Context: an optimization exercise on an open-source flow, tuned for a short achievable clock period and few clock cycles. The choices shown serve that exercise and are no tape-out recipe.
RTL that was checked went through simulation tests only; none was proved equivalent to the original.
The series may have gaps, and a smaller design here may also do less where the tests do not look.
Only the layout flow was run in runs 2 to 7; the RTL was not checked for function there.

Fig. 1: run 1, the metal 2 layer
Drawn at 1.5 px/µm.
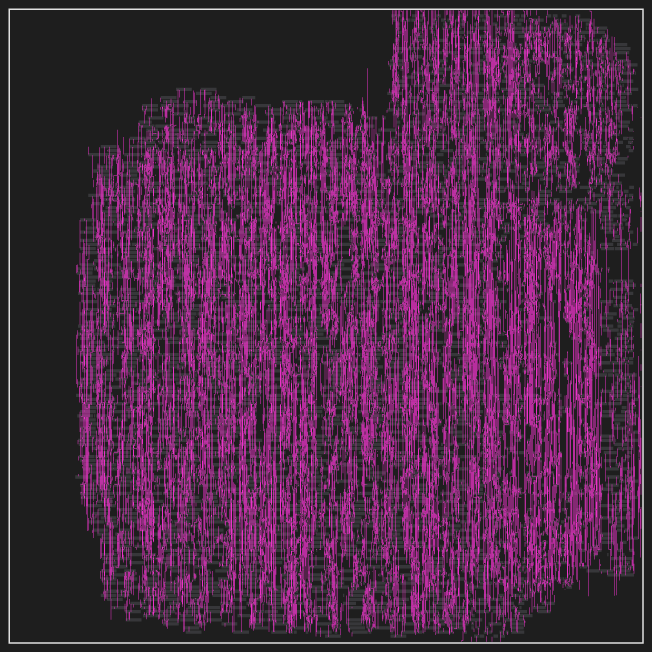
Fig. 2: run 1, wires at chosen ports, followed through buffers
Drawn at 1 px/µm.
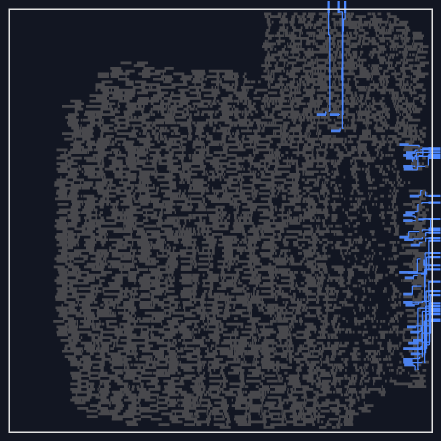
Fig. 3: run 1, routing congestion
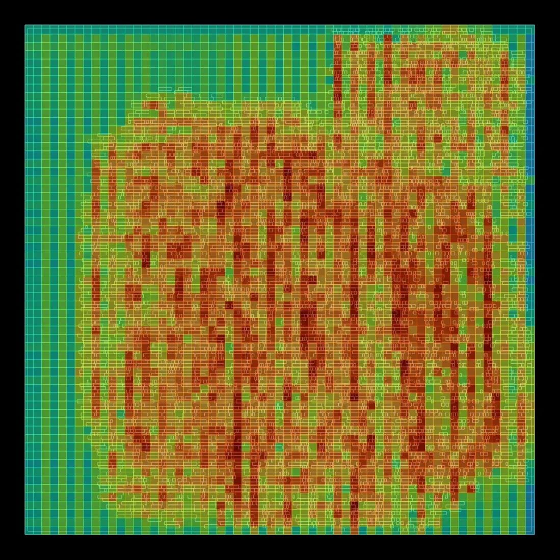
Fig. 4: run 1, signal wires by layer
Drawn at 1 px/µm. Two of the layers only.
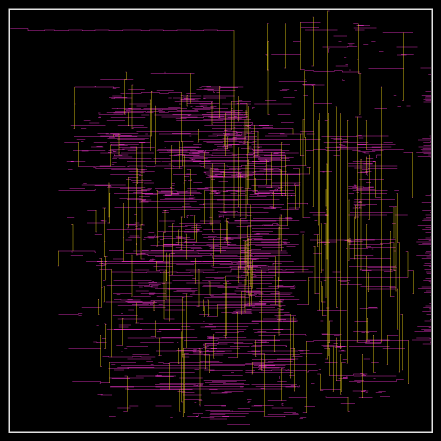
===== design.v =====
module PC_Module(clk,rst,en,PC,PC_Next);
    input clk,rst,en;
    input [31:0]PC_Next;
    output [31:0]PC;
    reg [31:0]PC;
    always @(posedge clk)
    begin
        if(rst == 1'b0)
            PC <= {32{1'b0}};
        else if(en)
            PC <= PC_Next;
    end
endmodule
module PC_Adder (a,b,c);
    input [31:0]a,b;
    output [31:0]c;
    assign c = a + b;
endmodule
module Mux (a,b,s,c);
    input [31:0]a,b;
    input s;
    output [31:0]c;
    assign c = (~s) ? a : b ;
endmodule
module Mux_3_by_1 (a,b,c,s,d);
    input [31:0] a,b,c;
    input [1:0] s;
    output [31:0] d;
    assign d = (s == 2'b00) ? a : (s == 2'b01) ? b : (s == 2'b10) ? c : 32'h00000000;
endmodule
module Main_Decoder(
    input  [6:0] Op,
    output RegWrite,
    output [1:0] ImmSrc,
    output ALUSrc,
    output MemWrite,
    output ResultSrc,
    output Branch,
    output [1:0] ALUOp
);
    assign RegWrite =
           (Op == 7'b0000011) |    
           (Op == 7'b0110011) |    
           (Op == 7'b0010011);     
    assign ImmSrc =
           (Op == 7'b0100011) ? 2'b01 :    
           (Op == 7'b1100011) ? 2'b10 :    
                                2'b00;    
    assign ALUSrc =
           (Op == 7'b0000011) |
           (Op == 7'b0100011) |
           (Op == 7'b0010011);
    assign MemWrite = (Op == 7'b0100011);
    assign ResultSrc = (Op == 7'b0000011);
    assign Branch = (Op == 7'b1100011);
    assign ALUOp =
           (Op == 7'b0110011) ? 2'b10 :    
           (Op == 7'b0010011) ? 2'b10 :    
           (Op == 7'b1100011) ? 2'b01 :    
                                2'b00;    
endmodule
module ALU_Decoder(ALUOp,funct3,funct7,op,ALUControl);
    input [1:0]ALUOp;
    input [2:0]funct3;
    input [6:0]funct7,op;
    output [2:0]ALUControl;
    assign ALUControl = (ALUOp == 2'b00) ? 3'b000 :
                        (ALUOp == 2'b01) ? 3'b001 :
                        ((ALUOp == 2'b10) & (funct3 == 3'b000) & ({op[5],funct7[5]} == 2'b11)) ? 3'b001 : 
                        ((ALUOp == 2'b10) & (funct3 == 3'b000) & ({op[5],funct7[5]} != 2'b11)) ? 3'b000 : 
                        ((ALUOp == 2'b10) & (funct3 == 3'b010)) ? 3'b101 : 
                        ((ALUOp == 2'b10) & (funct3 == 3'b110)) ? 3'b011 : 
                        ((ALUOp == 2'b10) & (funct3 == 3'b111)) ? 3'b010 : 
                                                                  3'b000 ;
endmodule
module ALU(A,B,Result,ALUControl,OverFlow,Carry,Zero,Negative);
    input [31:0]A,B;
    input [2:0]ALUControl;
    output Carry,OverFlow,Zero,Negative;
    output [31:0]Result;
    wire Cout;
    wire [31:0]Sum;
    assign {Cout,Sum} = (ALUControl[0] == 1'b0) ? A + B :
                                          (A + ((~B)+1)) ;
    assign Result = (ALUControl == 3'b000) ? Sum :
                    (ALUControl == 3'b001) ? Sum :
                    (ALUControl == 3'b010) ? A & B :
                    (ALUControl == 3'b011) ? A | B :
                    (ALUControl == 3'b101) ? {{31{1'b0}},((A[31] ^ B[31]) ? A[31] : Sum[31])} : {32{1'b0}};
    assign OverFlow = ((Sum[31] ^ A[31]) & 
                      (~(ALUControl[0] ^ B[31] ^ A[31])) &
                      (~ALUControl[1]));
    assign Carry = ((~ALUControl[1]) & Cout);
    assign Zero = &(~Result);
    assign Negative = Result[31];
endmodule
module Sign_Extend (In,ImmSrc,Imm_Ext);
    input [31:0] In;
    input [1:0] ImmSrc;
    output [31:0] Imm_Ext;
    assign Imm_Ext =  (ImmSrc == 2'b00) ? {{20{In[31]}},In[31:20]} : 
                     (ImmSrc == 2'b01) ? {{20{In[31]}},In[31:25],In[11:7]} :
                     (ImmSrc == 2'b10) ? {{20{In[31]}},In[7],In[30:25],In[11:8],1'b0} : 32'h00000000;
endmodule
module Register_File(clk,rst,WE3,WD3,A1,A2,A3,RD1,RD2);
    input clk,rst,WE3;
    input [4:0]A1,A2,A3;
    input [31:0]WD3;
    output [31:0]RD1,RD2;
    reg [31:0] Register [31:1];
    always @ (posedge clk)
    begin
        if(WE3 & (A3 != 5'h00))
            Register[A3] <= WD3;
    end
    wire [31:0] R1 = (A1 == 5'h00) ? 32'd0 :
                     (WE3 & (A3 == A1)) ? WD3 : Register[A1];
    wire [31:0] R2 = (A2 == 5'h00) ? 32'd0 :
                     (WE3 & (A3 == A2)) ? WD3 : Register[A2];
    assign RD1 = (rst==1'b0) ? 32'd0 : R1;
    assign RD2 = (rst==1'b0) ? 32'd0 : R2;
endmodule
module hazard_unit(rst, RegWriteM, RegWriteW, RD_M, RD_W, Rs1_E, Rs2_E, ForwardAE, ForwardBE,
                   ResultSrcE, RD_E, Rs1_D, Rs2_D, PCSrcE, StallF, StallD, FlushD, FlushE);
    input rst, RegWriteM, RegWriteW;
    input [4:0] RD_M, RD_W, Rs1_E, Rs2_E;
    output [1:0] ForwardAE, ForwardBE;
    input ResultSrcE, PCSrcE;
    input [4:0] RD_E, Rs1_D, Rs2_D;
    output StallF, StallD, FlushD, FlushE;
    assign ForwardAE = (rst == 1'b0) ? 2'b00 : 
                       ((RegWriteM == 1'b1) & (RD_M != 5'h00) & (RD_M == Rs1_E)) ? 2'b10 :
                       ((RegWriteW == 1'b1) & (RD_W != 5'h00) & (RD_W == Rs1_E)) ? 2'b01 : 2'b00;
    assign ForwardBE = (rst == 1'b0) ? 2'b00 : 
                       ((RegWriteM == 1'b1) & (RD_M != 5'h00) & (RD_M == Rs2_E)) ? 2'b10 :
                       ((RegWriteW == 1'b1) & (RD_W != 5'h00) & (RD_W == Rs2_E)) ? 2'b01 : 2'b00;
    wire lwStall = ResultSrcE & ((RD_E == Rs1_D) | (RD_E == Rs2_D));
    assign StallF = lwStall;
    assign StallD = lwStall;
    assign FlushD = PCSrcE;
    assign FlushE = lwStall | PCSrcE;
endmodule
module fetch_cycle(
    input        clk,
    input        rst,
    input        PCSrcE,
    input [31:0] PCTargetE,
    input        StallF,
    input        StallD,
    input        FlushD,
    output [31:0] imem_addr,
    input  [31:0] imem_rdata,
    output [31:0] InstrD,
    output [31:0] PCD,
    output [31:0] PCPlus4D
);
    wire [31:0] PCF;
    wire [31:0] PCNext;
    wire [31:0] PCPlus4F;
    wire [31:0] InstrF;
    assign PCNext = PCSrcE ? PCTargetE : PCPlus4F;
    PC_Module u_pc (
        .clk     (clk),
        .rst     (rst),
        .en      (~StallF),
        .PC      (PCF),
        .PC_Next (PCNext)
    );
    PC_Adder u_pc_adder (
        .a (PCF),
        .b (32'h0000_0004),
        .c (PCPlus4F)
    );
    assign imem_addr = PCF;
    assign InstrF    = (rst == 1'b0) ? {32{1'b0}} : imem_rdata;
    reg [31:0] InstrF_reg;
    reg [31:0] PCF_reg;
    reg [31:0] PCPlus4F_reg;
    always @(posedge clk or negedge rst) begin
        if (!rst) begin
            InstrF_reg    <= 32'h0000_0000;
            PCF_reg       <= 32'h0000_0000;
            PCPlus4F_reg  <= 32'h0000_0000;
        end else if (FlushD) begin
            InstrF_reg    <= 32'h0000_0000;
            PCF_reg       <= 32'h0000_0000;
            PCPlus4F_reg  <= 32'h0000_0000;
        end else if (!StallD) begin
            InstrF_reg    <= InstrF;
            PCF_reg       <= PCF;
            PCPlus4F_reg  <= PCPlus4F;
        end
    end
    assign InstrD   = rst ? InstrF_reg    : 32'h0000_0000;
    assign PCD      = rst ? PCF_reg       : 32'h0000_0000;
    assign PCPlus4D = rst ? PCPlus4F_reg  : 32'h0000_0000;
endmodule
module decode_cycle(
    input clk,
    input rst,
    input FlushE,
    input [31:0] InstrD,
    input [31:0] PCD,
    input [31:0] PCPlus4D,
    input RegWriteW,
    input [4:0] RDW,
    input [31:0] ResultW,
    output RegWriteE,
    output ALUSrcE,
    output MemWriteE,
    output ResultSrcE,
    output BranchE,
    output [2:0] ALUControlE,
    output [31:0] RD1_E,
    output [31:0] RD2_E,
    output [31:0] Imm_Ext_E,
    output [4:0]  RD_E,
    output [31:0] PCE,
    output [31:0] PCPlus4E,
    output [4:0] RS1_E,
    output [4:0] RS2_E,
    output [2:0] funct3E,
    output [4:0] RS1_D,
    output [4:0] RS2_D
);
    wire [6:0] opcode = InstrD[6:0];
    wire [4:0] rd     = InstrD[11:7];
    wire [2:0] funct3 = InstrD[14:12];
    wire [4:0] rs1    = InstrD[19:15];
    wire [4:0] rs2    = InstrD[24:20];
    wire [6:0] funct7 = InstrD[31:25];
    assign RS1_D = rs1;
    assign RS2_D = rs2;
    wire RegWriteD;
    wire [1:0] ImmSrc;
    wire ALUSrcD;
    wire MemWriteD;
    wire ResultSrcD;
    wire BranchD;
    wire [1:0] ALUOp;
    Main_Decoder main_dec (
        .Op(opcode),
        .RegWrite(RegWriteD),
        .ImmSrc(ImmSrc),
        .ALUSrc(ALUSrcD),
        .MemWrite(MemWriteD),
        .ResultSrc(ResultSrcD),
        .Branch(BranchD),
        .ALUOp(ALUOp)
    );
    wire [2:0] ALUControlD;
    ALU_Decoder alu_dec (
        .funct3(funct3),
        .funct7(funct7),
        .op(opcode),
        .ALUOp(ALUOp),
        .ALUControl(ALUControlD)
    );
    wire [31:0] RD1_D;
    wire [31:0] RD2_D;
    Register_File rf (
        .clk(clk),
        .rst(rst),
        .WE3(RegWriteW),
        .A1(rs1),
        .A2(rs2),
        .A3(RDW),
        .WD3(ResultW),
        .RD1(RD1_D),
        .RD2(RD2_D)
    );
    wire [31:0] Imm_Ext_D;
    Sign_Extend imm_ext (
        .In(InstrD),
        .ImmSrc(ImmSrc),
        .Imm_Ext(Imm_Ext_D)
    );
    reg RegWriteD_r, ALUSrcD_r, MemWriteD_r, ResultSrcD_r, BranchD_r;
    reg [2:0] ALUControlD_r;
    reg [31:0] RD1_D_r, RD2_D_r, Imm_Ext_D_r;
    reg [4:0] rd_r;
    reg [31:0] PCD_r, PCPlus4D_r;
    reg [4:0] rs1_r, rs2_r;
    reg [2:0] funct3_r;
    always @(posedge clk or negedge rst) begin
        if (!rst) begin
            RegWriteD_r   <= 0;
            ALUSrcD_r     <= 0;
            MemWriteD_r   <= 0;
            ResultSrcD_r  <= 0;
            BranchD_r     <= 0;
            ALUControlD_r <= 0;
            RD1_D_r       <= 0;
            RD2_D_r       <= 0;
            Imm_Ext_D_r   <= 0;
            rd_r          <= 0;
            PCD_r         <= 0;
            PCPlus4D_r    <= 0;
            rs1_r         <= 0;
            rs2_r         <= 0;
            funct3_r      <= 0;
        end else if (FlushE) begin
            RegWriteD_r   <= 0;
            ALUSrcD_r     <= 0;
            MemWriteD_r   <= 0;
            ResultSrcD_r  <= 0;
            BranchD_r     <= 0;
            ALUControlD_r <= 0;
            RD1_D_r       <= 0;
            RD2_D_r       <= 0;
            Imm_Ext_D_r   <= 0;
            rd_r          <= 0;
            PCD_r         <= 0;
            PCPlus4D_r    <= 0;
            rs1_r         <= 0;
            rs2_r         <= 0;
            funct3_r      <= 0;
        end else begin
            RegWriteD_r   <= RegWriteD;
            ALUSrcD_r     <= ALUSrcD;
            MemWriteD_r   <= MemWriteD;
            ResultSrcD_r  <= ResultSrcD;
            BranchD_r     <= BranchD;
            ALUControlD_r <= ALUControlD;
            RD1_D_r       <= RD1_D;
            RD2_D_r       <= RD2_D;
            Imm_Ext_D_r   <= Imm_Ext_D;
            rd_r          <= rd;
            PCD_r         <= PCD;
            PCPlus4D_r    <= PCPlus4D;
            rs1_r         <= rs1;
            rs2_r         <= rs2;
            funct3_r      <= funct3;
        end
    end
    assign RegWriteE   = RegWriteD_r;
    assign ALUSrcE     = ALUSrcD_r;
    assign MemWriteE   = MemWriteD_r;
    assign ResultSrcE  = ResultSrcD_r;
    assign BranchE     = BranchD_r;
    assign ALUControlE= ALUControlD_r;
    assign RD1_E       = RD1_D_r;
    assign RD2_E       = RD2_D_r;
    assign Imm_Ext_E   = Imm_Ext_D_r;
    assign RD_E        = rd_r;
    assign PCE         = PCD_r;
    assign PCPlus4E    = PCPlus4D_r;
    assign RS1_E       = rs1_r;
    assign RS2_E       = rs2_r;
    assign funct3E     = funct3_r;
endmodule
module execute_cycle(
    clk, rst, 
    RegWriteE, ALUSrcE, MemWriteE, ResultSrcE, BranchE,
    ALUControlE, RD1_E, RD2_E, Imm_Ext_E, RD_E,
    PCE, PCPlus4E, 
    funct3E,          
    PCSrcE, PCTargetE,
    RegWriteM, MemWriteM, ResultSrcM,
    RD_M, PCPlus4M, WriteDataM, ALU_ResultM,
    ResultW, ForwardA_E, ForwardB_E
);
    input clk, rst;
    input RegWriteE, ALUSrcE, MemWriteE, ResultSrcE, BranchE;
    input [2:0] ALUControlE;
    input [31:0] RD1_E, RD2_E, Imm_Ext_E;
    input [4:0] RD_E;
    input [31:0] PCE, PCPlus4E;
    input [2:0] funct3E;        
    input [31:0] ResultW;
    input [1:0] ForwardA_E, ForwardB_E;
    output PCSrcE;
    output [31:0] PCTargetE;
    output RegWriteM, MemWriteM, ResultSrcM;
    output [4:0] RD_M;
    output [31:0] PCPlus4M, WriteDataM, ALU_ResultM;
    wire [31:0] Src_A, Src_B_interim, Src_B;
    wire [31:0] ResultE;
    wire ZeroE;
    Mux_3_by_1 srca_mux (
        .a(RD1_E),
        .b(ResultW),
        .c(ALU_ResultM),
        .s(ForwardA_E),
        .d(Src_A)
    );
    Mux_3_by_1 srcb_mux (
        .a(RD2_E),
        .b(ResultW),
        .c(ALU_ResultM),
        .s(ForwardB_E),
        .d(Src_B_interim)
    );
    Mux alu_src_mux (
        .a(Src_B_interim),
        .b(Imm_Ext_E),
        .s(ALUSrcE),
        .c(Src_B)
    );
    ALU alu (
        .A(Src_A),
        .B(Src_B),
        .Result(ResultE),
        .ALUControl(ALUControlE),
        .OverFlow(),
        .Carry(),
        .Zero(ZeroE),
        .Negative()
    );
    PC_Adder br_add (
        .a(PCE),
        .b(Imm_Ext_E),
        .c(PCTargetE)
    );
    reg branch_taken;
    always @(*) begin
        case (funct3E)
            3'b000: branch_taken = (ZeroE);       
            3'b001: branch_taken = (!ZeroE);      
            default: branch_taken = 1'b0;         
        endcase
    end
    assign PCSrcE = BranchE && branch_taken;
    reg RegWriteE_r, MemWriteE_r, ResultSrcE_r;
    reg [4:0] RD_E_r;
    reg [31:0] PCPlus4E_r, RD2_E_r, ResultE_r;
    always @(posedge clk or negedge rst) begin
        if(!rst) begin
            RegWriteE_r <= 0;
            MemWriteE_r <= 0;
            ResultSrcE_r <= 0;
            RD_E_r <= 0;
            PCPlus4E_r <= 0;
            RD2_E_r <= 0;
            ResultE_r <= 0;
        end else begin
            RegWriteE_r <= RegWriteE;
            MemWriteE_r <= MemWriteE;
            ResultSrcE_r <= ResultSrcE;
            RD_E_r <= RD_E;
            PCPlus4E_r <= PCPlus4E;
            RD2_E_r <= Src_B_interim;
            ResultE_r <= ResultE;
        end
    end
    assign RegWriteM = RegWriteE_r;
    assign MemWriteM = MemWriteE_r;
    assign ResultSrcM = ResultSrcE_r;
    assign RD_M = RD_E_r;
    assign PCPlus4M = PCPlus4E_r;
    assign WriteDataM = RD2_E_r;
    assign ALU_ResultM = ResultE_r;
endmodule
module memory_cycle(clk, rst, RegWriteM, MemWriteM, ResultSrcM, RD_M, PCPlus4M, WriteDataM, 
    ALU_ResultM, RegWriteW, ResultSrcW, RD_W, PCPlus4W, ALU_ResultW, ReadDataW,
    dmem_addr, dmem_wdata, dmem_we, dmem_rdata);
    input clk, rst, RegWriteM, MemWriteM, ResultSrcM;
    input [4:0] RD_M; 
    input [31:0] PCPlus4M, WriteDataM, ALU_ResultM;
    output RegWriteW, ResultSrcW; 
    output [4:0] RD_W;
    output [31:0] PCPlus4W, ALU_ResultW, ReadDataW;
    output [31:0] dmem_addr, dmem_wdata;
    output dmem_we;
    input [31:0] dmem_rdata;
    wire [31:0] ReadDataM;
    reg RegWriteM_r, ResultSrcM_r;
    reg [4:0] RD_M_r;
    reg [31:0] PCPlus4M_r, ALU_ResultM_r, ReadDataM_r;
    assign dmem_addr  = ALU_ResultM;
    assign dmem_wdata = WriteDataM;
    assign dmem_we    = MemWriteM;
    assign ReadDataM  = (~rst) ? 32'd0 : dmem_rdata;
    always @(posedge clk or negedge rst) begin
        if (rst == 1'b0) begin
            RegWriteM_r <= 1'b0; 
            ResultSrcM_r <= 1'b0;
            RD_M_r <= 5'h00;
            PCPlus4M_r <= 32'h00000000; 
            ALU_ResultM_r <= 32'h00000000; 
            ReadDataM_r <= 32'h00000000;
        end
        else begin
            RegWriteM_r <= RegWriteM; 
            ResultSrcM_r <= ResultSrcM;
            RD_M_r <= RD_M;
            PCPlus4M_r <= PCPlus4M; 
            ALU_ResultM_r <= ALU_ResultM; 
            ReadDataM_r <= ReadDataM;
        end
    end 
    assign RegWriteW = RegWriteM_r;
    assign ResultSrcW = ResultSrcM_r;
    assign RD_W = RD_M_r;
    assign PCPlus4W = PCPlus4M_r;
    assign ALU_ResultW = ALU_ResultM_r;
    assign ReadDataW = ReadDataM_r;
endmodule
module writeback_cycle(clk, rst, ResultSrcW, PCPlus4W, ALU_ResultW, ReadDataW, ResultW);
input clk, rst, ResultSrcW;
input [31:0] PCPlus4W, ALU_ResultW, ReadDataW;
output [31:0] ResultW;
Mux result_mux (    
                .a(ALU_ResultW),
                .b(ReadDataW),
                .s(ResultSrcW),
                .c(ResultW)
                );
endmodule
module Pipeline_top(
    input         clk,
    input         rst,
    output [31:0] imem_addr,
    input  [31:0] imem_rdata,
    output [31:0] dmem_addr,
    output [31:0] dmem_wdata,
    output        dmem_we,
    input  [31:0] dmem_rdata
);
    wire PCSrcE;
    wire RegWriteE;
    wire ALUSrcE;
    wire MemWriteE;
    wire ResultSrcE;
    wire BranchE;
    wire RegWriteM;
    wire MemWriteM;
    wire ResultSrcM;
    wire RegWriteW;
    wire ResultSrcW;
    wire [2:0] ALUControlE;
    wire [4:0] RD_E;
    wire [4:0] RD_M;
    wire [4:0] RDW;
    wire [4:0] RS1_E;
    wire [4:0] RS2_E;
    wire [31:0] PCTargetE;
    wire [31:0] InstrD;
    wire [31:0] PCD;
    wire [31:0] PCPlus4D;
    wire [31:0] RD1_E;
    wire [31:0] RD2_E;
    wire [31:0] Imm_Ext_E;
    wire [31:0] PCE;
    wire [31:0] PCPlus4E;
    wire [31:0] PCPlus4M;
    wire [31:0] WriteDataM;
    wire [31:0] ALU_ResultM;
    wire [31:0] PCPlus4W;
    wire [31:0] ALU_ResultW;
    wire [31:0] ReadDataW;
    wire [31:0] ResultW;
    wire [1:0] ForwardAE;
    wire [1:0] ForwardBE;
    wire [2:0] funct3E;
    wire [4:0] RS1_D;
    wire [4:0] RS2_D;
    wire StallF, StallD, FlushD, FlushE;
    fetch_cycle u_fetch (
        .clk       (clk),
        .rst       (rst),
        .PCSrcE    (PCSrcE),
        .PCTargetE (PCTargetE),
        .StallF    (StallF),
        .StallD    (StallD),
        .FlushD    (FlushD),
        .imem_addr (imem_addr),
        .imem_rdata(imem_rdata),
        .InstrD    (InstrD),
        .PCD       (PCD),
        .PCPlus4D  (PCPlus4D)
    );
    decode_cycle u_decode (
    .clk        (clk),
    .rst        (rst),
    .FlushE     (FlushE),
    .InstrD     (InstrD),
    .PCD        (PCD),
    .PCPlus4D   (PCPlus4D),
    .RegWriteW  (RegWriteW),
    .RDW        (RDW),
    .ResultW    (ResultW),
    .RegWriteE  (RegWriteE),
    .ALUSrcE    (ALUSrcE),
    .MemWriteE  (MemWriteE),
    .ResultSrcE (ResultSrcE),
    .BranchE    (BranchE),
    .ALUControlE(ALUControlE),
    .RD1_E      (RD1_E),
    .RD2_E      (RD2_E),
    .Imm_Ext_E  (Imm_Ext_E),
    .RD_E       (RD_E),
    .PCE        (PCE),
    .PCPlus4E   (PCPlus4E),
    .RS1_E      (RS1_E),
    .RS2_E      (RS2_E),
    .funct3E    (funct3E),
    .RS1_D      (RS1_D),
    .RS2_D      (RS2_D)
    );
    execute_cycle u_execute (
        .clk         (clk),
        .rst         (rst),
        .RegWriteE   (RegWriteE),
        .ALUSrcE     (ALUSrcE),
        .MemWriteE   (MemWriteE),
        .ResultSrcE  (ResultSrcE),
        .BranchE     (BranchE),
        .ALUControlE (ALUControlE),
        .RD1_E       (RD1_E),
        .RD2_E       (RD2_E),
        .Imm_Ext_E   (Imm_Ext_E),
        .RD_E        (RD_E),
        .PCE         (PCE),
        .PCPlus4E    (PCPlus4E),
        .ResultW     (ResultW),
        .ForwardA_E  (ForwardAE),
        .ForwardB_E  (ForwardBE),
        .PCSrcE      (PCSrcE),
        .RegWriteM   (RegWriteM),
        .MemWriteM   (MemWriteM),
        .ResultSrcM  (ResultSrcM),
        .RD_M        (RD_M),
        .PCPlus4M    (PCPlus4M),
        .WriteDataM  (WriteDataM),
        .ALU_ResultM (ALU_ResultM),
        .PCTargetE   (PCTargetE),
        .funct3E     (funct3E)
    );
    memory_cycle u_memory (
        .clk         (clk),
        .rst         (rst),
        .RegWriteM   (RegWriteM),
        .MemWriteM   (MemWriteM),
        .ResultSrcM  (ResultSrcM),
        .RD_M        (RD_M),
        .PCPlus4M    (PCPlus4M),
        .WriteDataM  (WriteDataM),
        .ALU_ResultM (ALU_ResultM),
        .RegWriteW   (RegWriteW),
        .ResultSrcW  (ResultSrcW),
        .RD_W        (RDW),
        .PCPlus4W    (PCPlus4W),
        .ALU_ResultW (ALU_ResultW),
        .ReadDataW   (ReadDataW),
        .dmem_addr   (dmem_addr),
        .dmem_wdata  (dmem_wdata),
        .dmem_we     (dmem_we),
        .dmem_rdata  (dmem_rdata)
    );
    writeback_cycle u_writeback (
        .clk        (clk),
        .rst        (rst),
        .ResultSrcW (ResultSrcW),
        .PCPlus4W   (PCPlus4W),
        .ALU_ResultW(ALU_ResultW),
        .ReadDataW  (ReadDataW),
        .ResultW    (ResultW)
    );
    hazard_unit u_hazard (
        .rst       (rst),
        .RegWriteM (RegWriteM),
        .RegWriteW (RegWriteW),
        .RD_M      (RD_M),
        .RD_W      (RDW),
        .Rs1_E     (RS1_E),
        .Rs2_E     (RS2_E),
        .ForwardAE (ForwardAE),
        .ForwardBE (ForwardBE),
        .ResultSrcE(ResultSrcE),
        .RD_E      (RD_E),
        .Rs1_D     (RS1_D),
        .Rs2_D     (RS2_D),
        .PCSrcE    (PCSrcE),
        .StallF    (StallF),
        .StallD    (StallD),
        .FlushD    (FlushD),
        .FlushE    (FlushE)
    );
endmodule

===== run.sh =====
#!/bin/bash
# synth_recipe.tcl (not shown) runs the flow's synth.tcl, then flattens the netlist and writes it again
# the make line also repeats each setting of config.mk as NAME=value (left out here)
make -C /OpenROAD-flow-scripts/flow DESIGN_CONFIG=/design/flow/config.mk WORK_HOME=/design/flow/orfs CLKGATE_MAP_FILE= SYNTH_SCRIPT=/design/flow/synth_recipe.tcl finish

===== config.mk =====
export PLATFORM = sky130hd
export DESIGN_NAME = Pipeline_top
export DESIGN_NICKNAME = Pipeline_top
export VERILOG_FILES = /design/flow/design.v
export SDC_FILE = /design/flow/constraint.sdc
export NUM_CORES = 4
export LEC_CHECK = 0
export CAP_MARGIN = 20
export CORE_MARGIN = 2
export CORE_UTILIZATION = 40
export SLEW_MARGIN = 20

===== constraint.sdc =====
create_clock -name core_clock -period 10.0 [get_ports {clk}]
set_input_delay 2.0000 -clock core_clock [delete_from_list [all_inputs] [get_ports {clk}]]
set_output_delay 2.0000 -clock core_clock [all_outputs]
set_load 0.01 [all_outputs]

==> impl_metrics.ini, run 1 <==
[outcome]
status = timing/DRC/antenna clean

[yosys]
synth_fp_nets = 6185
synth_edf_count = 992
yosysSeqAreaShare = 0.559
synth.cell_area_um2 = 69700
syn_area_per_cell_um2 = 11.6
synth_top_area_share = 0.427
synth.ff_latch_count = 1366
async_flop_share = 0.250
post_synth_most_frequent_cells = sky130_fd_sc_hd__edfxtp_1 (992), sky130_fd_sc_hd__nand2_1 (800), sky130_fd_sc_hd__nor2_1 (403)
post-synth-top-count-cell = sky130_fd_sc_hd__edfxtp_1

[timing]
worst-slew-pin-transition_ns = 1.15
post-route-min-period_ns = 8.74
rsz0062_at_grt = false
relSlewSlack = 0.231
layout_setup_ws_ns = 1.26
final_hold_viol_count = 0
fin_skew_ns = 0.0590

[layout]
biggestCellCategory = flip-flops and latches
layout.core_utilization = 0.456
clock_cell_area_share = 0.0606
final-seq-area_um2 = 39000
layout.cells.non_filler = 8454
seq_area_frac = 0.494
num-fill-cells = 15800
top_register = u_decode.rf.Register
nNonClkInverters = 197
finish.net_count = 6194
layout.non_clock_buffers = 317
multi_input_gates = 3967
layout_overhead_on_the_synthesized_area_pct = 13.3

[critical_path]
crit_top_cell = sky130_fd_sc_hd__buf_4
critPathTopFamily = compound AO/OA/AOI/OAI gates
worstSetupPathType = in2reg
timing.critical_path.slowest_stage_cell = sky130_fd_sc_hd__a2111oi_0
timing.reg2reg.setup_slack_ns = 1.71
worstPathBufferInverterCount = 6

[route]
drc = 0
detail_route.iter0.violations = 6586
vias_per_cell = 6.24
detailedRoute.firstPassIterationCount = 6

[floorplanning]
die_x_um = 421
floorplan.core_area_um2 = 173000
rows = 153
fp.dieArea_um2 = 178000
well_tap_count = 2325

[place]
dp_worst_slack_ns = 0.461
finalWeightedCongestion = 0.933
detailedPlacementHpwl_um = 154000

[grt]
grt_pass1_vias = 50900
grt_start_max_net_pins = 154
global_route.overflow_total = 0

[clock_network]
post_cts_sizing = 0
clkTransAtPathRegs_ns = 0.06
tritoncts_clock_tree = done
clkLatencyLatePin_ns = 0.84

[min_path]
hold_path.class = reg2reg

[run]
cap_viol_max_count = 0
Testbench counts for the RTL of run 1, summed over its fixed seeds: cycles 117,931.
About Fig. 1:
share of all routed wire: 47%
nets with wire on the layer: 5050
longest straight run: 177 µm

About Fig. 2:
| colour | port | direction | edge | end cells | buffers | wire |
|---|---|---|---|---|---|---|
| blue | dmem_wdata | output | 29 east, 3 north | 32 | 32 | 1410 µm |

About Fig. 3:
average routed wire per standard cell: 29.1 µm
GRT Overall Usage: 0.271
global-route met1 utilization: 0.368
met3 global-route usage: 0.0489

About Fig. 4:
| colour | layer | wire length |
|---|---|---|
| yellow | M4 | 10200 µm |
| magenta | M3 | 22.5 mm |

[run 1: worst paths after layout]
| check | from | end | cells past startpoint |
|---|---|---|---|
| min in group asynchronous | rst | u_fetch.PCF_reg[10] | 1 |
| worst max-delay path | rst | u_fetch.u_pc.PC[26] | 24 |
| worst min register to register | u_execute.ResultSrcE_r | u_memory.ResultSrcM_r | 0 |
| worst min-delay path | u_execute.ResultSrcE_r | u_memory.ResultSrcM_r | 0 |
| worst max register to register | u_execute.RD_E_r[0] | u_fetch.u_pc.PC[26] | 24 |
| max in group asynchronous | rst | u_memory.RD_M_r[3] | 4 |
[run 1: routing by layer]
layer	GRT usage	wire, µm	vias up
met2	0.432	115000	2753
met5	0	13	-
met3	0.0489	22500	522
met1	0.368	98600	26700
li1	-	-	22700
met4	0.105	10200	2
[run 1: kinds of logic (layout without fill, tap and decap cells)]
group,after synthesis,in the layout,share of synthesized area
compound gates,1465,1465,0.143
xor+xnor,85,85,0.0107
fa+ha+maj,130,130,0.0237
buf+inv,656,785,0.0360
flops,1366,1366,0.559
mux,497,497,0.112
other cells,0,11,0
simple gates,1790,1790,0.116
[run 1: cell usage in the layout (no fill, tap or decap), types with 115 or more instances in the layout]
cell	n
sky130_fd_sc_hd__inv_1	191
sky130_fd_sc_hd__edfxtp_1	992
sky130_fd_sc_hd__mux4_2	221
sky130_fd_sc_hd__mux2i_1	219
sky130_fd_sc_hd__clkdlybuf4s50_1	161
sky130_fd_sc_hd__clkbuf_16	150
sky130_fd_sc_hd__nand2_1	790
sky130_fd_sc_hd__dfrtp_1	334
sky130_fd_sc_hd__nor2_1	365
sky130_fd_sc_hd__ha_1	127
sky130_fd_sc_hd__buf_4	143
sky130_fd_sc_hd__a211oi_1	248
sky130_fd_sc_hd__o21ai_0	170
sky130_fd_sc_hd__a21oi_1	370
sky130_fd_sc_hd__a311oi_1	115
sky130_fd_sc_hd__nand3_1	134
Fig. 5: run 1, selected gate families
Drawn at 1.5 px/µm.
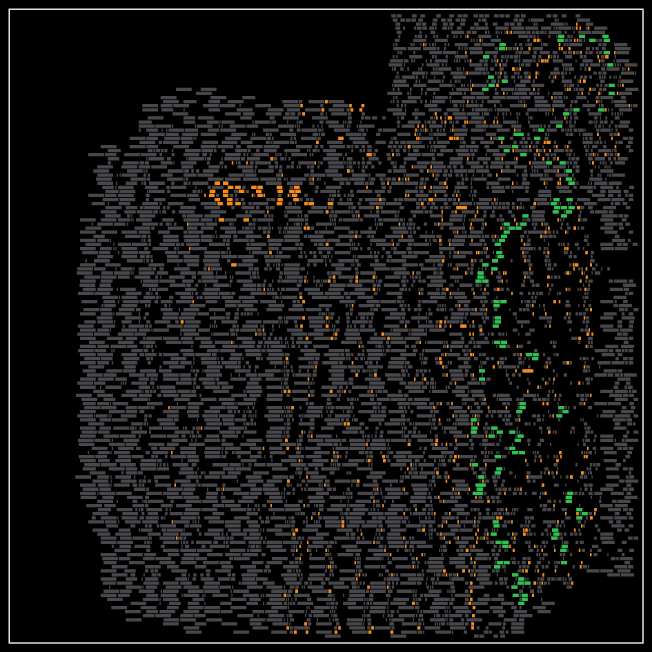

==> run 2: a larger rewrite; changed files in full <==
==> design.v <==
module Pipeline_top(
    input         clk,
    input         rst,
    output [31:0] imem_addr,
    input  [31:0] imem_rdata,
    output [31:0] dmem_addr,
    output [31:0] dmem_wdata,
    output        dmem_we,
    input  [31:0] dmem_rdata
);
    reg  [31:0] pcF;
    reg         vD;
    reg  [31:0] instrD, pcD;
    reg         hitD, predTD;
    reg  [1:0]  ctrD;
    reg  [9:0]  btgtD;
    reg         regwE, memwE, loadE, brE, bneE, predTE, hitE, mismE;
    reg  [1:0]  ctrE;
    reg  [4:0]  rdE;
    reg         subE, andE, orE, sltE;
    reg         faME, faWE, fbME, fbWE, fsME, fsWE;
    reg  [31:0] opAE, opBE, sdE, pc4E, tgtE;
    reg  [4:0]  bidxE, btagE;
    reg         regwM, memwM, loadM;
    reg  [4:0]  rdM;
    reg  [31:0] aluM, wdM;
    reg         bupdM;
    reg  [4:0]  bidxM, btagM;
    reg  [9:0]  btgtM;
    reg  [1:0]  bctrM;
    reg         regwW;
    reg  [4:0]  rdW;
    reg  [31:0] resW;
    reg  [31:0] rf [1:31];
    reg  [31:0] btb_v;
    reg  [4:0]  btb_tag [0:31];
    reg  [9:0]  btb_tgt [0:31];
    reg  [1:0]  btb_ctr [0:31];
    assign imem_addr = pcF;
    wire [4:0]  fidx    = pcF[6:2];
    wire        f_hit   = btb_v[fidx] & (btb_tag[fidx] == pcF[11:7]);
    wire [1:0]  f_ctr   = btb_ctr[fidx];
    wire [9:0]  f_btgt  = btb_tgt[fidx];
    wire        f_predT = f_hit & f_ctr[1];
    wire [31:0] pc4F    = pcF + 32'd4;
    wire [6:0] op     = instrD[6:0];
    wire [4:0] rdD    = instrD[11:7];
    wire [2:0] f3     = instrD[14:12];
    wire [4:0] rs1    = instrD[19:15];
    wire [4:0] rs2    = instrD[24:20];
    wire isR = (op == 7'b0110011);
    wire isI = (op == 7'b0010011);
    wire isL = (op == 7'b0000011);
    wire isS = (op == 7'b0100011);
    wire isB = (op == 7'b1100011);
    wire use1 = isR | isI | isL | isS | isB;
    wire use2 = isR | isS | isB;
    wire regwD = vD & (isR | isI | isL) & (rdD != 5'd0);
    wire [31:0] immI = {{20{instrD[31]}}, instrD[31:20]};
    wire [31:0] immS = {{20{instrD[31]}}, instrD[31:25], instrD[11:7]};
    wire [31:0] immB = {{20{instrD[31]}}, instrD[7], instrD[30:25], instrD[11:8], 1'b0};
    wire aluop = isR | isI;
    wire subD  = aluop & (f3 == 3'b010 | (isR & f3 == 3'b000 & instrD[30]));
    wire sltD  = aluop & (f3 == 3'b010);
    wire orD   = aluop & (f3 == 3'b110);
    wire andD  = aluop & (f3 == 3'b111);
    wire [31:0] rf1 = (rs1 == 5'd0) ? 32'd0 : (regwW & (rdW == rs1)) ? resW : rf[rs1];
    wire [31:0] rf2 = (rs2 == 5'd0) ? 32'd0 : (regwW & (rdW == rs2)) ? resW : rf[rs2];
    wire fa_m = regwE & (rdE == rs1);
    wire fa_w = ~fa_m & regwM & (rdM == rs1);
    wire fs_m = regwE & (rdE == rs2);
    wire fs_w = ~fs_m & regwM & (rdM == rs2);
    wire bReg = isR | isB;
    wire stall = vD & loadE & regwE & ((use1 & (rdE == rs1)) | (use2 & (rdE == rs2)));
    wire [31:0] pc4D  = pcD + 32'd4;
    wire [31:0] tgtD  = pcD + immB;
    wire        staticT = (f3 == 3'b001) | instrD[31];
    wire        brD     = vD & isB;
    wire        predTD2 = vD & (hitD ? predTD : (isB & staticT));
    wire        mismD   = predTD & ((tgtD[11:2] != btgtD) | (tgtD[31:12] != pcD[31:12]));
    wire [31:0] A  = faME ? aluM : faWE ? resW : opAE;
    wire [31:0] B  = fbME ? aluM : fbWE ? resW : opBE;
    wire [31:0] SD = fsME ? aluM : fsWE ? resW : sdE;
    wire [31:0] sum = A + (B ^ {32{subE}}) + {31'd0, subE};
    wire        lt  = (A[31] ^ B[31]) ? A[31] : sum[31];
    wire [31:0] aluE = andE ? (A & B) :
                       orE  ? (A | B) :
                       sltE ? {31'd0, lt} : sum;
    wire eq     = (A == B);
    wire takenE = brE & (eq ^ bneE);
    wire ex_redirect = takenE ? (~predTE | mismE) : predTE;
    wire [31:0] rpc  = takenE ? tgtE : pc4E;
    wire id_redirect = brD & ~hitD & staticT & ~stall & ~ex_redirect;
    wire [31:0] pc_next = ex_redirect ? rpc :
                          stall       ? pcF :
                          id_redirect ? tgtD :
                          f_predT     ? {pcF[31:12], f_btgt, 2'b00} : pc4F;
    always @(posedge clk or negedge rst) begin
        if (!rst) pcF <= 32'd0;
        else      pcF <= pc_next;
    end
    always @(posedge clk or negedge rst) begin
        if (!rst) begin
            vD <= 1'b0;
        end else if (ex_redirect | id_redirect) begin
            vD <= 1'b0;
        end else if (!stall) begin
            vD <= 1'b1;
        end
    end
    always @(posedge clk) begin
        if (!stall) begin
            instrD <= imem_rdata;
            pcD    <= pcF;
            hitD   <= f_hit;
            predTD <= f_predT;
            ctrD   <= f_ctr;
            btgtD  <= f_btgt;
        end
    end
    wire bubbleE = ex_redirect | stall | ~vD;
    always @(posedge clk or negedge rst) begin
        if (!rst) begin
            regwE <= 1'b0; memwE <= 1'b0; loadE <= 1'b0; brE <= 1'b0; predTE <= 1'b0;
        end else if (bubbleE) begin
            regwE <= 1'b0; memwE <= 1'b0; loadE <= 1'b0; brE <= 1'b0; predTE <= 1'b0;
        end else begin
            regwE  <= regwD;
            memwE  <= isS;
            loadE  <= isL;
            brE    <= isB;
            predTE <= predTD2;
        end
    end
    always @(posedge clk) begin
        rdE   <= rdD;
        bneE  <= (f3 == 3'b001);
        hitE  <= hitD;
        mismE <= mismD;
        ctrE  <= ctrD;
        subE  <= subD;
        sltE  <= sltD;
        orE   <= orD;
        andE  <= andD;
        faME  <= fa_m;
        faWE  <= fa_w;
        fbME  <= bReg & fs_m;
        fbWE  <= bReg & fs_w;
        fsME  <= fs_m;
        fsWE  <= fs_w;
        opAE  <= rf1;
        opBE  <= bReg ? rf2 : (isS ? immS : immI);
        sdE   <= rf2;
        pc4E  <= pc4D;
        tgtE  <= tgtD;
        bidxE <= pcD[6:2];
        btagE <= pcD[11:7];
    end
    always @(posedge clk or negedge rst) begin
        if (!rst) begin
            regwM <= 1'b0; memwM <= 1'b0; loadM <= 1'b0; bupdM <= 1'b0;
        end else begin
            regwM <= regwE; memwM <= memwE; loadM <= loadE; bupdM <= brE;
        end
    end
    always @(posedge clk) begin
        rdM   <= rdE;
        aluM  <= aluE;
        wdM   <= SD;
        bidxM <= bidxE;
        btagM <= btagE;
        btgtM <= tgtE[11:2];
        bctrM <= ~hitE ? {2{takenE}} :
                 takenE ? ((ctrE == 2'b11) ? 2'b11 : ctrE + 2'b01) :
                          ((ctrE == 2'b00) ? 2'b00 : ctrE - 2'b01);
    end
    assign dmem_addr  = aluM;
    assign dmem_wdata = wdM;
    assign dmem_we    = memwM;
    always @(posedge clk or negedge rst) begin
        if (!rst) regwW <= 1'b0;
        else      regwW <= regwM;
    end
    always @(posedge clk) begin
        rdW  <= rdM;
        resW <= loadM ? dmem_rdata : aluM;
    end
    always @(posedge clk) begin
        if (regwW) rf[rdW] <= resW;
    end
    always @(posedge clk or negedge rst) begin
        if (!rst) btb_v <= 32'd0;
        else if (bupdM) btb_v[bidxM] <= 1'b1;
    end
    always @(posedge clk) begin
        if (bupdM) begin
            btb_tag[bidxM] <= btagM;
            btb_tgt[bidxM] <= btgtM;
            btb_ctr[bidxM] <= bctrM;
        end
    end
endmodule
Fig. 6: run 2, selected gate families
Drawn at 1.5 px/µm.
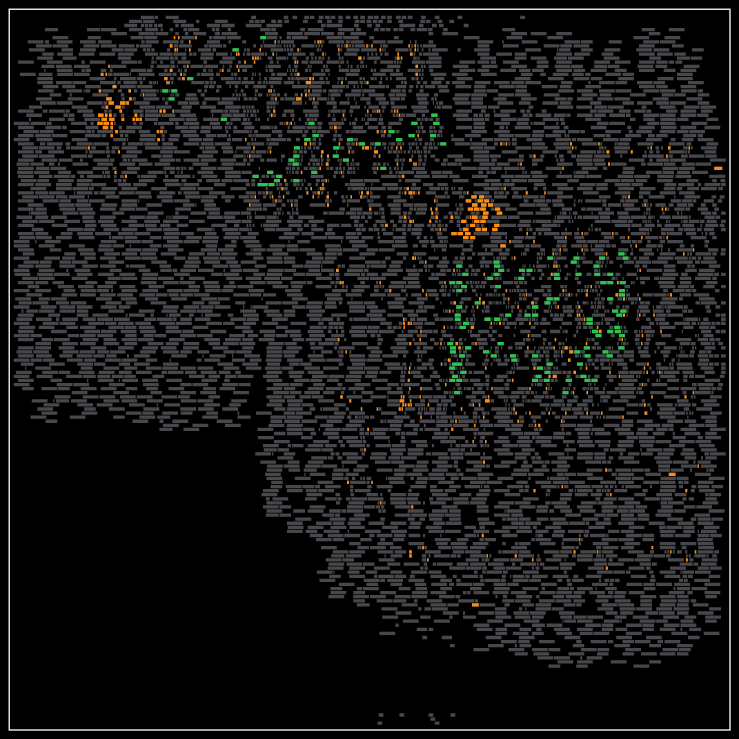
| colour | family | cells | most used |
|---|---|---|---|
| orange | nor cells | 444 | nor2_1 |
| green | fa/ha/maj cells | 132 | ha_1 |

Fig. 7: run 2, signal wires by layer
Drawn at 1 px/µm. Two of the layers only.
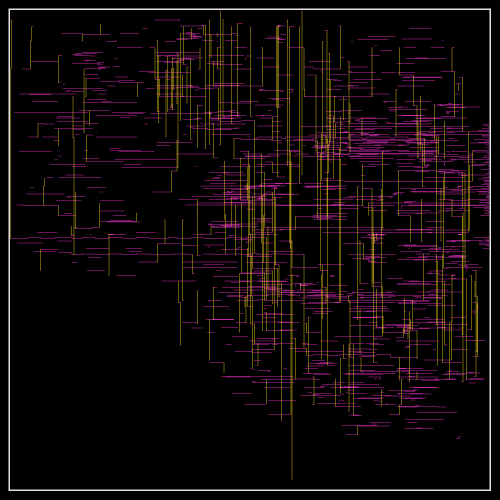
average routed wire per standard cell: 31.7 µm
Total Routed Length: 282000 µm

==> run 2 against run 1 <==
  * Worst setup slack gained 2.2 ns
  * Sequential share of layout area grew 6.0 points
  * Die area grew 29%
  * Still clean on timing, DRC and antenna
  * Critical endpoint is now pcF[28]
  * Critical path type is now reg2reg
  * First-iteration DRC count grew 0.30%
  * Sequential cell count grew 645
  * Global-route usage shrank 2.9 points
  * Cell count grew 5.4%
  * Synthesized area grew 30%
==> impl_metrics.ini, run 2 <==
[place]
dp_worst_slack_ns = 3.14
detailedPlacementHpwl_um = 170000
finalWeightedCongestion = 0.919

[yosys]
syn_area_per_cell_um2 = 16.1
yosysSeqAreaShare = 0.628
post-synth-top-count-cell = sky130_fd_sc_hd__edfxtp_1
post_synth_most_frequent_cells = sky130_fd_sc_hd__edfxtp_1 (1614), sky130_fd_sc_hd__mux4_2 (613), sky130_fd_sc_hd__dfxtp_1 (322)
async_flop_share = 0.0373
synth_fp_nets = 5800
synth.cell_area_um2 = 90400

[clock_network]
total_cts_buffers = 206
clkTransAtPathRegs_ns = 0.06
post_cts_sizing = 0
tritoncts_clock_tree = done
clkLatencyLatePin_ns = 0.88
cts-hold-fix-buffers = 0

[critical_path]
timing.reg2reg.setup_slack_ns = 3.42
critPathTopFamily = simple AND/OR/NAND/NOR gates
worstSetupPathType = reg2reg
r2r_start = faWE
timing.critical_path.slowest_stage_cell = sky130_fd_sc_hd__dfxtp_2
critical_path.reg2reg.endpoint = pcF[28]
worstPathBufferInverterCount = 2
worstRegToRegCells = 16
worstSetupStartpoint = faWE
timing.critical_path.cells = buf_4 > mux2i_1 > o21a_1 > ha_1 > nor4_1 > nand4_1 > or3_1 > a21boi_2 > buf_4 > nor2_1 > or2_1 > nor2_4 > nand2_2 > nor4_1 > a211oi_1 > o21ai_0

[layout]
layout_overhead_on_the_synthesized_area_pct = 13.6
layout.cells.most_common = sky130_fd_sc_hd__edfxtp_1
mostFrequentLayoutCells = sky130_fd_sc_hd__edfxtp_1 (1614), sky130_fd_sc_hd__mux4_2 (613), sky130_fd_sc_hd__dfxtp_1 (279)
finish.net_count = 5934
top_register = rf

[min_path]
timing.hold.worst_path_depth = 0
hold_path_end = btagM[4]
hold_path.startpoint = btagE[4]
hold_path.class = reg2reg

[outcome]
status = timing/DRC/antenna clean

[timing]
worst-slew-pin-transition_ns = 1.19
fin_skew_ns = 0.0613
setup-tns-final_ns = 0
relSlewSlack = 0.208
post-route-min-period_ns = 6.58
rsz0062_at_grt = false
layout_setup_ws_ns = 3.42
final_hold_viol_count = 0

[route]
vias_per_cell = 6.11
detailedRoute.firstPassIterationCount = 6
detail_route.iter0.violations = 6606
drc = 0

[floorplanning]
rows = 174
fp.dieArea_um2 = 230000
die_x_um = 480
floorplan.core_area_um2 = 225000

[run]
cap_viol_max_count = 0

[grt]
grt_use_total = 0.242
-- run 2: cell count changes after synthesis, sizes merged, moves of 78 or more --
cell and delta:
nor2b -85, a21oi -129, inv -78, edfxtp +622
a311oi -110, dfrtp -267, a211oi -164, nor2 -95
nand2 -584, mux4 +411, dfxtp +290, clkbuf -137
-- run 2: final cells by class --
cell class,instances,area (µm²)
diodes,2,5.00
clock buffers,289,5840
clock inverters,99,1030
fillers,19300,122000
inverters,118,443
multi-input cells,3097,32000
flip-flops and latches,2011,56900
well taps,2992,3740
repair buffers,302,2770
-- run 2: routing by layer --
layer  global-route usage  share of wire  wire length (µm)  vias to the layer above
met5                    0              0                 0                        -
met4                0.104          0.046             12900                        0
met3               0.0399          0.075             21100                      564
met2                0.391           0.48            134000                     2534
met1                0.326           0.40            114000                    28600
li1                     -              -                 -                    22700
-- run 2: how the worst max path moves through the flow --
stage               end  slack [ns]  depth (start not counted)
6_report        pcF[28]        3.42                         16
5_1_grt         pcF[12]        2.93                         16
3_3_place_gp    pcF[12]        3.17                         15
4_1_cts         pcF[12]        3.14                         15
2_1_floorplan  aluM[30]        5.66                         19
3_5_place_dp    pcF[12]        3.14                         15
-- run 2: logic make-up after synthesis --
| family | Yosys count | share of synthesized area |
|---|---|---|
| flops | 2011 | 0.628 |
| mux | 1037 | 0.205 |
| compound gates | 887 | 0.0646 |
| simple gates | 862 | 0.0441 |
| buf+inv | 494 | 0.0229 |
| xor+xnor | 179 | 0.0173 |
| fa+ha+maj | 132 | 0.0184 |
-- run 2: through the flow --
stage / hold slack [ns] / cells
finish: 0.311 / 8910
global placement: 0.312 / 8518
global route: 0.314 / 8910
detailed placement: 0.317 / 8520
floorplan: 0.310 / 5602
CTS: 0.307 / 8908
Fig. 8: run 2, the metal 2 layer
Drawn at 1 px/µm.
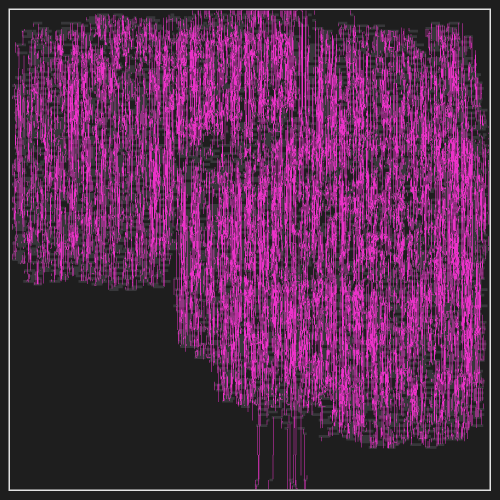

==> inputs of run 3 (changes only) <==
--- a/config.mk
+++ b/config.mk
@@ -8,4 +8,6 @@
 export CAP_MARGIN = 20
 export CORE_MARGIN = 2
 export CORE_UTILIZATION = 40
+export GPL_TIMING_DRIVEN = 1
+export SETUP_SLACK_MARGIN = 5
 export SLEW_MARGIN = 20
Fig. 9: run 3, the metal 2 layer
Drawn at 1 px/µm.
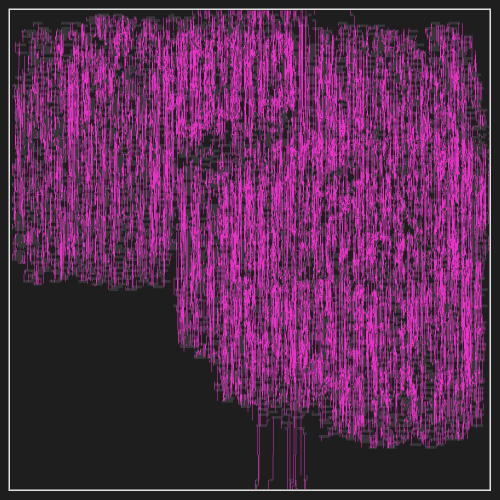
Total Routed Length: 283000 µm
met2 track demand over resource: 0.392

Fig. 10: run 3, signal wires by layer
Drawn at 1 px/µm. Two of the layers only.
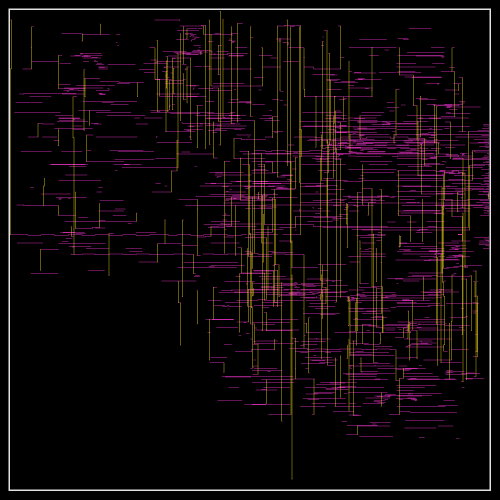
| colour | layer | wire length |
|---|---|---|
| magenta | M3 | 21.8 mm |
| yellow | M4 | 12700 µm |

==> run 3 against run 2 <==
  * Worst hold slack got worse by 0.0024 ns
  * Cell count increased by 0.29%
  * Design area increased by 0.36%
  * Non-clock buffer count increased by 23
  * Clock skew decreased by 0.0041 ns
  * Synthesized area unchanged
  * Sequential share of layout area decreased by 0.18 points
  * Via count increased by 0.54%
  * Fmax increased by 39%
==> impl_metrics.ini, run 3 <==
[grt]
grt_antenna_before_repair = 11
global_route.overflow_total = 0
grt_use_total = 0.243
grt_start_max_net_pins = 114

[timing]
setup_viol = 0
final_hold_viol_count = 0
fin_skew_ns = 0.0571
setup-tns-final_ns = 0
layout_setup_ws_ns = 5.25
fmaxAchievable_mhz = 211
worst-slew-pin-transition_ns = 1.19
hold-worst-slack_ns = 0.309
rsz0062_at_grt = false
post-route-min-period_ns = 4.75
maxSlewViolCount = 0
relSlewSlack = 0.204

[critical_path]
worstSetupPathType = reg2reg
critical_path.endpoint_type = flop
timing.critical_path.cells = buf_12 > mux2_2 > mux2i_2 > ha_1 > nor4_2 > nand4_1 > buf_4 > or3_1 > a21boi_2 > buf_6 > nor2_4 > or2_4 > nor2_4 > nand2_8 > nor4_1 > a211oi_1 > o21ai_0
timing.reg2reg.setup_slack_ns = 5.25
worstPathBufferInverterCount = 3
critical-path-max-stage-delay_ns = 0.42
cp_data_required_time_ns = 10.78
r2r_start = fbWE
critical_path.reg2reg.endpoint = pcF[28]
worstRegToRegCells = 17
timing.critical_path.slowest_stage_cell = sky130_fd_sc_hd__dfxtp_4
critPathTopFamily = simple AND/OR/NAND/NOR gates
worst-endpoint-arrival_ns = 5.52

[yosys]
async_flop_share = 0.0373
synth_compound_area_frac = 0.0646
synth_top_family_by_area = multiplexers
yosysSeqAreaShare = 0.628
mux_cell_area_share_after_synthesis = 0.205
post_synth_xor_area_fraction = 0.0173
post_synth_most_frequent_cells = sky130_fd_sc_hd__edfxtp_1 (1614), sky130_fd_sc_hd__mux4_2 (613), sky130_fd_sc_hd__dfxtp_1 (322)
synth.cell_area_um2 = 90400
syn_area_per_cell_um2 = 16.1
post-synth-top-count-cell = sky130_fd_sc_hd__edfxtp_1
synth_fp_nets = 5800
synthAdderAreaFrac = 0.0184
synth_simple_gate_area_frac = 0.0441
synthDistinctLibCells = 97

[layout]
top_register = rf
mostFrequentLayoutCells = sky130_fd_sc_hd__edfxtp_1 (1614), sky130_fd_sc_hd__mux4_2 (613), sky130_fd_sc_hd__dfxtp_1 (279)
finish.net_count = 5958
final-seq-area_um2 = 56900
layout.cells.most_common = sky130_fd_sc_hd__edfxtp_1
layout_overhead_on_the_synthesized_area_pct = 14.0
num-fill-cells = 19300
post_route_cells_drive_above_1_share = 0.234
multiInputGateArea_um2 = 32100
layout.core_utilization = 0.458

[clock_network]
ctsLongestPathBuffers = 3
total_cts_buffers = 206
clock_sink_count = 2011
tritoncts_clock_tree = done
clkTransAtPathRegs_ns = 0.06
clkLatencyLatePin_ns = 0.88

[min_path]
hold_path.startpoint = btagE[4]
timing.hold.worst_path_depth = 0
hold_path.class = reg2reg
hold_path_end = btagM[4]

[floorplanning]
die_x_um = 480
floorplan.core_area_um2 = 225000
fp.dieArea_um2 = 230000
rows = 174
initial_utilization = 0.402

[route]
route.detailed.wl_per_inst_um = 31.7
drc = 0
detailedRoute.firstPassIterationCount = 6
detail_route.iter0.violations = 7031
vias_per_cell = 6.12

[place]
dp_worst_slack_ns = 3.14
finalWeightedCongestion = 0.919
detailedPlacementHpwl_um = 170000

[outcome]
status = timing/DRC/antenna clean

[run]
cap_viol_max_count = 0
==> run 3: worst max-delay path by stage <==
stage | start | endpoint | slack, ns | cells past startpoint
floorplan | fbWE | aluM[30] | 5.66 | 19
global placement | faWE | pcF[12] | 3.17 | 15
detailed placement | faWE | pcF[12] | 3.14 | 15
CTS | fbWE | pcF[28] | 4.95 | 17
global route | fbWE | aluM[30] | 5.01 | 16
finish | fbWE | pcF[28] | 5.25 | 17
==> run 3: kinds of logic (layout without fill, tap and decap cells) <==
kind of cell | Yosys count | in the layout
flops | 2011 | 2011
mux | 1037 | 1037
compound gates | 887 | 887
simple gates | 862 | 863
buf+inv | 494 | 831
xor+xnor | 179 | 179
fa+ha+maj | 132 | 132
other cells | 0 | 4
==> run 3: per-layer routing <==
metal | vias up | track usage | share of wire
met5 | - | 0 | 0
met3 | 559 | 0.0391 | 0.077
met4 | 0 | 0.102 | 0.045
met2 | 2615 | 0.392 | 0.48
li1 | 22800 | - | -
met1 | 28800 | 0.327 | 0.40
==> run 3: what timing repair did <==
item | 4_1_cts | 5_1_grt
buffers inserted | 4 | 19
gates cloned | 0 | 1
resized for setup | 44 | 17
hold buffers | 0 | 0
pin swaps | 4 | 1
setup endpoints to repair | 45 | 38
==> run 3: area by class of cell <==
type,instances,share of cell area
diodes,4,0.0000971
well taps,2992,0.0363
clock inverters,99,0.00999
clock buffers,289,0.0566
inverters,118,0.00430
flip-flops and latches,2011,0.552
multi-input cells,3098,0.312
repair buffers,325,0.0292
==> run 3: through the flow <==
stage / cells / cell area (µm²)
2_1_floorplan: 5602 / 90400
3_3_place_gp: 8518 / 95700
3_5_place_dp: 8520 / 95800
4_1_cts: 8912 / 103000
5_1_grt: 8934 / 103000
6_report: 8936 / 103000
Fig. 11: run 3, routing congestion
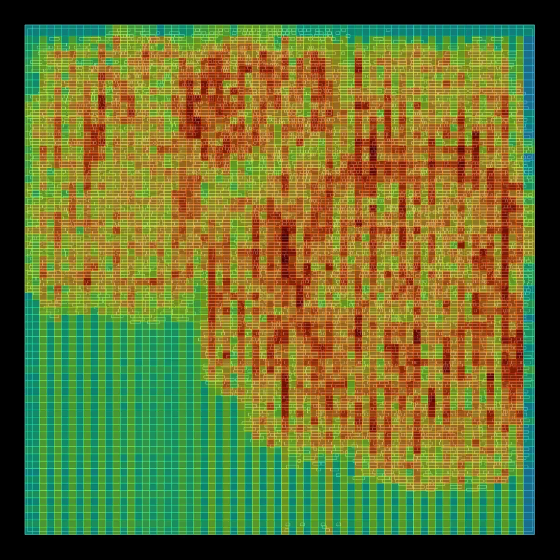

==> inputs of run 4 (changes only) <==
==> flow/run.sh (new file) <==
#!/bin/bash
# Standard ORFS layout with a larger setup-slack target for the timing repair
# steps (the constraints and clock period are the standard flow's own).
set -euo pipefail
bash standard.sh SETUP_SLACK_MARGIN=7 finish > standard_flow.log 2>&1
==> standard.sh (new file) <==
#!/bin/bash
# synth_recipe.tcl (not shown) runs the flow's synth.tcl, then flattens the netlist and writes it again
# the make line also repeats each setting of config.mk as NAME=value (left out here)
make -C /OpenROAD-flow-scripts/flow DESIGN_CONFIG=/design/flow/config.mk WORK_HOME=/design/flow/orfs CLKGATE_MAP_FILE= SYNTH_SCRIPT=/design/flow/synth_recipe.tcl "${@:-finish}"
--- a/config.mk
+++ b/config.mk
@@ -8,6 +8,4 @@
 export CAP_MARGIN = 20
 export CORE_MARGIN = 2
 export CORE_UTILIZATION = 40
-export GPL_TIMING_DRIVEN = 1
-export SETUP_SLACK_MARGIN = 5
 export SLEW_MARGIN = 20
removed: run.sh
Fig. 12: run 4, routing congestion
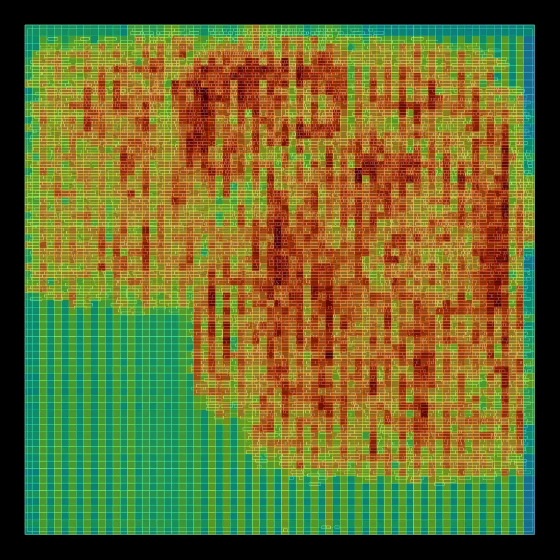
global-route met1 utilization: 0.351
GRT busiest layer: met2
average routed wire per standard cell: 33.6 µm

==> run 4 against run 3 <==
  * Fmax is 17% higher
  * Clock-buffer cell count increased by 10
  * Clock skew is 0.030 ns higher
  * Via count increased by 5.4%
  * Register-to-register slack improved by 0.68 ns
  * Critical path depth is 2 higher
  * Worst setup slack improved by 0.68 ns
  * Sequential share of layout area down 3.0 points
  * Non-clock buffer count grew 308
  * Sequential cell count did not move
  * Critical path type unchanged
  * Critical endpoint is now pcF[30]
  * Largest cell class unchanged
  * Highest routed layer is now met5
==> impl_metrics.ini, run 4 <==
[critical_path]
worstRegToRegCells = 19
timing.reg2reg.setup_slack_ns = 5.93
setup.worst_path.end = pcF[30]
worstSetupStartpoint = faWE
cp_data_required_time_ns = 10.80
worst-endpoint-arrival_ns = 4.87
worstSetupPathType = reg2reg
critical_path.reg2reg.endpoint = pcF[30]
r2r_start = faWE
worst_setup_path_start_kind = flop
critical_path.max_fanout = 8
critical_path.endpoint_type = flop

[clock_network]
tritoncts_clock_tree = done
total_cts_buffers = 205
cts-hold-fix-buffers = 0
ctsLongestPathBuffers = 3
cts.root.buffer_cell = sky130_fd_sc_hd__clkbuf_16
clkLatencyLatePin_ns = 0.89
clock_sink_count = 2011
cts_max_level = 4
clkTransAtPathRegs_ns = 0.07

[run]
cap_viol_max_count = 0

[layout]
share_of_the_final_layout_cell_area_in_multi_input_gates = 0.313
reg.largest.list = rf x992, btb_tgt x320, btb_tag x160
top_register = rf
sequential_cell_total = 2011
final-seq-area_um2 = 57200
nNonClkInverters = 118
layout.core_utilization = 0.487
nonClkBufAreaFrac = 0.0657
antenna_cells_inserted = 6
layout.cells.non_filler = 9255
biggestCellCategory = flip-flops and latches
largest_register_ff_count = 992
num-fill-cells = 18600
clock_cell_area_share = 0.0618
seq_area_frac = 0.521
finish.net_count = 6277
layout.non_clock_buffers = 633
layout_overhead_on_the_synthesized_area_pct = 21.2
clockBufferCount = 299
layout.cells.most_common = sky130_fd_sc_hd__edfxtp_1
multi_input_gates = 3110
mostFrequentLayoutCells = sky130_fd_sc_hd__edfxtp_1 (1614), sky130_fd_sc_hd__mux4_2 (619), sky130_fd_sc_hd__buf_4 (317)
post_route_cells_drive_above_1_share = 0.349
multiInputGateArea_um2 = 34300

[timing]
fmaxAchievable_mhz = 246
setup_viol = 0
layout_setup_ws_ns = 5.93
final_hold_viol_count = 0
fin_skew_ns = 0.0872
timing.final.crit_share = 0.407
post-route-min-period_ns = 4.07
worst-slew-pin-transition_ns = 1.13
rsz0062_at_grt = true
setup-tns-final_ns = 0
maxSlewViolCount = 0
relSlewSlack = 0.242

[yosys]
post-synth-top-count-cell = sky130_fd_sc_hd__edfxtp_1
synth.cell_area_um2 = 90400
mux_cell_area_share_after_synthesis = 0.205
synthAdderAreaFrac = 0.0184
async_flop_share = 0.0373
synth_top_flop_cell = sky130_fd_sc_hd__edfxtp_1
synth_top_cells_by_area = sky130_fd_sc_hd__edfxtp_1 (54%), sky130_fd_sc_hd__mux4_2 (15%), sky130_fd_sc_hd__dfxtp_1 (7.1%)
netlist_instances = 5602
synth_top_family_by_area = multiplexers
post_synth_xor_area_fraction = 0.0173
synth_edf_count = 1614
synth_simple_gate_area_frac = 0.0441
synthDistinctLibCells = 97
yosysSeqAreaShare = 0.628
synth.ff_latch_count = 2011
synth_compound_area_frac = 0.0646
synth_warnings = 1
synth_area_leader_cell = sky130_fd_sc_hd__edfxtp_1
synth_fp_nets = 5800
syn_area_per_cell_um2 = 16.1
post_synth_most_frequent_cells = sky130_fd_sc_hd__edfxtp_1 (1614), sky130_fd_sc_hd__mux4_2 (613), sky130_fd_sc_hd__dfxtp_1 (322)
synth_top_area_share = 0.536

[min_path]
timing.hold.worst_path_depth = 0
hold_path_end = btagM[3]
hold_path.startpoint = btagE[3]
hold_path.class = reg2reg

[route]
total_routed_length_um = 311000
vias_post_dr = 57700
drc = 0
detail_route.iter0.violations = 7623
vias_per_cell = 6.23
detailedRoute.firstPassIterationCount = 7
ant_nets = 0

[floorplanning]
fp.dieArea_um2 = 230000
die_h_um = 480
die_x_um = 480
initial_utilization = 0.402
io_pins = 163
floorplan.core_area_um2 = 225000
well_tap_count = 2992
rows = 174

[place]
port_buffers = 162
finalWeightedCongestion = 0.937
dp_worst_slack_ns = 3.30
dpl.cell_count = 8514
detailedPlacementHpwl_um = 172000

[grt]
global_route.overflow_total = 0
grt_use_total = 0.264
grt_pass1_wl_um = 432000
grt_start_max_net_pins = 76
grt_pass1_vias = 57100
grt_antenna_before_repair = 7

[outcome]
status = timing/DRC/antenna clean
Fig. 13: run 4, selected gate families
Drawn at 1.5 px/µm.
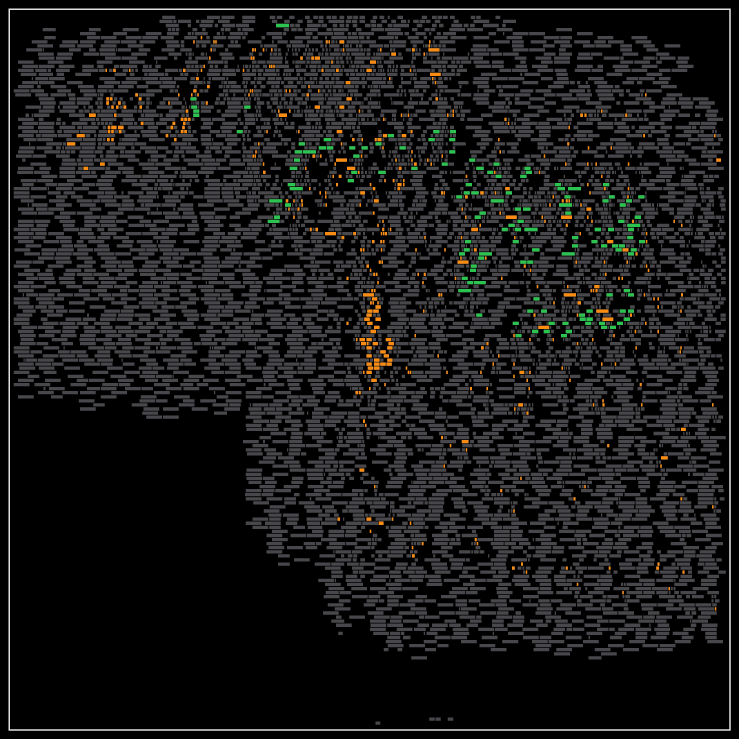
| colour | family | cells | most used |
|---|---|---|---|
| green | fa/ha/maj cells | 132 | ha_1 |
| orange | nor cells | 445 | nor2_1 |

run 4: per-stage QoR:
step / instance area (µm²) / hold WS, ns
global route: 110000 / 0.335
floorplan: 91000 / 0.310
global placement: 96000 / 0.313
detailed placement: 96000 / 0.313
finish: 110000 / 0.325
CTS: 108000 / 0.332
run 4: cell families (layout without fill, tap and decap cells):
family                   Yosys count  after routing
flip-flops                      2011           2011
multiplexers                    1037           1037
AO/OA/AOI/OAI                    887            889
AND/OR/NAND/NOR                  862            873
buffers and inverters            494           1136
XOR/XNOR                         179            179
adder cells (fa/ha/maj)          132            132
other                              0              6
run 4: worst max-delay path: stages (launching register included):
cell,delay [ns]
sky130_fd_sc_hd__dfxtp_4,0.38
sky130_fd_sc_hd__buf_12,0.16
sky130_fd_sc_hd__buf_4,0.13
sky130_fd_sc_hd__mux2i_1,0.11
sky130_fd_sc_hd__o21a_1,0.20
sky130_fd_sc_hd__ha_1,0.32
sky130_fd_sc_hd__nor4_4,0.38
sky130_fd_sc_hd__nand4_1,0.18
sky130_fd_sc_hd__buf_6,0.18
sky130_fd_sc_hd__or3_4,0.42
sky130_fd_sc_hd__a21boi_4,0.27
sky130_fd_sc_hd__nor2_4,0.09
sky130_fd_sc_hd__or2_4,0.29
sky130_fd_sc_hd__nor2_4,0.13
sky130_fd_sc_hd__buf_12,0.18
sky130_fd_sc_hd__nand2_8,0.13
sky130_fd_sc_hd__nand2_8,0.16
sky130_fd_sc_hd__buf_12,0.14
sky130_fd_sc_hd__o21ai_2,0.05
sky130_fd_sc_hd__o21ai_1,0.08
run 4: per-layer routing:
| metal | share of wire | global-route usage |
|---|---|---|
| met4 | 0.057 | 0.130 |
| met3 | 0.093 | 0.0522 |
| met2 | 0.46 | 0.415 |
| met1 | 0.39 | 0.351 |
| met5 | 0.000042 | 0 |
run 4: timing repair:
action	CTS	global route
gates cloned	46	4
pin swaps	128	124
resized for setup	1044	210
setup buffers	226	73
setup endpoints to repair	609	578
Fig. 14: run 4, signal wires by layer
Drawn at 1 px/µm. Two of the layers only.
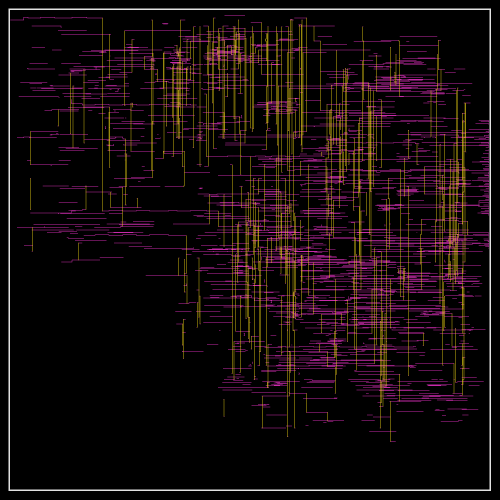

==> run 5: a larger rewrite; changed files in full <==
==> design.v <==
module Pipeline_top(
    input         clk,
    input         rst,
    output [31:0] imem_addr,
    input  [31:0] imem_rdata,
    output [31:0] dmem_addr,
    output [31:0] dmem_wdata,
    output        dmem_we,
    input  [31:0] dmem_rdata
);
    localparam BB = 5;               
    localparam BN = 1 << BB;         
    localparam TB = 10 - BB;         
    reg  [31:0] pcF;                 
    reg  [31:0] pcO;                 
    reg         vD;
    reg  [31:0] instrD, pcD;
    reg         hitD, predTD;
    reg  [1:0]  ctrD;
    reg  [9:0]  btgtD;
    reg         regwE, memwE, loadE, brE, predTE;
    reg         bneE, hitE, mismE;
    reg  [1:0]  ctrE;
    reg  [4:0]  rdE;
    reg         addE, subE, andE, orE, sltE;
    reg         faME, fbME, fbMPE, fbMNE, fsME;
    reg  [31:0] opAE, opBE, opBXE, sdE, pc4E, tgtE;
    reg  [BB-1:0] bidxE;
    reg  [TB-1:0] btagE;
    reg         regwM, memwM, loadM;
    reg  [4:0]  rdM;
    reg  [31:0] aluM, aluMn, wdM;
    reg         bupdM;
    reg  [BB-1:0] bidxM;
    reg  [TB-1:0] btagM;
    reg  [9:0]  btgtM;
    reg  [1:0]  bctrM;
    reg         regwW;
    reg  [4:0]  rdW;
    reg  [31:0] resW;
    reg  [31:0] rf [1:31];
    reg  [BN-1:0] btb_v;
    reg  [TB-1:0] btb_tag [0:BN-1];
    reg  [9:0]    btb_tgt [0:BN-1];
    reg  [1:0]    btb_ctr [0:BN-1];
    assign imem_addr = pcO;
    wire [BB-1:0] fidx  = pcF[BB+1:2];
    wire        f_hit   = btb_v[fidx] & (btb_tag[fidx] == pcF[11:BB+2]);
    wire [1:0]  f_ctr   = btb_ctr[fidx];
    wire [9:0]  f_btgt  = btb_tgt[fidx];
    wire        f_predT = f_hit & f_ctr[1];
    wire [31:0] pc4F    = pcF + 32'd4;
    wire [6:0] op     = instrD[6:0];
    wire [4:0] rdD    = instrD[11:7];
    wire [2:0] f3     = instrD[14:12];
    wire [4:0] rs1    = instrD[19:15];
    wire [4:0] rs2    = instrD[24:20];
    wire isR = (op == 7'b0110011);
    wire isI = (op == 7'b0010011);
    wire isL = (op == 7'b0000011);
    wire isS = (op == 7'b0100011);
    wire isB = (op == 7'b1100011);
    wire use1 = isR | isI | isL | isS | isB;
    wire use2 = isR | isS | isB;
    wire regwD = vD & (isR | isI | isL) & (rdD != 5'd0);
    wire [31:0] immI = {{20{instrD[31]}}, instrD[31:20]};
    wire [31:0] immS = {{20{instrD[31]}}, instrD[31:25], instrD[11:7]};
    wire [31:0] immB = {{20{instrD[31]}}, instrD[7], instrD[30:25], instrD[11:8], 1'b0};
    wire aluop = isR | isI;
    wire sltD  = aluop & (f3 == 3'b010);
    wire orD   = aluop & (f3 == 3'b110);
    wire andD  = aluop & (f3 == 3'b111);
    wire addD  = ~(sltD | orD | andD);
    wire subD  = isR & (f3 == 3'b000) & instrD[30];
    wire [31:0] resM = loadM ? dmem_rdata : aluM;
    wire [31:0] rf1 = (rs1 == 5'd0) ? 32'd0 : (regwW & (rdW == rs1)) ? resW : rf[rs1];
    wire [31:0] rf2 = (rs2 == 5'd0) ? 32'd0 : (regwW & (rdW == rs2)) ? resW : rf[rs2];
    wire fa_m = regwE & (rdE == rs1);
    wire fa_w = regwM & (rdM == rs1);
    wire fs_m = regwE & (rdE == rs2);
    wire fs_w = regwM & (rdM == rs2);
    wire bReg = isR | isB;
    wire [31:0] srcA = fa_w ? resM : rf1;
    wire [31:0] srcS = fs_w ? resM : rf2;
    wire [31:0] srcB = bReg ? srcS : (isS ? immS : immI);
    wire stall = vD & loadE & regwE & ((use1 & (rdE == rs1)) | (use2 & (rdE == rs2)));
    wire [31:0] pc4D  = pcD + 32'd4;
    wire [31:0] tgtD  = pcD + immB;
    wire        staticT = (f3 == 3'b001) | instrD[31];
    wire        brD     = vD & isB;
    wire        predTD2 = vD & (hitD ? predTD : (isB & staticT));
    wire        mismD   = predTD & ((tgtD[11:2] != btgtD) | (tgtD[31:12] != pcD[31:12]));
    wire        id_redirect = brD & ~hitD & staticT & ~stall;
    wire [31:0] A  = faME ? aluM : opAE;
    wire [31:0] B  = fbME ? aluM : opBE;
    wire [31:0] BX = ({32{fbMPE}} & aluM) | ({32{fbMNE}} & aluMn) | opBXE;
    wire [31:0] SD = fsME ? aluM : sdE;
    wire [32:0] sum33 = {A, 1'b1} + {BX, subE};
    wire [31:0] sum   = sum33[32:1];
    wire        lt    = $signed(A) < $signed(B);
    wire [31:0] aluE  = ({32{addE}} & sum) |
                        ({32{andE}} & (A & B)) |
                        ({32{orE}}  & (A | B)) |
                        {31'd0, sltE & lt};
    wire eq = (A == B);
    wire tk_eq = brE & ~bneE;                
    wire tk_ne = brE & bneE;                 
    wire rd_tk = ~predTE | mismE;            
    wire rd_nt = predTE;                     
    wire redir_eq = tk_eq ? rd_tk : rd_nt;
    wire redir_ne = tk_ne ? rd_tk : rd_nt;
    wire [31:0] rpc_eq = tk_eq ? tgtE : pc4E;
    wire [31:0] rpc_ne = tk_ne ? tgtE : pc4E;
    wire ex_redirect = eq ? redir_eq : redir_ne;
    wire takenE      = eq ? tk_eq : tk_ne;
    wire [31:0] pc_fd = stall       ? pcF :
                        id_redirect ? tgtD :
                        f_predT     ? {pcF[31:12], f_btgt, 2'b00} : pc4F;
    wire [31:0] pc_eq = redir_eq ? rpc_eq : pc_fd;
    wire [31:0] pc_ne = redir_ne ? rpc_ne : pc_fd;
    wire [31:0] pc_next = eq ? pc_eq : pc_ne;
    always @(posedge clk or negedge rst) begin
        if (!rst) pcF <= 32'd0;
        else      pcF <= pc_next;
    end
    always @(posedge clk) begin
        pcO <= rst ? pc_next : 32'd0;
    end
    always @(posedge clk or negedge rst) begin
        if (!rst) begin
            vD <= 1'b0;
        end else if (ex_redirect | id_redirect) begin
            vD <= 1'b0;
        end else if (!stall) begin
            vD <= 1'b1;
        end
    end
    always @(posedge clk) begin
        if (!stall) begin
            instrD <= imem_rdata;
            pcD    <= pcF;
            hitD   <= f_hit;
            predTD <= f_predT;
            ctrD   <= f_ctr;
            btgtD  <= f_btgt;
        end
    end
    wire bubbleE = ex_redirect | stall | ~vD;
    always @(posedge clk or negedge rst) begin
        if (!rst) begin
            regwE <= 1'b0; memwE <= 1'b0; loadE <= 1'b0; brE <= 1'b0; predTE <= 1'b0;
        end else if (bubbleE) begin
            regwE <= 1'b0; memwE <= 1'b0; loadE <= 1'b0; brE <= 1'b0; predTE <= 1'b0;
        end else begin
            regwE  <= regwD;
            memwE  <= isS;
            loadE  <= isL;
            brE    <= isB;
            predTE <= predTD2;
        end
    end
    always @(posedge clk) begin
        rdE   <= rdD;
        bneE  <= (f3 == 3'b001);
        hitE  <= hitD;
        mismE <= mismD;
        ctrE  <= ctrD;
        addE  <= addD;
        subE  <= subD;
        sltE  <= sltD;
        orE   <= orD;
        andE  <= andD;
        faME  <= fa_m;
        fbME  <= bReg & fs_m;
        fbMPE <= bReg & fs_m & ~subD;
        fbMNE <= bReg & fs_m & subD;
        fsME  <= fs_m;
        opAE  <= srcA;
        opBE  <= srcB;
        opBXE <= (bReg & fs_m) ? 32'd0 : (subD ? ~srcB : srcB);
        sdE   <= srcS;
        pc4E  <= pc4D;
        tgtE  <= tgtD;
        bidxE <= pcD[BB+1:2];
        btagE <= pcD[11:BB+2];
    end
    always @(posedge clk or negedge rst) begin
        if (!rst) begin
            regwM <= 1'b0; loadM <= 1'b0; bupdM <= 1'b0;
        end else begin
            regwM <= regwE; loadM <= loadE; bupdM <= brE;
        end
    end
    always @(posedge clk) begin
        memwM <= rst & memwE;
        rdM   <= rdE;
        aluM  <= aluE;
        aluMn <= ~aluE;
        wdM   <= SD;
        bidxM <= bidxE;
        btagM <= btagE;
        btgtM <= tgtE[11:2];
        bctrM <= ~hitE ? {2{takenE}} :
                 takenE ? ((ctrE == 2'b11) ? 2'b11 : ctrE + 2'b01) :
                          ((ctrE == 2'b00) ? 2'b00 : ctrE - 2'b01);
    end
    assign dmem_addr  = ~aluMn;
    assign dmem_wdata = wdM;
    assign dmem_we    = memwM;
    always @(posedge clk or negedge rst) begin
        if (!rst) regwW <= 1'b0;
        else      regwW <= regwM;
    end
    always @(posedge clk) begin
        rdW  <= rdM;
        resW <= resM;
    end
    always @(posedge clk) begin
        if (regwW) rf[rdW] <= resW;
    end
    always @(posedge clk or negedge rst) begin
        if (!rst) btb_v <= {BN{1'b0}};
        else if (bupdM) btb_v[bidxM] <= 1'b1;
    end
    always @(posedge clk) begin
        if (bupdM) begin
            btb_tag[bidxM] <= btagM;
            btb_tgt[bidxM] <= btgtM;
            btb_ctr[bidxM] <= bctrM;
        end
    end
endmodule
Fig. 15: run 5, signal wires by layer
Drawn at 1 px/µm. Two of the layers only.
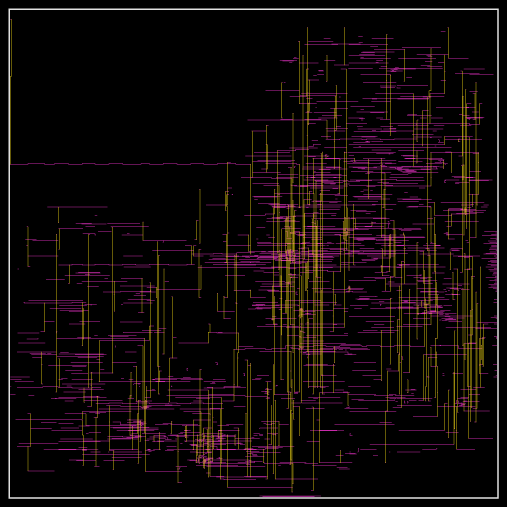
| colour | layer | wire length |
|---|---|---|
| magenta | M3 | 22.8 mm |
| yellow | M4 | 16300 µm |

==> run 5 against run 4 <==
  * Routed wire length shrank 1.5%
  * Core utilization increased by 1.5 points
  * Critical path type unchanged
  * Synthesized cell count increased by 1.2%
  * Worst setup slack improved by 0.13 ns
  * Cell count up 3.3%
  * Worst hold slack improved by 0.0016 ns
  * Clock skew up 0.0046 ns
  * Clock-buffer cell count down 33
  * First-iteration DRC count fell by 12%
==> impl_metrics.ini, run 5 <==
[grt]
grt_start_max_net_pins = 67
grt_pass1_wl_um = 426000
global_route.overflow_total = 0
grt_antenna_before_repair = 5
grt_use_total = 0.251
grt_pass1_vias = 57900
global_route.usage.met2 = 0.422
gr-max-usage-layer = met2

[layout]
stdcell_area_um2 = 117000
sequential_cell_total = 2112
nonClkBufAreaFrac = 0.0792
layout.non_clock_buffers = 777
layout_overhead_on_the_synthesized_area_pct = 24.9
num-fill-cells = 18800
multi_input_gates = 2963
seq_area_frac = 0.506
layout.core_utilization = 0.502
post_route_cells_drive_above_1_share = 0.393
nNonClkInverters = 246
layout.cells.non_filler = 9564
antenna_cells_inserted = 7
share_of_the_final_layout_cell_area_in_multi_input_gates = 0.309
reg.largest.list = rf x992, btb_tgt x320, btb_tag x160
biggestCellCategory = flip-flops and latches
clockBufferCount = 266
finish.net_count = 6549
largest_register_ff_count = 992
clock_cell_area_share = 0.0646
layout.cells.most_common = sky130_fd_sc_hd__edfxtp_1

[yosys]
synth_fp_nets = 5903
synth.cell_area_um2 = 93400
post-synth-top-count-cell = sky130_fd_sc_hd__edfxtp_1
netlist_instances = 5672
synth_top_cells_by_area = sky130_fd_sc_hd__edfxtp_1 (52%), sky130_fd_sc_hd__mux4_2 (17%), sky130_fd_sc_hd__dfxtp_1 (9.1%)
async_flop_share = 0.0350
post_synth_most_frequent_cells = sky130_fd_sc_hd__edfxtp_1 (1614), sky130_fd_sc_hd__mux4_2 (693), sky130_fd_sc_hd__dfxtp_1 (424)
synth.ff_latch_count = 2112
synth_area_leader_cell = sky130_fd_sc_hd__edfxtp_1
synth_top_flop_cell = sky130_fd_sc_hd__edfxtp_1
synth_warnings = 1

[min_path]
hold_path.startpoint = btagE[4]
hold_path.class = reg2reg

[place]
port_buffers = 162
dpl.cell_count = 8658
post_dp_cell_area_um2 = 99400
detailedPlacementHpwl_um = 173000
finalWeightedCongestion = 0.863

[floorplanning]
io_pins = 163
rows = 177
initial_utilization = 0.402
well_tap_count = 3043
die_x_um = 487
fp.dieArea_um2 = 237000

[timing]
fmaxAchievable_mhz = 254
setup-tns-final_ns = 0
setup_viol = 0
post-route-min-period_ns = 3.93
final_hold_viol_count = 0
fin_skew_ns = 0.0918
maxSlewViolCount = 0
worst-slew-pin-transition_ns = 1.16
hold-worst-slack_ns = 0.327
rsz0062_at_grt = true
layout_setup_ws_ns = 6.07

[route]
total_routed_length_um = 306000
vias_per_cell = 6.10
met3_wirelength_um = 22800
wl_met2_um = 151000
routedLengthMet1_um = 116000
ant_nets = 0
drc = 0
route.detailed.wl_per_inst_um = 32.0
detail_route.iter0.violations = 6676
vias_post_dr = 58300
maxUsedRoutingLayer = met4

[critical_path]
r2r_start = fbME
worst-endpoint-arrival_ns = 4.75
timing.critical_path.slowest_stage_cell = sky130_fd_sc_hd__dfxtp_4
crit_top_cell = sky130_fd_sc_hd__buf_6
cp_data_required_time_ns = 10.82
worstPathBufferInverterCount = 6
timing.critical_path.cells = buf_6 > buf_12 > buf_16 > mux2i_4 > ha_4 > nor4_4 > nand4_1 > buf_6 > o31a_1 > o21a_4 > o21a_4 > buf_12 > nor3_4 > nand2_2 > or2_4 > buf_6 > o311ai_4 > and2_1
worst_setup_path_start_kind = flop
worstSetupPathType = reg2reg
timing.reg2reg.setup_slack_ns = 6.07
worstSetupStartpoint = fbME

[run]
cap_viol_max_count = 0

[clock_network]
clkLatencyLatePin_ns = 0.88
clock_sink_count = 2112
ctsLongestPathBuffers = 3
total_cts_buffers = 218
cts-hold-fix-buffers = 0
cts_max_level = 4
clkTransAtPathRegs_ns = 0.06

[outcome]
status = timing/DRC/antenna clean
Fig. 16: run 5, the metal 2 layer
Drawn at 1 px/µm.
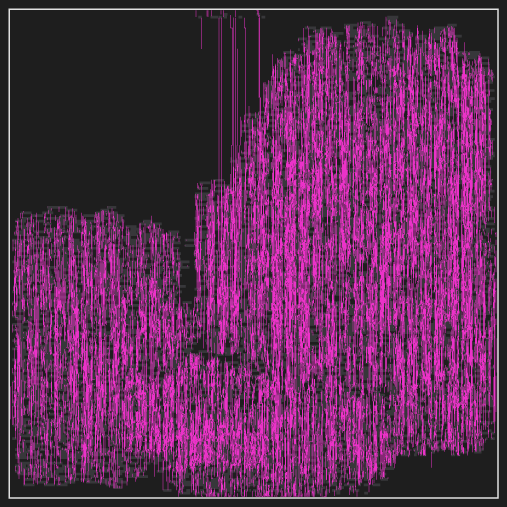
longest straight run: 265 µm
nets with wire on the layer: 5929
wire length on this layer: 151 mm

## run 5: cell types whose count changed after synthesis, sizes merged, moves of 47 or more
cell / delta
nand2: -82
mux4: +61
a221o: +52
nor3: -49
a21oi: -47
o21ai: -112
a221oi: -63
inv: +126
a211oi: +70
dfxtp: +102
mux2: -57
## run 5: repair_timing
| item | in CTS | in global routing |
|---|---|---|
| setup buffers | 301 | 121 |
| setup endpoints to repair | 896 | 415 |
| resized for setup | 1306 | 246 |
| cloned | 51 | 10 |
| endpoints found under the hold margin | 0 | 0 |
| pin swaps | 201 | 174 |
## run 5: cells by family after synthesis
group | synth area share
simple gates | 0.0390
flops | 0.630
buf+inv | 0.0253
compound gates | 0.0630
fa+ha+maj | 0.0223
mux | 0.203
xor+xnor | 0.0178
## run 5: worst reg2reg max path, cell delays in order, from the launching register on
cell,delay [ns]
sky130_fd_sc_hd__dfxtp_4,0.41
sky130_fd_sc_hd__buf_6,0.12
sky130_fd_sc_hd__buf_12,0.09
sky130_fd_sc_hd__buf_16,0.13
sky130_fd_sc_hd__mux2i_4,0.28
sky130_fd_sc_hd__ha_4,0.25
sky130_fd_sc_hd__nor4_4,0.35
sky130_fd_sc_hd__nand4_1,0.18
sky130_fd_sc_hd__buf_6,0.18
sky130_fd_sc_hd__o31a_1,0.28
sky130_fd_sc_hd__o21a_4,0.22
sky130_fd_sc_hd__o21a_4,0.13
sky130_fd_sc_hd__buf_12,0.13
sky130_fd_sc_hd__nor3_4,0.22
sky130_fd_sc_hd__nand2_2,0.09
sky130_fd_sc_hd__or2_4,0.26
sky130_fd_sc_hd__buf_6,0.13
sky130_fd_sc_hd__o311ai_4,0.29
sky130_fd_sc_hd__and2_1,0.17
## run 5: path summary, 6_finish.rpt
path / cells past startpoint / to
worst max-delay path: 18 / pcO[23]
worst min register to register: 0 / btagM[4]
worst min-delay path: 0 / btagM[4]
min in group asynchronous: 1 / pcF[14]
max in group asynchronous: 2 / btb_v[20]
worst max register to register: 18 / pcO[23]
Fig. 17: run 5, wires at chosen ports, followed through buffers
Drawn at 1 px/µm.
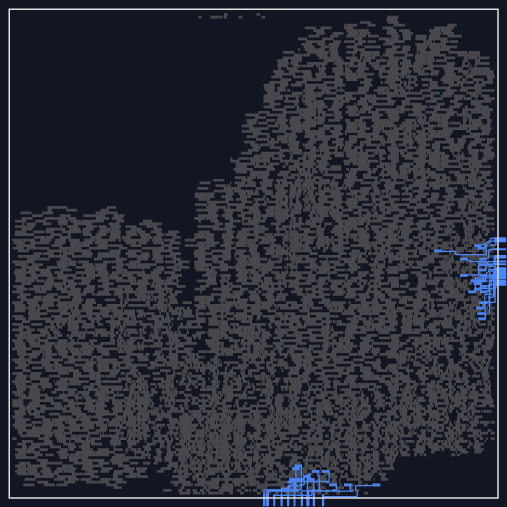

## Run 6: files that changed since run 5, shown whole
==> design.v <==
module Pipeline_top(
    input         clk,
    input         rst,
    output [31:0] imem_addr,
    input  [31:0] imem_rdata,
    output [31:0] dmem_addr,
    output [31:0] dmem_wdata,
    output        dmem_we,
    input  [31:0] dmem_rdata
);
    localparam BB = 4;               
    localparam BN = 1 << BB;         
    localparam TB = 10 - BB;         
    reg  [31:0] pcF;                 
    reg  [31:0] pcO;                 
    reg         vD;
    reg  [31:0] instrD, pcD;
    reg         hitD, predTD;
    reg  [9:0]  btgtD;
    reg         regwE, memwE, loadE, brE, predTE;
    reg         bneE, hitE;
    reg  [4:0]  rdE;
    reg         addE, subE, andE, orE, sltE;
    reg         faME, fbME, fbMPE, fbMNE, fsME;
    reg  [31:0] opAE, opBE, opBXE, sdE, pc4E, tgtE;
    reg  [9:0]  btgtE;
    reg  [19:0] pchE;
    reg         backE;
    reg  [BB-1:0] bidxE;
    reg  [TB-1:0] btagE;
    reg         regwM, memwM, loadM;
    reg  [4:0]  rdM;
    reg  [31:0] aluM, aluMn, wdM;
    reg         redirM;              
    reg  [31:0] rpcM;
    reg         bupdM, takenM, backM;
    reg  [BB-1:0] bidxM;
    reg  [TB-1:0] btagM;
    reg  [9:0]  btgtM;
    reg         regwW;
    reg  [4:0]  rdW;
    reg  [31:0] resW;
    reg  [31:0] rf [1:31];
    reg  [BN-1:0] btb_v;
    reg  [BN-1:0] btb_pred;          
    reg  [TB-1:0] btb_tag  [0:BN-1];
    reg  [9:0]    btb_tgt  [0:BN-1];
    reg  [1:0]    btb_ctr  [0:BN-1];
    reg  [4:0]    btb_cnt  [0:BN-1];  
    reg  [4:0]    btb_trip [0:BN-1];  
    reg  [BN-1:0] btb_tv;             
    reg  [BN-1:0] btb_back;           
    assign imem_addr = pcO;
    wire [BB-1:0] fidx  = pcF[BB+1:2];
    wire        f_hit   = btb_v[fidx] & (btb_tag[fidx] == pcF[11:BB+2]);
    wire [9:0]  f_btgt  = btb_tgt[fidx];
    wire        f_predT = f_hit & btb_pred[fidx];
    wire [31:0] pc4F    = pcF + 32'd4;
    wire [6:0] op     = instrD[6:0];
    wire [4:0] rdD    = instrD[11:7];
    wire [2:0] f3     = instrD[14:12];
    wire [4:0] rs1    = instrD[19:15];
    wire [4:0] rs2    = instrD[24:20];
    wire isR = (op == 7'b0110011);
    wire isI = (op == 7'b0010011);
    wire isL = (op == 7'b0000011);
    wire isS = (op == 7'b0100011);
    wire isB = (op == 7'b1100011);
    wire use1 = isR | isI | isL | isS | isB;
    wire use2 = isR | isS | isB;
    wire regwD = vD & (isR | isI | isL) & (rdD != 5'd0);
    wire [31:0] immI = {{20{instrD[31]}}, instrD[31:20]};
    wire [31:0] immS = {{20{instrD[31]}}, instrD[31:25], instrD[11:7]};
    wire [31:0] immB = {{20{instrD[31]}}, instrD[7], instrD[30:25], instrD[11:8], 1'b0};
    wire aluop = isR | isI;
    wire sltD  = aluop & (f3 == 3'b010);
    wire orD   = aluop & (f3 == 3'b110);
    wire andD  = aluop & (f3 == 3'b111);
    wire addD  = ~(sltD | orD | andD);
    wire subD  = isR & (f3 == 3'b000) & instrD[30];
    wire [31:0] resM = loadM ? dmem_rdata : aluM;
    wire [31:0] rf1 = (rs1 == 5'd0) ? 32'd0 : (regwW & (rdW == rs1)) ? resW : rf[rs1];
    wire [31:0] rf2 = (rs2 == 5'd0) ? 32'd0 : (regwW & (rdW == rs2)) ? resW : rf[rs2];
    wire fa_m = regwE & (rdE == rs1);
    wire fa_w = regwM & (rdM == rs1);
    wire fs_m = regwE & (rdE == rs2);
    wire fs_w = regwM & (rdM == rs2);
    wire bReg = isR | isB;
    wire [31:0] srcA = fa_w ? resM : rf1;
    wire [31:0] srcS = fs_w ? resM : rf2;
    wire [31:0] srcB = bReg ? srcS : (isS ? immS : immI);
    wire stall = vD & loadE & regwE & ((use1 & (rdE == rs1)) | (use2 & (rdE == rs2)));
    wire [31:0] pc4D  = pcD + 32'd4;
    wire [31:0] tgtD  = pcD + immB;
    wire        staticT = (f3 == 3'b001) | instrD[31];
    wire        brD     = vD & isB;
    wire        predTD2 = vD & (hitD ? predTD : (isB & staticT));
    wire        id_redirect = brD & ~hitD & staticT & ~stall;
    wire killE = redirM;             
    wire [31:0] A  = faME ? aluM : opAE;
    wire [31:0] B  = fbME ? aluM : opBE;
    wire [31:0] BX = ({32{fbMPE}} & aluM) | ({32{fbMNE}} & aluMn) | opBXE;
    wire [31:0] SD = fsME ? aluM : sdE;
    wire [32:0] sum33 = {A, 1'b1} + {BX, subE};
    wire [31:0] sum   = sum33[32:1];
    wire        lt    = $signed(A) < $signed(B);
    wire [31:0] aluE  = ({32{addE}} & sum) |
                        ({32{andE}} & (A & B)) |
                        ({32{orE}}  & (A | B)) |
                        {31'd0, sltE & lt};
    wire eq     = (A == B);
    wire takenE = brE & (eq ^ bneE);
    wire mismE  = hitE & ((tgtE[11:2] != btgtE) | (tgtE[31:12] != pchE));
    wire mispE  = takenE ? (~predTE | mismE) : predTE;
    wire [31:0] pc_next = redirM      ? rpcM :
                          stall       ? pcF :
                          id_redirect ? tgtD :
                          f_predT     ? {pcF[31:12], f_btgt, 2'b00} : pc4F;
    always @(posedge clk or negedge rst) begin
        if (!rst) pcF <= 32'd0;
        else      pcF <= pc_next;
    end
    always @(posedge clk) begin
        pcO <= rst ? pc_next : 32'd0;
    end
    always @(posedge clk or negedge rst) begin
        if (!rst) begin
            vD <= 1'b0;
        end else if (redirM | id_redirect) begin
            vD <= 1'b0;
        end else if (!stall) begin
            vD <= 1'b1;
        end
    end
    always @(posedge clk) begin
        if (!stall) begin
            instrD <= imem_rdata;
            pcD    <= pcF;
            hitD   <= f_hit;
            predTD <= f_predT;
            btgtD  <= f_btgt;
        end
    end
    wire bubbleE = redirM | stall | ~vD;
    always @(posedge clk or negedge rst) begin
        if (!rst) begin
            regwE <= 1'b0; memwE <= 1'b0; loadE <= 1'b0; brE <= 1'b0; predTE <= 1'b0;
        end else if (bubbleE) begin
            regwE <= 1'b0; memwE <= 1'b0; loadE <= 1'b0; brE <= 1'b0; predTE <= 1'b0;
        end else begin
            regwE  <= regwD;
            memwE  <= isS;
            loadE  <= isL;
            brE    <= isB;
            predTE <= predTD2;
        end
    end
    always @(posedge clk) begin
        rdE   <= rdD;
        bneE  <= (f3 == 3'b001);
        hitE  <= hitD;
        addE  <= addD;
        subE  <= subD;
        sltE  <= sltD;
        orE   <= orD;
        andE  <= andD;
        faME  <= fa_m;
        fbME  <= bReg & fs_m;
        fbMPE <= bReg & fs_m & ~subD;
        fbMNE <= bReg & fs_m & subD;
        fsME  <= fs_m;
        opAE  <= srcA;
        opBE  <= srcB;
        opBXE <= (bReg & fs_m) ? 32'd0 : (subD ? ~srcB : srcB);
        sdE   <= srcS;
        pc4E  <= pc4D;
        tgtE  <= tgtD;
        btgtE <= btgtD;
        pchE  <= pcD[31:12];
        backE <= instrD[31];
        bidxE <= pcD[BB+1:2];
        btagE <= pcD[11:BB+2];
    end
    always @(posedge clk or negedge rst) begin
        if (!rst) begin
            regwM <= 1'b0; loadM <= 1'b0; bupdM <= 1'b0; redirM <= 1'b0;
        end else begin
            regwM  <= regwE & ~killE;
            loadM  <= loadE & ~killE;
            bupdM  <= brE & ~killE;
            redirM <= mispE & ~killE;
        end
    end
    always @(posedge clk) begin
        memwM  <= rst & memwE & ~killE;
        rdM    <= rdE;
        aluM   <= aluE;
        aluMn  <= ~aluE;
        wdM    <= SD;
        rpcM   <= takenE ? tgtE : pc4E;
        takenM <= takenE;
        backM  <= backE;
        bidxM  <= bidxE;
        btagM  <= btagE;
        btgtM  <= tgtE[11:2];
    end
    assign dmem_addr  = ~aluMn;
    assign dmem_wdata = wdM;
    assign dmem_we    = memwM;
    always @(posedge clk or negedge rst) begin
        if (!rst) regwW <= 1'b0;
        else      regwW <= regwM;
    end
    always @(posedge clk) begin
        rdW  <= rdM;
        resW <= resM;
    end
    always @(posedge clk) begin
        if (regwW) rf[rdW] <= resW;
    end
    wire       u_hit  = btb_v[bidxM] & (btb_tag[bidxM] == btagM);
    wire [1:0] u_ctr0 = btb_ctr[bidxM];
    wire [4:0] u_cnt0 = btb_cnt[bidxM];
    wire [4:0] u_trp0 = btb_trip[bidxM];
    wire       u_tv0  = btb_tv[bidxM];
    wire [1:0] u_ctr  = ~u_hit ? {2{takenM}} :
                        takenM ? ((u_ctr0 == 2'b11) ? 2'b11 : u_ctr0 + 2'b01) :
                                 ((u_ctr0 == 2'b00) ? 2'b00 : u_ctr0 - 2'b01);
    wire [4:0] u_cnt  = ~takenM ? 5'd0 :
                        ~u_hit ? 5'd1 :
                        (u_cnt0 == 5'd31) ? 5'd31 : u_cnt0 + 5'd1;
    wire [4:0] u_trp  = (u_hit & ~takenM) ? u_cnt0 : u_trp0;
    wire       u_tv   = u_hit & (takenM ? u_tv0 : (u_cnt0 != 5'd31));
    wire       u_pred = (backM & u_tv) ? (u_cnt != u_trp) : u_ctr[1];
    always @(posedge clk or negedge rst) begin
        if (!rst) btb_v <= {BN{1'b0}};
        else if (bupdM) btb_v[bidxM] <= 1'b1;
    end
    always @(posedge clk) begin
        if (bupdM) begin
            btb_tag[bidxM]  <= btagM;
            btb_tgt[bidxM]  <= btgtM;
            btb_ctr[bidxM]  <= u_ctr;
            btb_cnt[bidxM]  <= u_cnt;
            btb_trip[bidxM] <= u_trp;
            btb_tv[bidxM]   <= u_tv;
            btb_back[bidxM] <= backM;
            btb_pred[bidxM] <= u_pred;
        end
    end
endmodule
Fig. 18: run 6, wires at chosen ports, followed through buffers
Drawn at 1 px/µm.
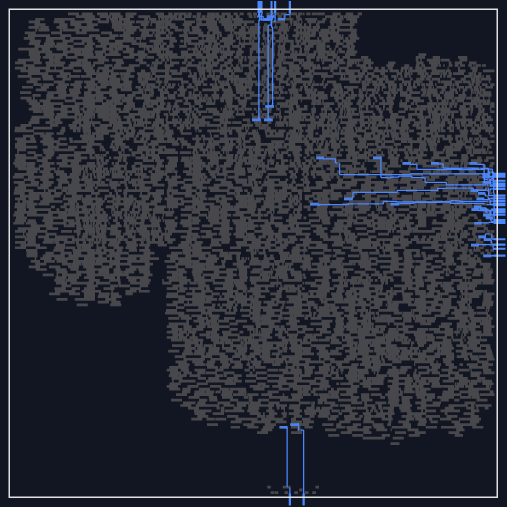
| colour | port | direction | edge | end cells | buffers | wire |
|---|---|---|---|---|---|---|
| blue | dmem_wdata | output | 24 east, 6 north, 2 south | 32 | 32 | 1770 µm |

Fig. 19: run 6, selected gate families
Drawn at 1.5 px/µm.
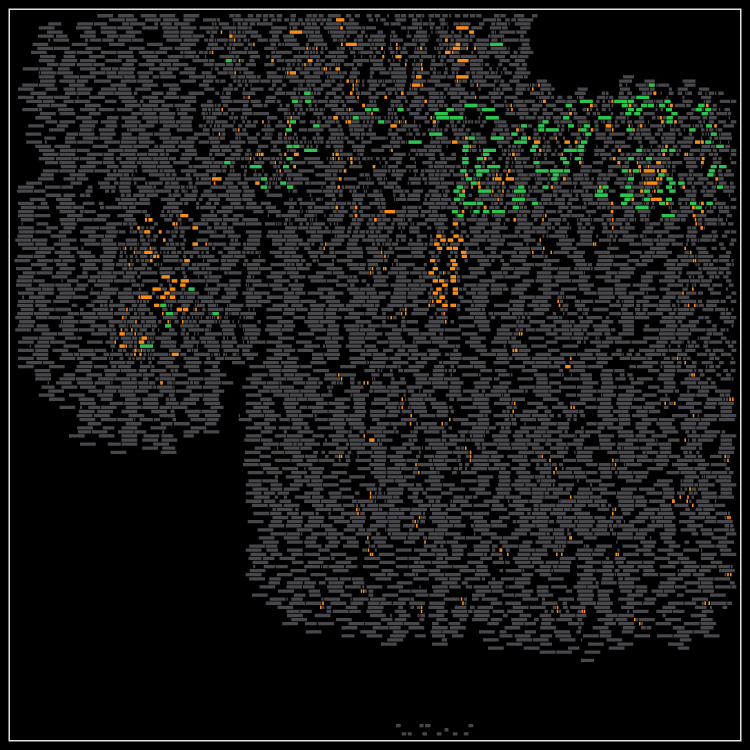
share of the final layout cell area in multi-input gates: 0.321
most common cell after layout, fill and taps aside: sky130_fd_sc_hd__edfxtp_1

==> run 6 against run 5 <==
  * Core utilization down 0.65 points
  * Synthesized area down 0.21%
  * Sequential cell count down 21
  * Non-clock buffer count down 116
  * Cell count down 0.58%
  * Critical endpoint is now btb_pred[9]
  * Largest cell class unchanged
  * Highest routed layer is now met5
==> impl_metrics.ini, run 6 <==
[run]
cap_viol_max_count = 0

[floorplanning]
rows = 177
floorplan.core_area_um2 = 232000
io_pins = 163
initial_utilization = 0.401
die_x_um = 487
fp.dieArea_um2 = 237000
die_h_um = 487

[timing]
setup-tns-final_ns = 0
relSlewSlack = 0.222
timing.final.crit_share = 0.366
post-route-min-period_ns = 3.66
fin_skew_ns = 0.0554
final_hold_viol_count = 0
worst-slew-pin-transition_ns = 1.17
maxSlewViolCount = 0
rsz0062_at_grt = true
setup_viol = 0
fmaxAchievable_mhz = 273

[critical_path]
crit_top_cell = sky130_fd_sc_hd__buf_12
worst-endpoint-arrival_ns = 4.25
timing.reg2reg.setup_slack_ns = 6.34
r2r_start = bidxM[0]
critPathTopFamily = simple AND/OR/NAND/NOR gates
critical_path.max_fanout = 8
critical_path.reg2reg.endpoint = btb_pred[9]
worstPathBufferInverterCount = 4
critical_path.endpoint_type = flop
timing.critical_path.cells = buf_12 > buf_16 > mux4_2 > mux2i_1 > xnor2_1 > or3_4 > o31ai_4 > and3_4 > buf_12 > nand2_8 > o221ai_2 > and4bb_4 > buf_12 > o41ai_2
worstRegToRegCells = 14
worstSetupPathType = reg2reg
worst_setup_path_start_kind = flop
critical-path-max-stage-delay_ns = 0.49
cp_data_required_time_ns = 10.59
timing.critical_path.slowest_stage_cell = sky130_fd_sc_hd__mux4_2

[yosys]
post-synth-top-count-cell = sky130_fd_sc_hd__edfxtp_1
netlist_instances = 5750
synthDistinctLibCells = 95
synth_warnings = 1
post_synth_most_frequent_cells = sky130_fd_sc_hd__edfxtp_1 (1548), sky130_fd_sc_hd__mux4_2 (682), sky130_fd_sc_hd__dfxtp_1 (484)
synth_top_flop_cell = sky130_fd_sc_hd__edfxtp_1
synth.cell_area_um2 = 93200
syn_area_per_cell_um2 = 16.2
synth_top_cells_by_area = sky130_fd_sc_hd__edfxtp_1 (50%), sky130_fd_sc_hd__mux4_2 (16%), sky130_fd_sc_hd__dfxtp_1 (10%)
synth_fp_nets = 5983
synth_top_area_share = 0.499
async_flop_share = 0.0282
yosysSeqAreaShare = 0.619
synth_edf_count = 1548
synth_area_leader_cell = sky130_fd_sc_hd__edfxtp_1
synth.ff_latch_count = 2091

[min_path]
hold_path_end = bidxM[3]
hold_path.class = reg2reg
timing.hold.worst_path_depth = 0
hold_path.startpoint = bidxE[3]

[route]
wl_met2_um = 144000
drc = 0
vias_post_dr = 58000
detail_route.iter0.violations = 7070
routedLengthMet1_um = 119000
total_routed_length_um = 305000
detailedRoute.firstPassIterationCount = 5
route.detailed.wl_per_inst_um = 32.1
ant_nets = 0
met3_wirelength_um = 25300
vias_per_cell = 6.10
maxUsedRoutingLayer = met5

[layout]
num-fill-cells = 19100
mostFrequentLayoutCells = sky130_fd_sc_hd__edfxtp_1 (1548), sky130_fd_sc_hd__mux4_2 (694), sky130_fd_sc_hd__dfxtp_1 (366)
stdcell_area_um2 = 115000
largest_register_ff_count = 992
post_route_cells_drive_above_1_share = 0.375
layout.core_utilization = 0.496
layout_overhead_on_the_synthesized_area_pct = 23.5
reg.largest.list = rf x992, btb_tgt x160, btb_tag x96
top_register = rf
finish.net_count = 6502
layout.cells.non_filler = 9509

[grt]
met1_usage = 0.334
grt_use_total = 0.250
grt_pass1_vias = 57800
grt_util_met3 = 0.0408
grt_pass1_wl_um = 425000
grt_start_max_net_pins = 72
global_route.overflow_total = 0
global_route.usage.met2 = 0.398
grt_antenna_before_repair = 15
gr-max-usage-layer = met2

[outcome]
status = timing/DRC/antenna clean

[clock_network]
clkLatencyLatePin_ns = 0.86
clkTransAtPathRegs_ns = 0.07
total_cts_buffers = 211
cts_max_level = 4
ctsLongestPathBuffers = 3
clock_sink_count = 2091
cts.root.buffer_cell = sky130_fd_sc_hd__clkbuf_16
tritoncts_clock_tree = done

[place]
post_dp_cell_area_um2 = 98900
detailedPlacementHpwl_um = 165000
port_buffers = 162
finalWeightedCongestion = 0.897
dpl.cell_count = 8713
[run 6: cell types whose count changed after synthesis, moves of 46 or more]
cell,before,now
sky130_fd_sc_hd__a211oi_1,157,111
sky130_fd_sc_hd__a21oi_1,196,243
sky130_fd_sc_hd__dfxtp_1,424,484
sky130_fd_sc_hd__edfxtp_1,1614,1548
sky130_fd_sc_hd__mux2i_1,249,316
sky130_fd_sc_hd__nand2_1,133,204
[run 6: cell type report]
cell class / count / area, µm² / share of cell area
flip-flops and latches: 2091 / 57900 / 0.503
diodes: 7 / 17.5 / 0.000152
multi-input cells: 3090 / 36900 / 0.321
clock buffers: 290 / 5910 / 0.0514
well taps: 3043 / 3810 / 0.0331
repair buffers: 661 / 8440 / 0.0733
inverters: 214 / 827 / 0.00719
clock inverters: 113 / 1240 / 0.0108
[run 6: timing repair]
action | 4_1_cts | 5_1_grt
pin swaps | 175 | 160
hold buffers | 0 | 0
gates cloned | 48 | 21
gates resized for setup | 1179 | 325
endpoints found under the setup margin | 1154 | 652
setup buffers | 193 | 123
[run 6: per-stage QoR]
step / worst slack [ns] / hold slack (ns)
final: 6.34 / 0.316
after global routing: 6.27 / 0.322
after detailed placement: 4.90 / 0.312
after global placement: 4.92 / 0.312
after floorplan: 6.31 / 0.310
after CTS: 6.45 / 0.316
[run 6: logic make-up after synthesis]
group | Yosys count | synth area share
adders and majority gates | 167 | 0.0226
AOI/OAI and AO/OA | 787 | 0.0574
muxes | 1108 | 0.216
DFF | 2091 | 0.619
buffers and inverters | 572 | 0.0256
xor gates and xnor gates | 178 | 0.0167
and+or+nand+nor | 847 | 0.0431
[run 6: worst max path at each step]
stage | startpoint | cells after the start | to | slack [ns]
final | bidxM[0] | 14 | btb_pred[9] | 6.34
after global routing | bidxM[0] | 14 | btb_pred[9] | 6.27
after CTS | bidxM[0] | 12 | btb_pred[9] | 6.45
after detailed placement | bidxM[0] | 11 | btb_pred[0] | 4.90
after global placement | bidxM[0] | 11 | btb_pred[9] | 4.92
after floorplan | bidxM[0] | 19 | btb_pred[9] | 6.31
Fig. 20: run 6, routing congestion
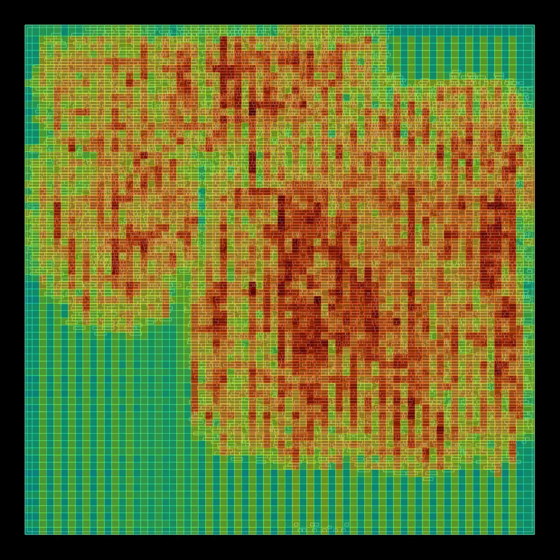

==> inputs of run 7 (changes only) <==
--- a/config.mk
+++ b/config.mk
@@ -7,5 +7,6 @@
 export LEC_CHECK = 0
 export CAP_MARGIN = 20
 export CORE_MARGIN = 2
-export CORE_UTILIZATION = 40
+export CORE_UTILIZATION = 60
+export GPL_TIMING_DRIVEN = 1
 export SLEW_MARGIN = 20
Fig. 21: run 7, routing congestion
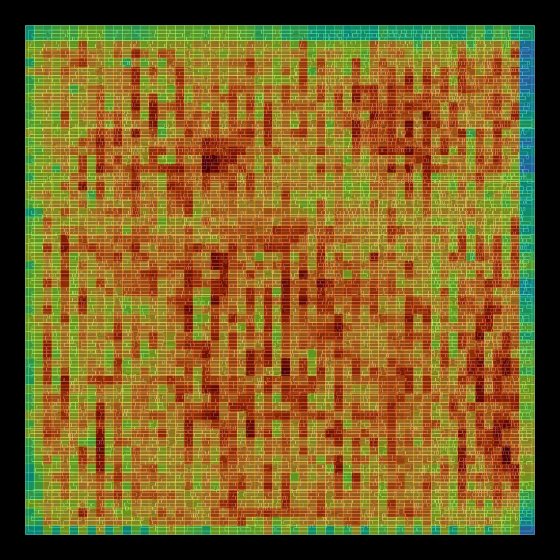
global-route met1 utilization: 0.516
met2 track demand over resource: 0.545

==> run 7 against run 6 <==
  * Synthesized cell count is the same
  * Critical path type unchanged
  * Largest cell class unchanged
  * Design area down 1.1%
  * Critical path depth grew 2
  * Clock skew fell by 0.021 ns
  * Sequential share of layout area grew 0.55 points
  * First-iteration DRC count up 12%
  * Cell count is 10% lower
  * Worst setup slack worse by 0.16 ns
==> impl_metrics.ini, run 7 <==
[outcome]
status = timing/DRC/antenna clean

[floorplanning]
io_pins = 163
fp.dieArea_um2 = 158000
initial_utilization = 0.604
die_x_um = 398
rows = 144
floorplan.core_area_um2 = 154000

[timing]
rsz0062_at_grt = true
timing.final.crit_share = 0.382
fmaxAchievable_mhz = 262
setup_viol = 0
worst-slew-pin-transition_ns = 1.17
post-route-min-period_ns = 3.82
setup-tns-final_ns = 0
fin_skew_ns = 0.0348
relSlewSlack = 0.219
final_hold_viol_count = 0

[critical_path]
worstSetupStartpoint = bidxM[0]
timing.critical_path.slowest_stage_cell = sky130_fd_sc_hd__mux4_2
worst_setup_path_start_kind = flop
critical-path-max-stage-delay_ns = 0.51
critical_path.reg2reg.endpoint = btb_pred[6]
timing.reg2reg.setup_slack_ns = 6.18
worstSetupPathType = reg2reg
worstPathBufferInverterCount = 4
critical_path.max_fanout = 8
r2r_start = bidxM[0]
timing.critical_path.cells = buf_12 > buf_16 > mux4_2 > a22oi_2 > nand2_2 > ha_4 > and4b_1 > and2b_2 > or3b_1 > o31ai_1 > nor3_1 > nand4_1 > and4bb_4 > buf_12 > buf_16 > o41ai_4
critical_path.endpoint_type = flop
worst-endpoint-arrival_ns = 4.38
critPathTopFamily = simple AND/OR/NAND/NOR gates

[grt]
grt_pass1_wl_um = 406000
grt_antenna_before_repair = 5
global_route.overflow_total = 0
gr-max-usage-layer = met2
grt_start_max_net_pins = 67
grt_use_total = 0.360
grt_util_met3 = 0.0869

[yosys]
synth_top_flop_cell = sky130_fd_sc_hd__edfxtp_1
post_synth_most_frequent_cells = sky130_fd_sc_hd__edfxtp_1 (1548), sky130_fd_sc_hd__mux4_2 (682), sky130_fd_sc_hd__dfxtp_1 (484)
synth.cell_area_um2 = 93200
synth_top_cells_by_area = sky130_fd_sc_hd__edfxtp_1 (50%), sky130_fd_sc_hd__mux4_2 (16%), sky130_fd_sc_hd__dfxtp_1 (10%)
async_flop_share = 0.0282
synthDistinctLibCells = 95
synth_fp_nets = 5983
synth_top_area_share = 0.499
syn_area_per_cell_um2 = 16.2
synth.ff_latch_count = 2091
synth_warnings = 1

[layout]
largest_register_ff_count = 992
layout.cells.non_filler = 8520
post_route_cells_drive_above_1_share = 0.376
mostFrequentLayoutCells = sky130_fd_sc_hd__edfxtp_1 (1548), sky130_fd_sc_hd__mux4_2 (693), sky130_fd_sc_hd__dfxtp_1 (371)
layout.cells.most_common = sky130_fd_sc_hd__edfxtp_1
layout_overhead_on_the_synthesized_area_pct = 22.1
finish.net_count = 6528
stdcell_area_um2 = 114000
top_register = rf

[clock_network]
tritoncts_clock_tree = done
cts.root.buffer_cell = sky130_fd_sc_hd__clkbuf_16
total_cts_buffers = 208
clkLatencyLatePin_ns = 0.83
clkTransAtPathRegs_ns = 0.06
clock_sink_count = 2091
ctsLongestPathBuffers = 3
cts_max_level = 4

[route]
maxUsedRoutingLayer = met5
detailedRoute.firstPassIterationCount = 8
detail_route.iter0.violations = 7946
vias_post_dr = 58800
drc = 0
wl_met2_um = 134000
ant_nets = 0
total_routed_length_um = 290000
met3_wirelength_um = 34100
vias_per_cell = 6.90
routedLengthMet1_um = 112000

[run]
cap_viol_max_count = 0

[min_path]
timing.hold.worst_path_depth = 0
hold_path.startpoint = backE
hold_path_end = backM
hold_path.class = reg2reg

[place]
dpl.cell_count = 7715
post_dp_cell_area_um2 = 97700
finalWeightedCongestion = 0.912
port_buffers = 162
Fig. 22: run 7, wires at chosen ports, followed through buffers
Drawn at 1 px/µm.
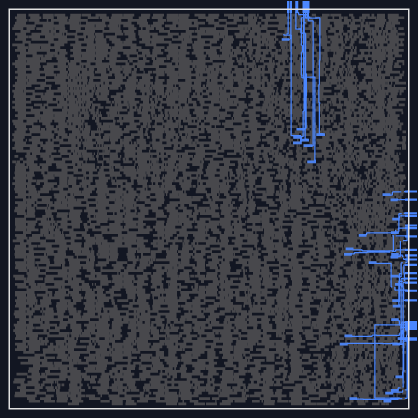
| colour | port | direction | edge | end cells | buffers | wire |
|---|---|---|---|---|---|---|
| blue | dmem_wdata | output | 24 east, 8 north | 32 | 32 | 2270 µm |

[run 7: layout make-up]
class,count,area [µm²],area share
diodes,2,5.00,0.0000440
clock buffers,283,5730,0.0504
clock inverters,106,1300,0.0114
inverters,214,831,0.00730
multi-input cells,3092,36800,0.323
flip-flops and latches,2091,57900,0.509
well taps,2044,2560,0.0225
repair buffers,688,8670,0.0763
[run 7: worst max path at each step]
stage	to	slack [ns]	cells after the start
after floorplan	btb_pred[9]	6.31	19
after global placement	btb_pred[10]	5.17	11
after detailed placement	opBXE[5]	5.15	10
after CTS	rpcM[15]	6.33	14
after global routing	btb_pred[6]	6.14	16
final	btb_pred[6]	6.18	16
[run 7: worst register-to-register path, stage by stage, from the launching register on]
cell and delay (ns):
sky130_fd_sc_hd__dfxtp_4 0.45, sky130_fd_sc_hd__buf_12 0.16, sky130_fd_sc_hd__buf_16 0.12, sky130_fd_sc_hd__mux4_2 0.52, sky130_fd_sc_hd__a22oi_2 0.22, sky130_fd_sc_hd__nand2_2 0.12
sky130_fd_sc_hd__ha_4 0.19, sky130_fd_sc_hd__and4b_1 0.19, sky130_fd_sc_hd__and2b_2 0.26, sky130_fd_sc_hd__or3b_1 0.13, sky130_fd_sc_hd__o31ai_1 0.08, sky130_fd_sc_hd__nor3_1 0.24
sky130_fd_sc_hd__nand4_1 0.15, sky130_fd_sc_hd__and4bb_4 0.39, sky130_fd_sc_hd__buf_12 0.12, sky130_fd_sc_hd__buf_16 0.14, sky130_fd_sc_hd__o41ai_4 0.08
[run 7: cells by family after synthesis]
| logic type | count (synthesis) | synth area share |
|---|---|---|
| flops | 2091 | 0.619 |
| mux | 1108 | 0.216 |
| simple gates | 847 | 0.0431 |
| compound gates | 787 | 0.0574 |
| buf+inv | 572 | 0.0256 |
| xor+xnor | 178 | 0.0167 |
| fa+ha+maj | 167 | 0.0226 |
[run 7: through the flow]
step	utilization	hold slack [ns]	setup WS [ns]
after global routing	0.737	0.339	6.14
after global placement	0.633	0.314	5.17
final	0.737	0.329	6.18
after floorplan	-	0.310	6.31
after detailed placement	0.633	0.314	5.15
after CTS	0.720	0.330	6.33
[run 7: repair_timing]
action	4_1_cts	5_1_grt
setup buffers	237	102
gates cloned	56	18
setup endpoints to repair	1075	688
hold buffers	0	0
pin swaps	201	167
gates resized for setup	1182	340

==> gallery <==
Selected gate families.
Drawn at 1.5 px/µm.
Plate I
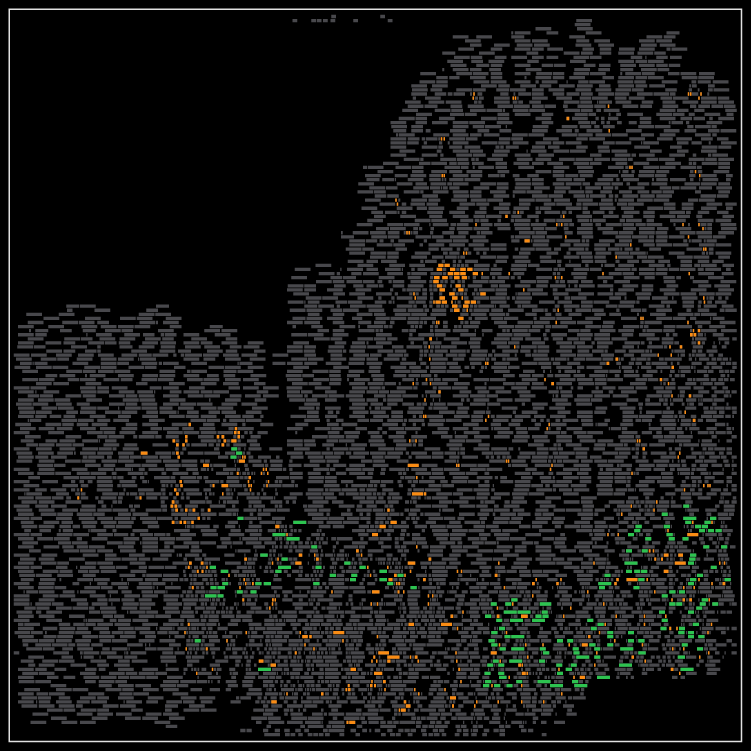
Plate II
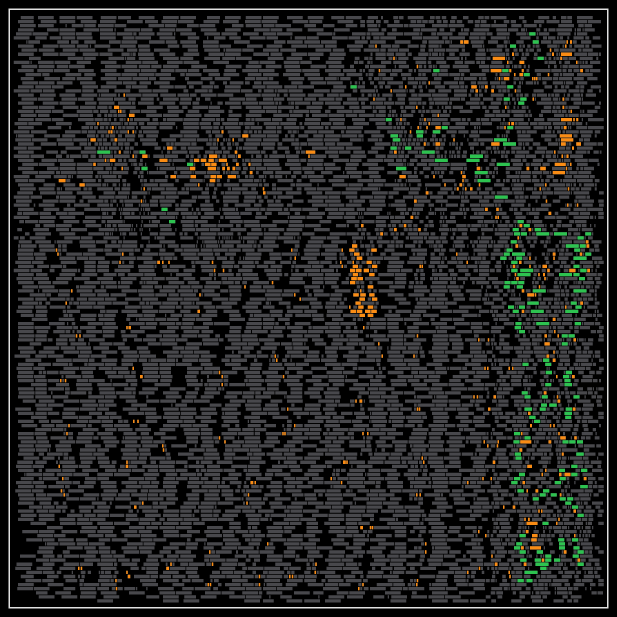
Plate III
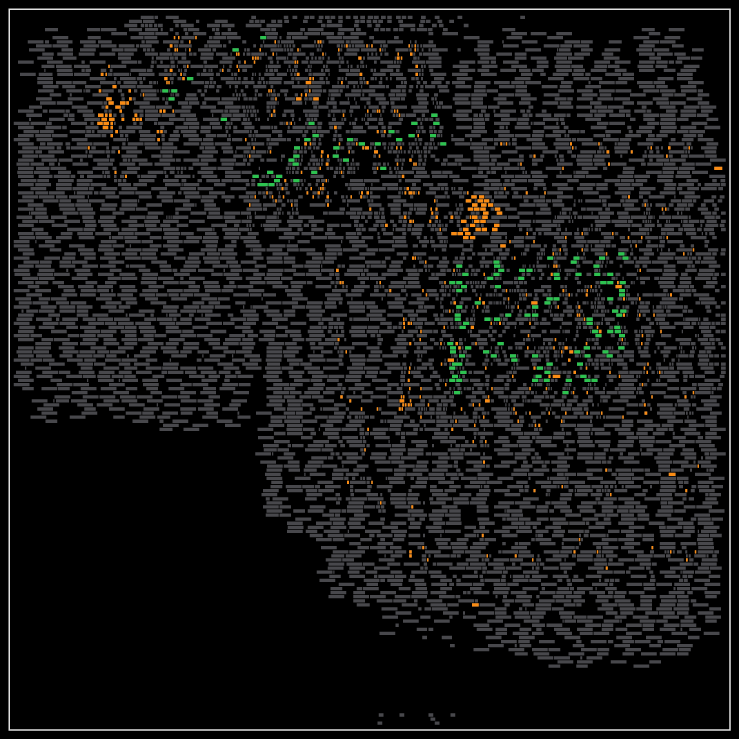
Plate I comes from run 5.
Plate II comes from run 7.
Plate III comes from run 3.
The one with the smallest die is Plate II.

Key to Plate II:
| colour | family | cells | most used | where |
|---|---|---|---|---|
| orange | nor cells | 428 | nor2_1 | all over the die |
| green | fa/ha/maj cells | 167 | ha_1 | a column on the right |

## afterwards: timing with drivers on the ports
No port has a modelled driver above. Below, the same layouts with a new extraction and two added sets of constraints.
Step 1: set_driving_cell puts a clkbuf_16 on clk and a buf_2 on each other input, an assumption about the parent block.
Step 2 moves the port delays by t, midway between the first and last clock arrival at a register: inputs arrive t later, outputs are due t later. That takes back most of the time a late clock gives input paths.
a / b / c = ideal ports / drivers / drivers and shift; a / b = the first two.
run | shift t [ns] | setup WS [ns] | hold slack, ns | pins driven straight from the clock port
run 1 | 0.891 | 1.257 / 1.284 / 0.394 | 0.348 / 0.348 / 0.348 | 1
run 2 | 0.938 | 3.419 / 3.419 / 3.419 | 0.311 / 0.311 / 0.311 | 1
run 3 | 0.937 | 5.252 / 5.252 / 5.252 | 0.309 / 0.309 / 0.309 | 1
run 4 | 0.939 | 5.934 / 5.934 / 5.934 | 0.325 / 0.325 / 0.325 | 1
run 5 | 0.922 | 6.067 / 6.067 / 5.848 | 0.327 / 0.327 / 0.327 | 1
run 6 | 0.939 | 6.337 / 6.337 / 6.049 | 0.316 / 0.316 / 0.316 | 1
run 7 | 0.905 | 6.177 / 6.177 / 6.065 | 0.329 / 0.329 / 0.329 | 1
After both steps every run listed still meets setup and hold. The setup slack of run 1, which loses most, moves by +0.027 ns with the drivers and by -0.863 ns with both steps.
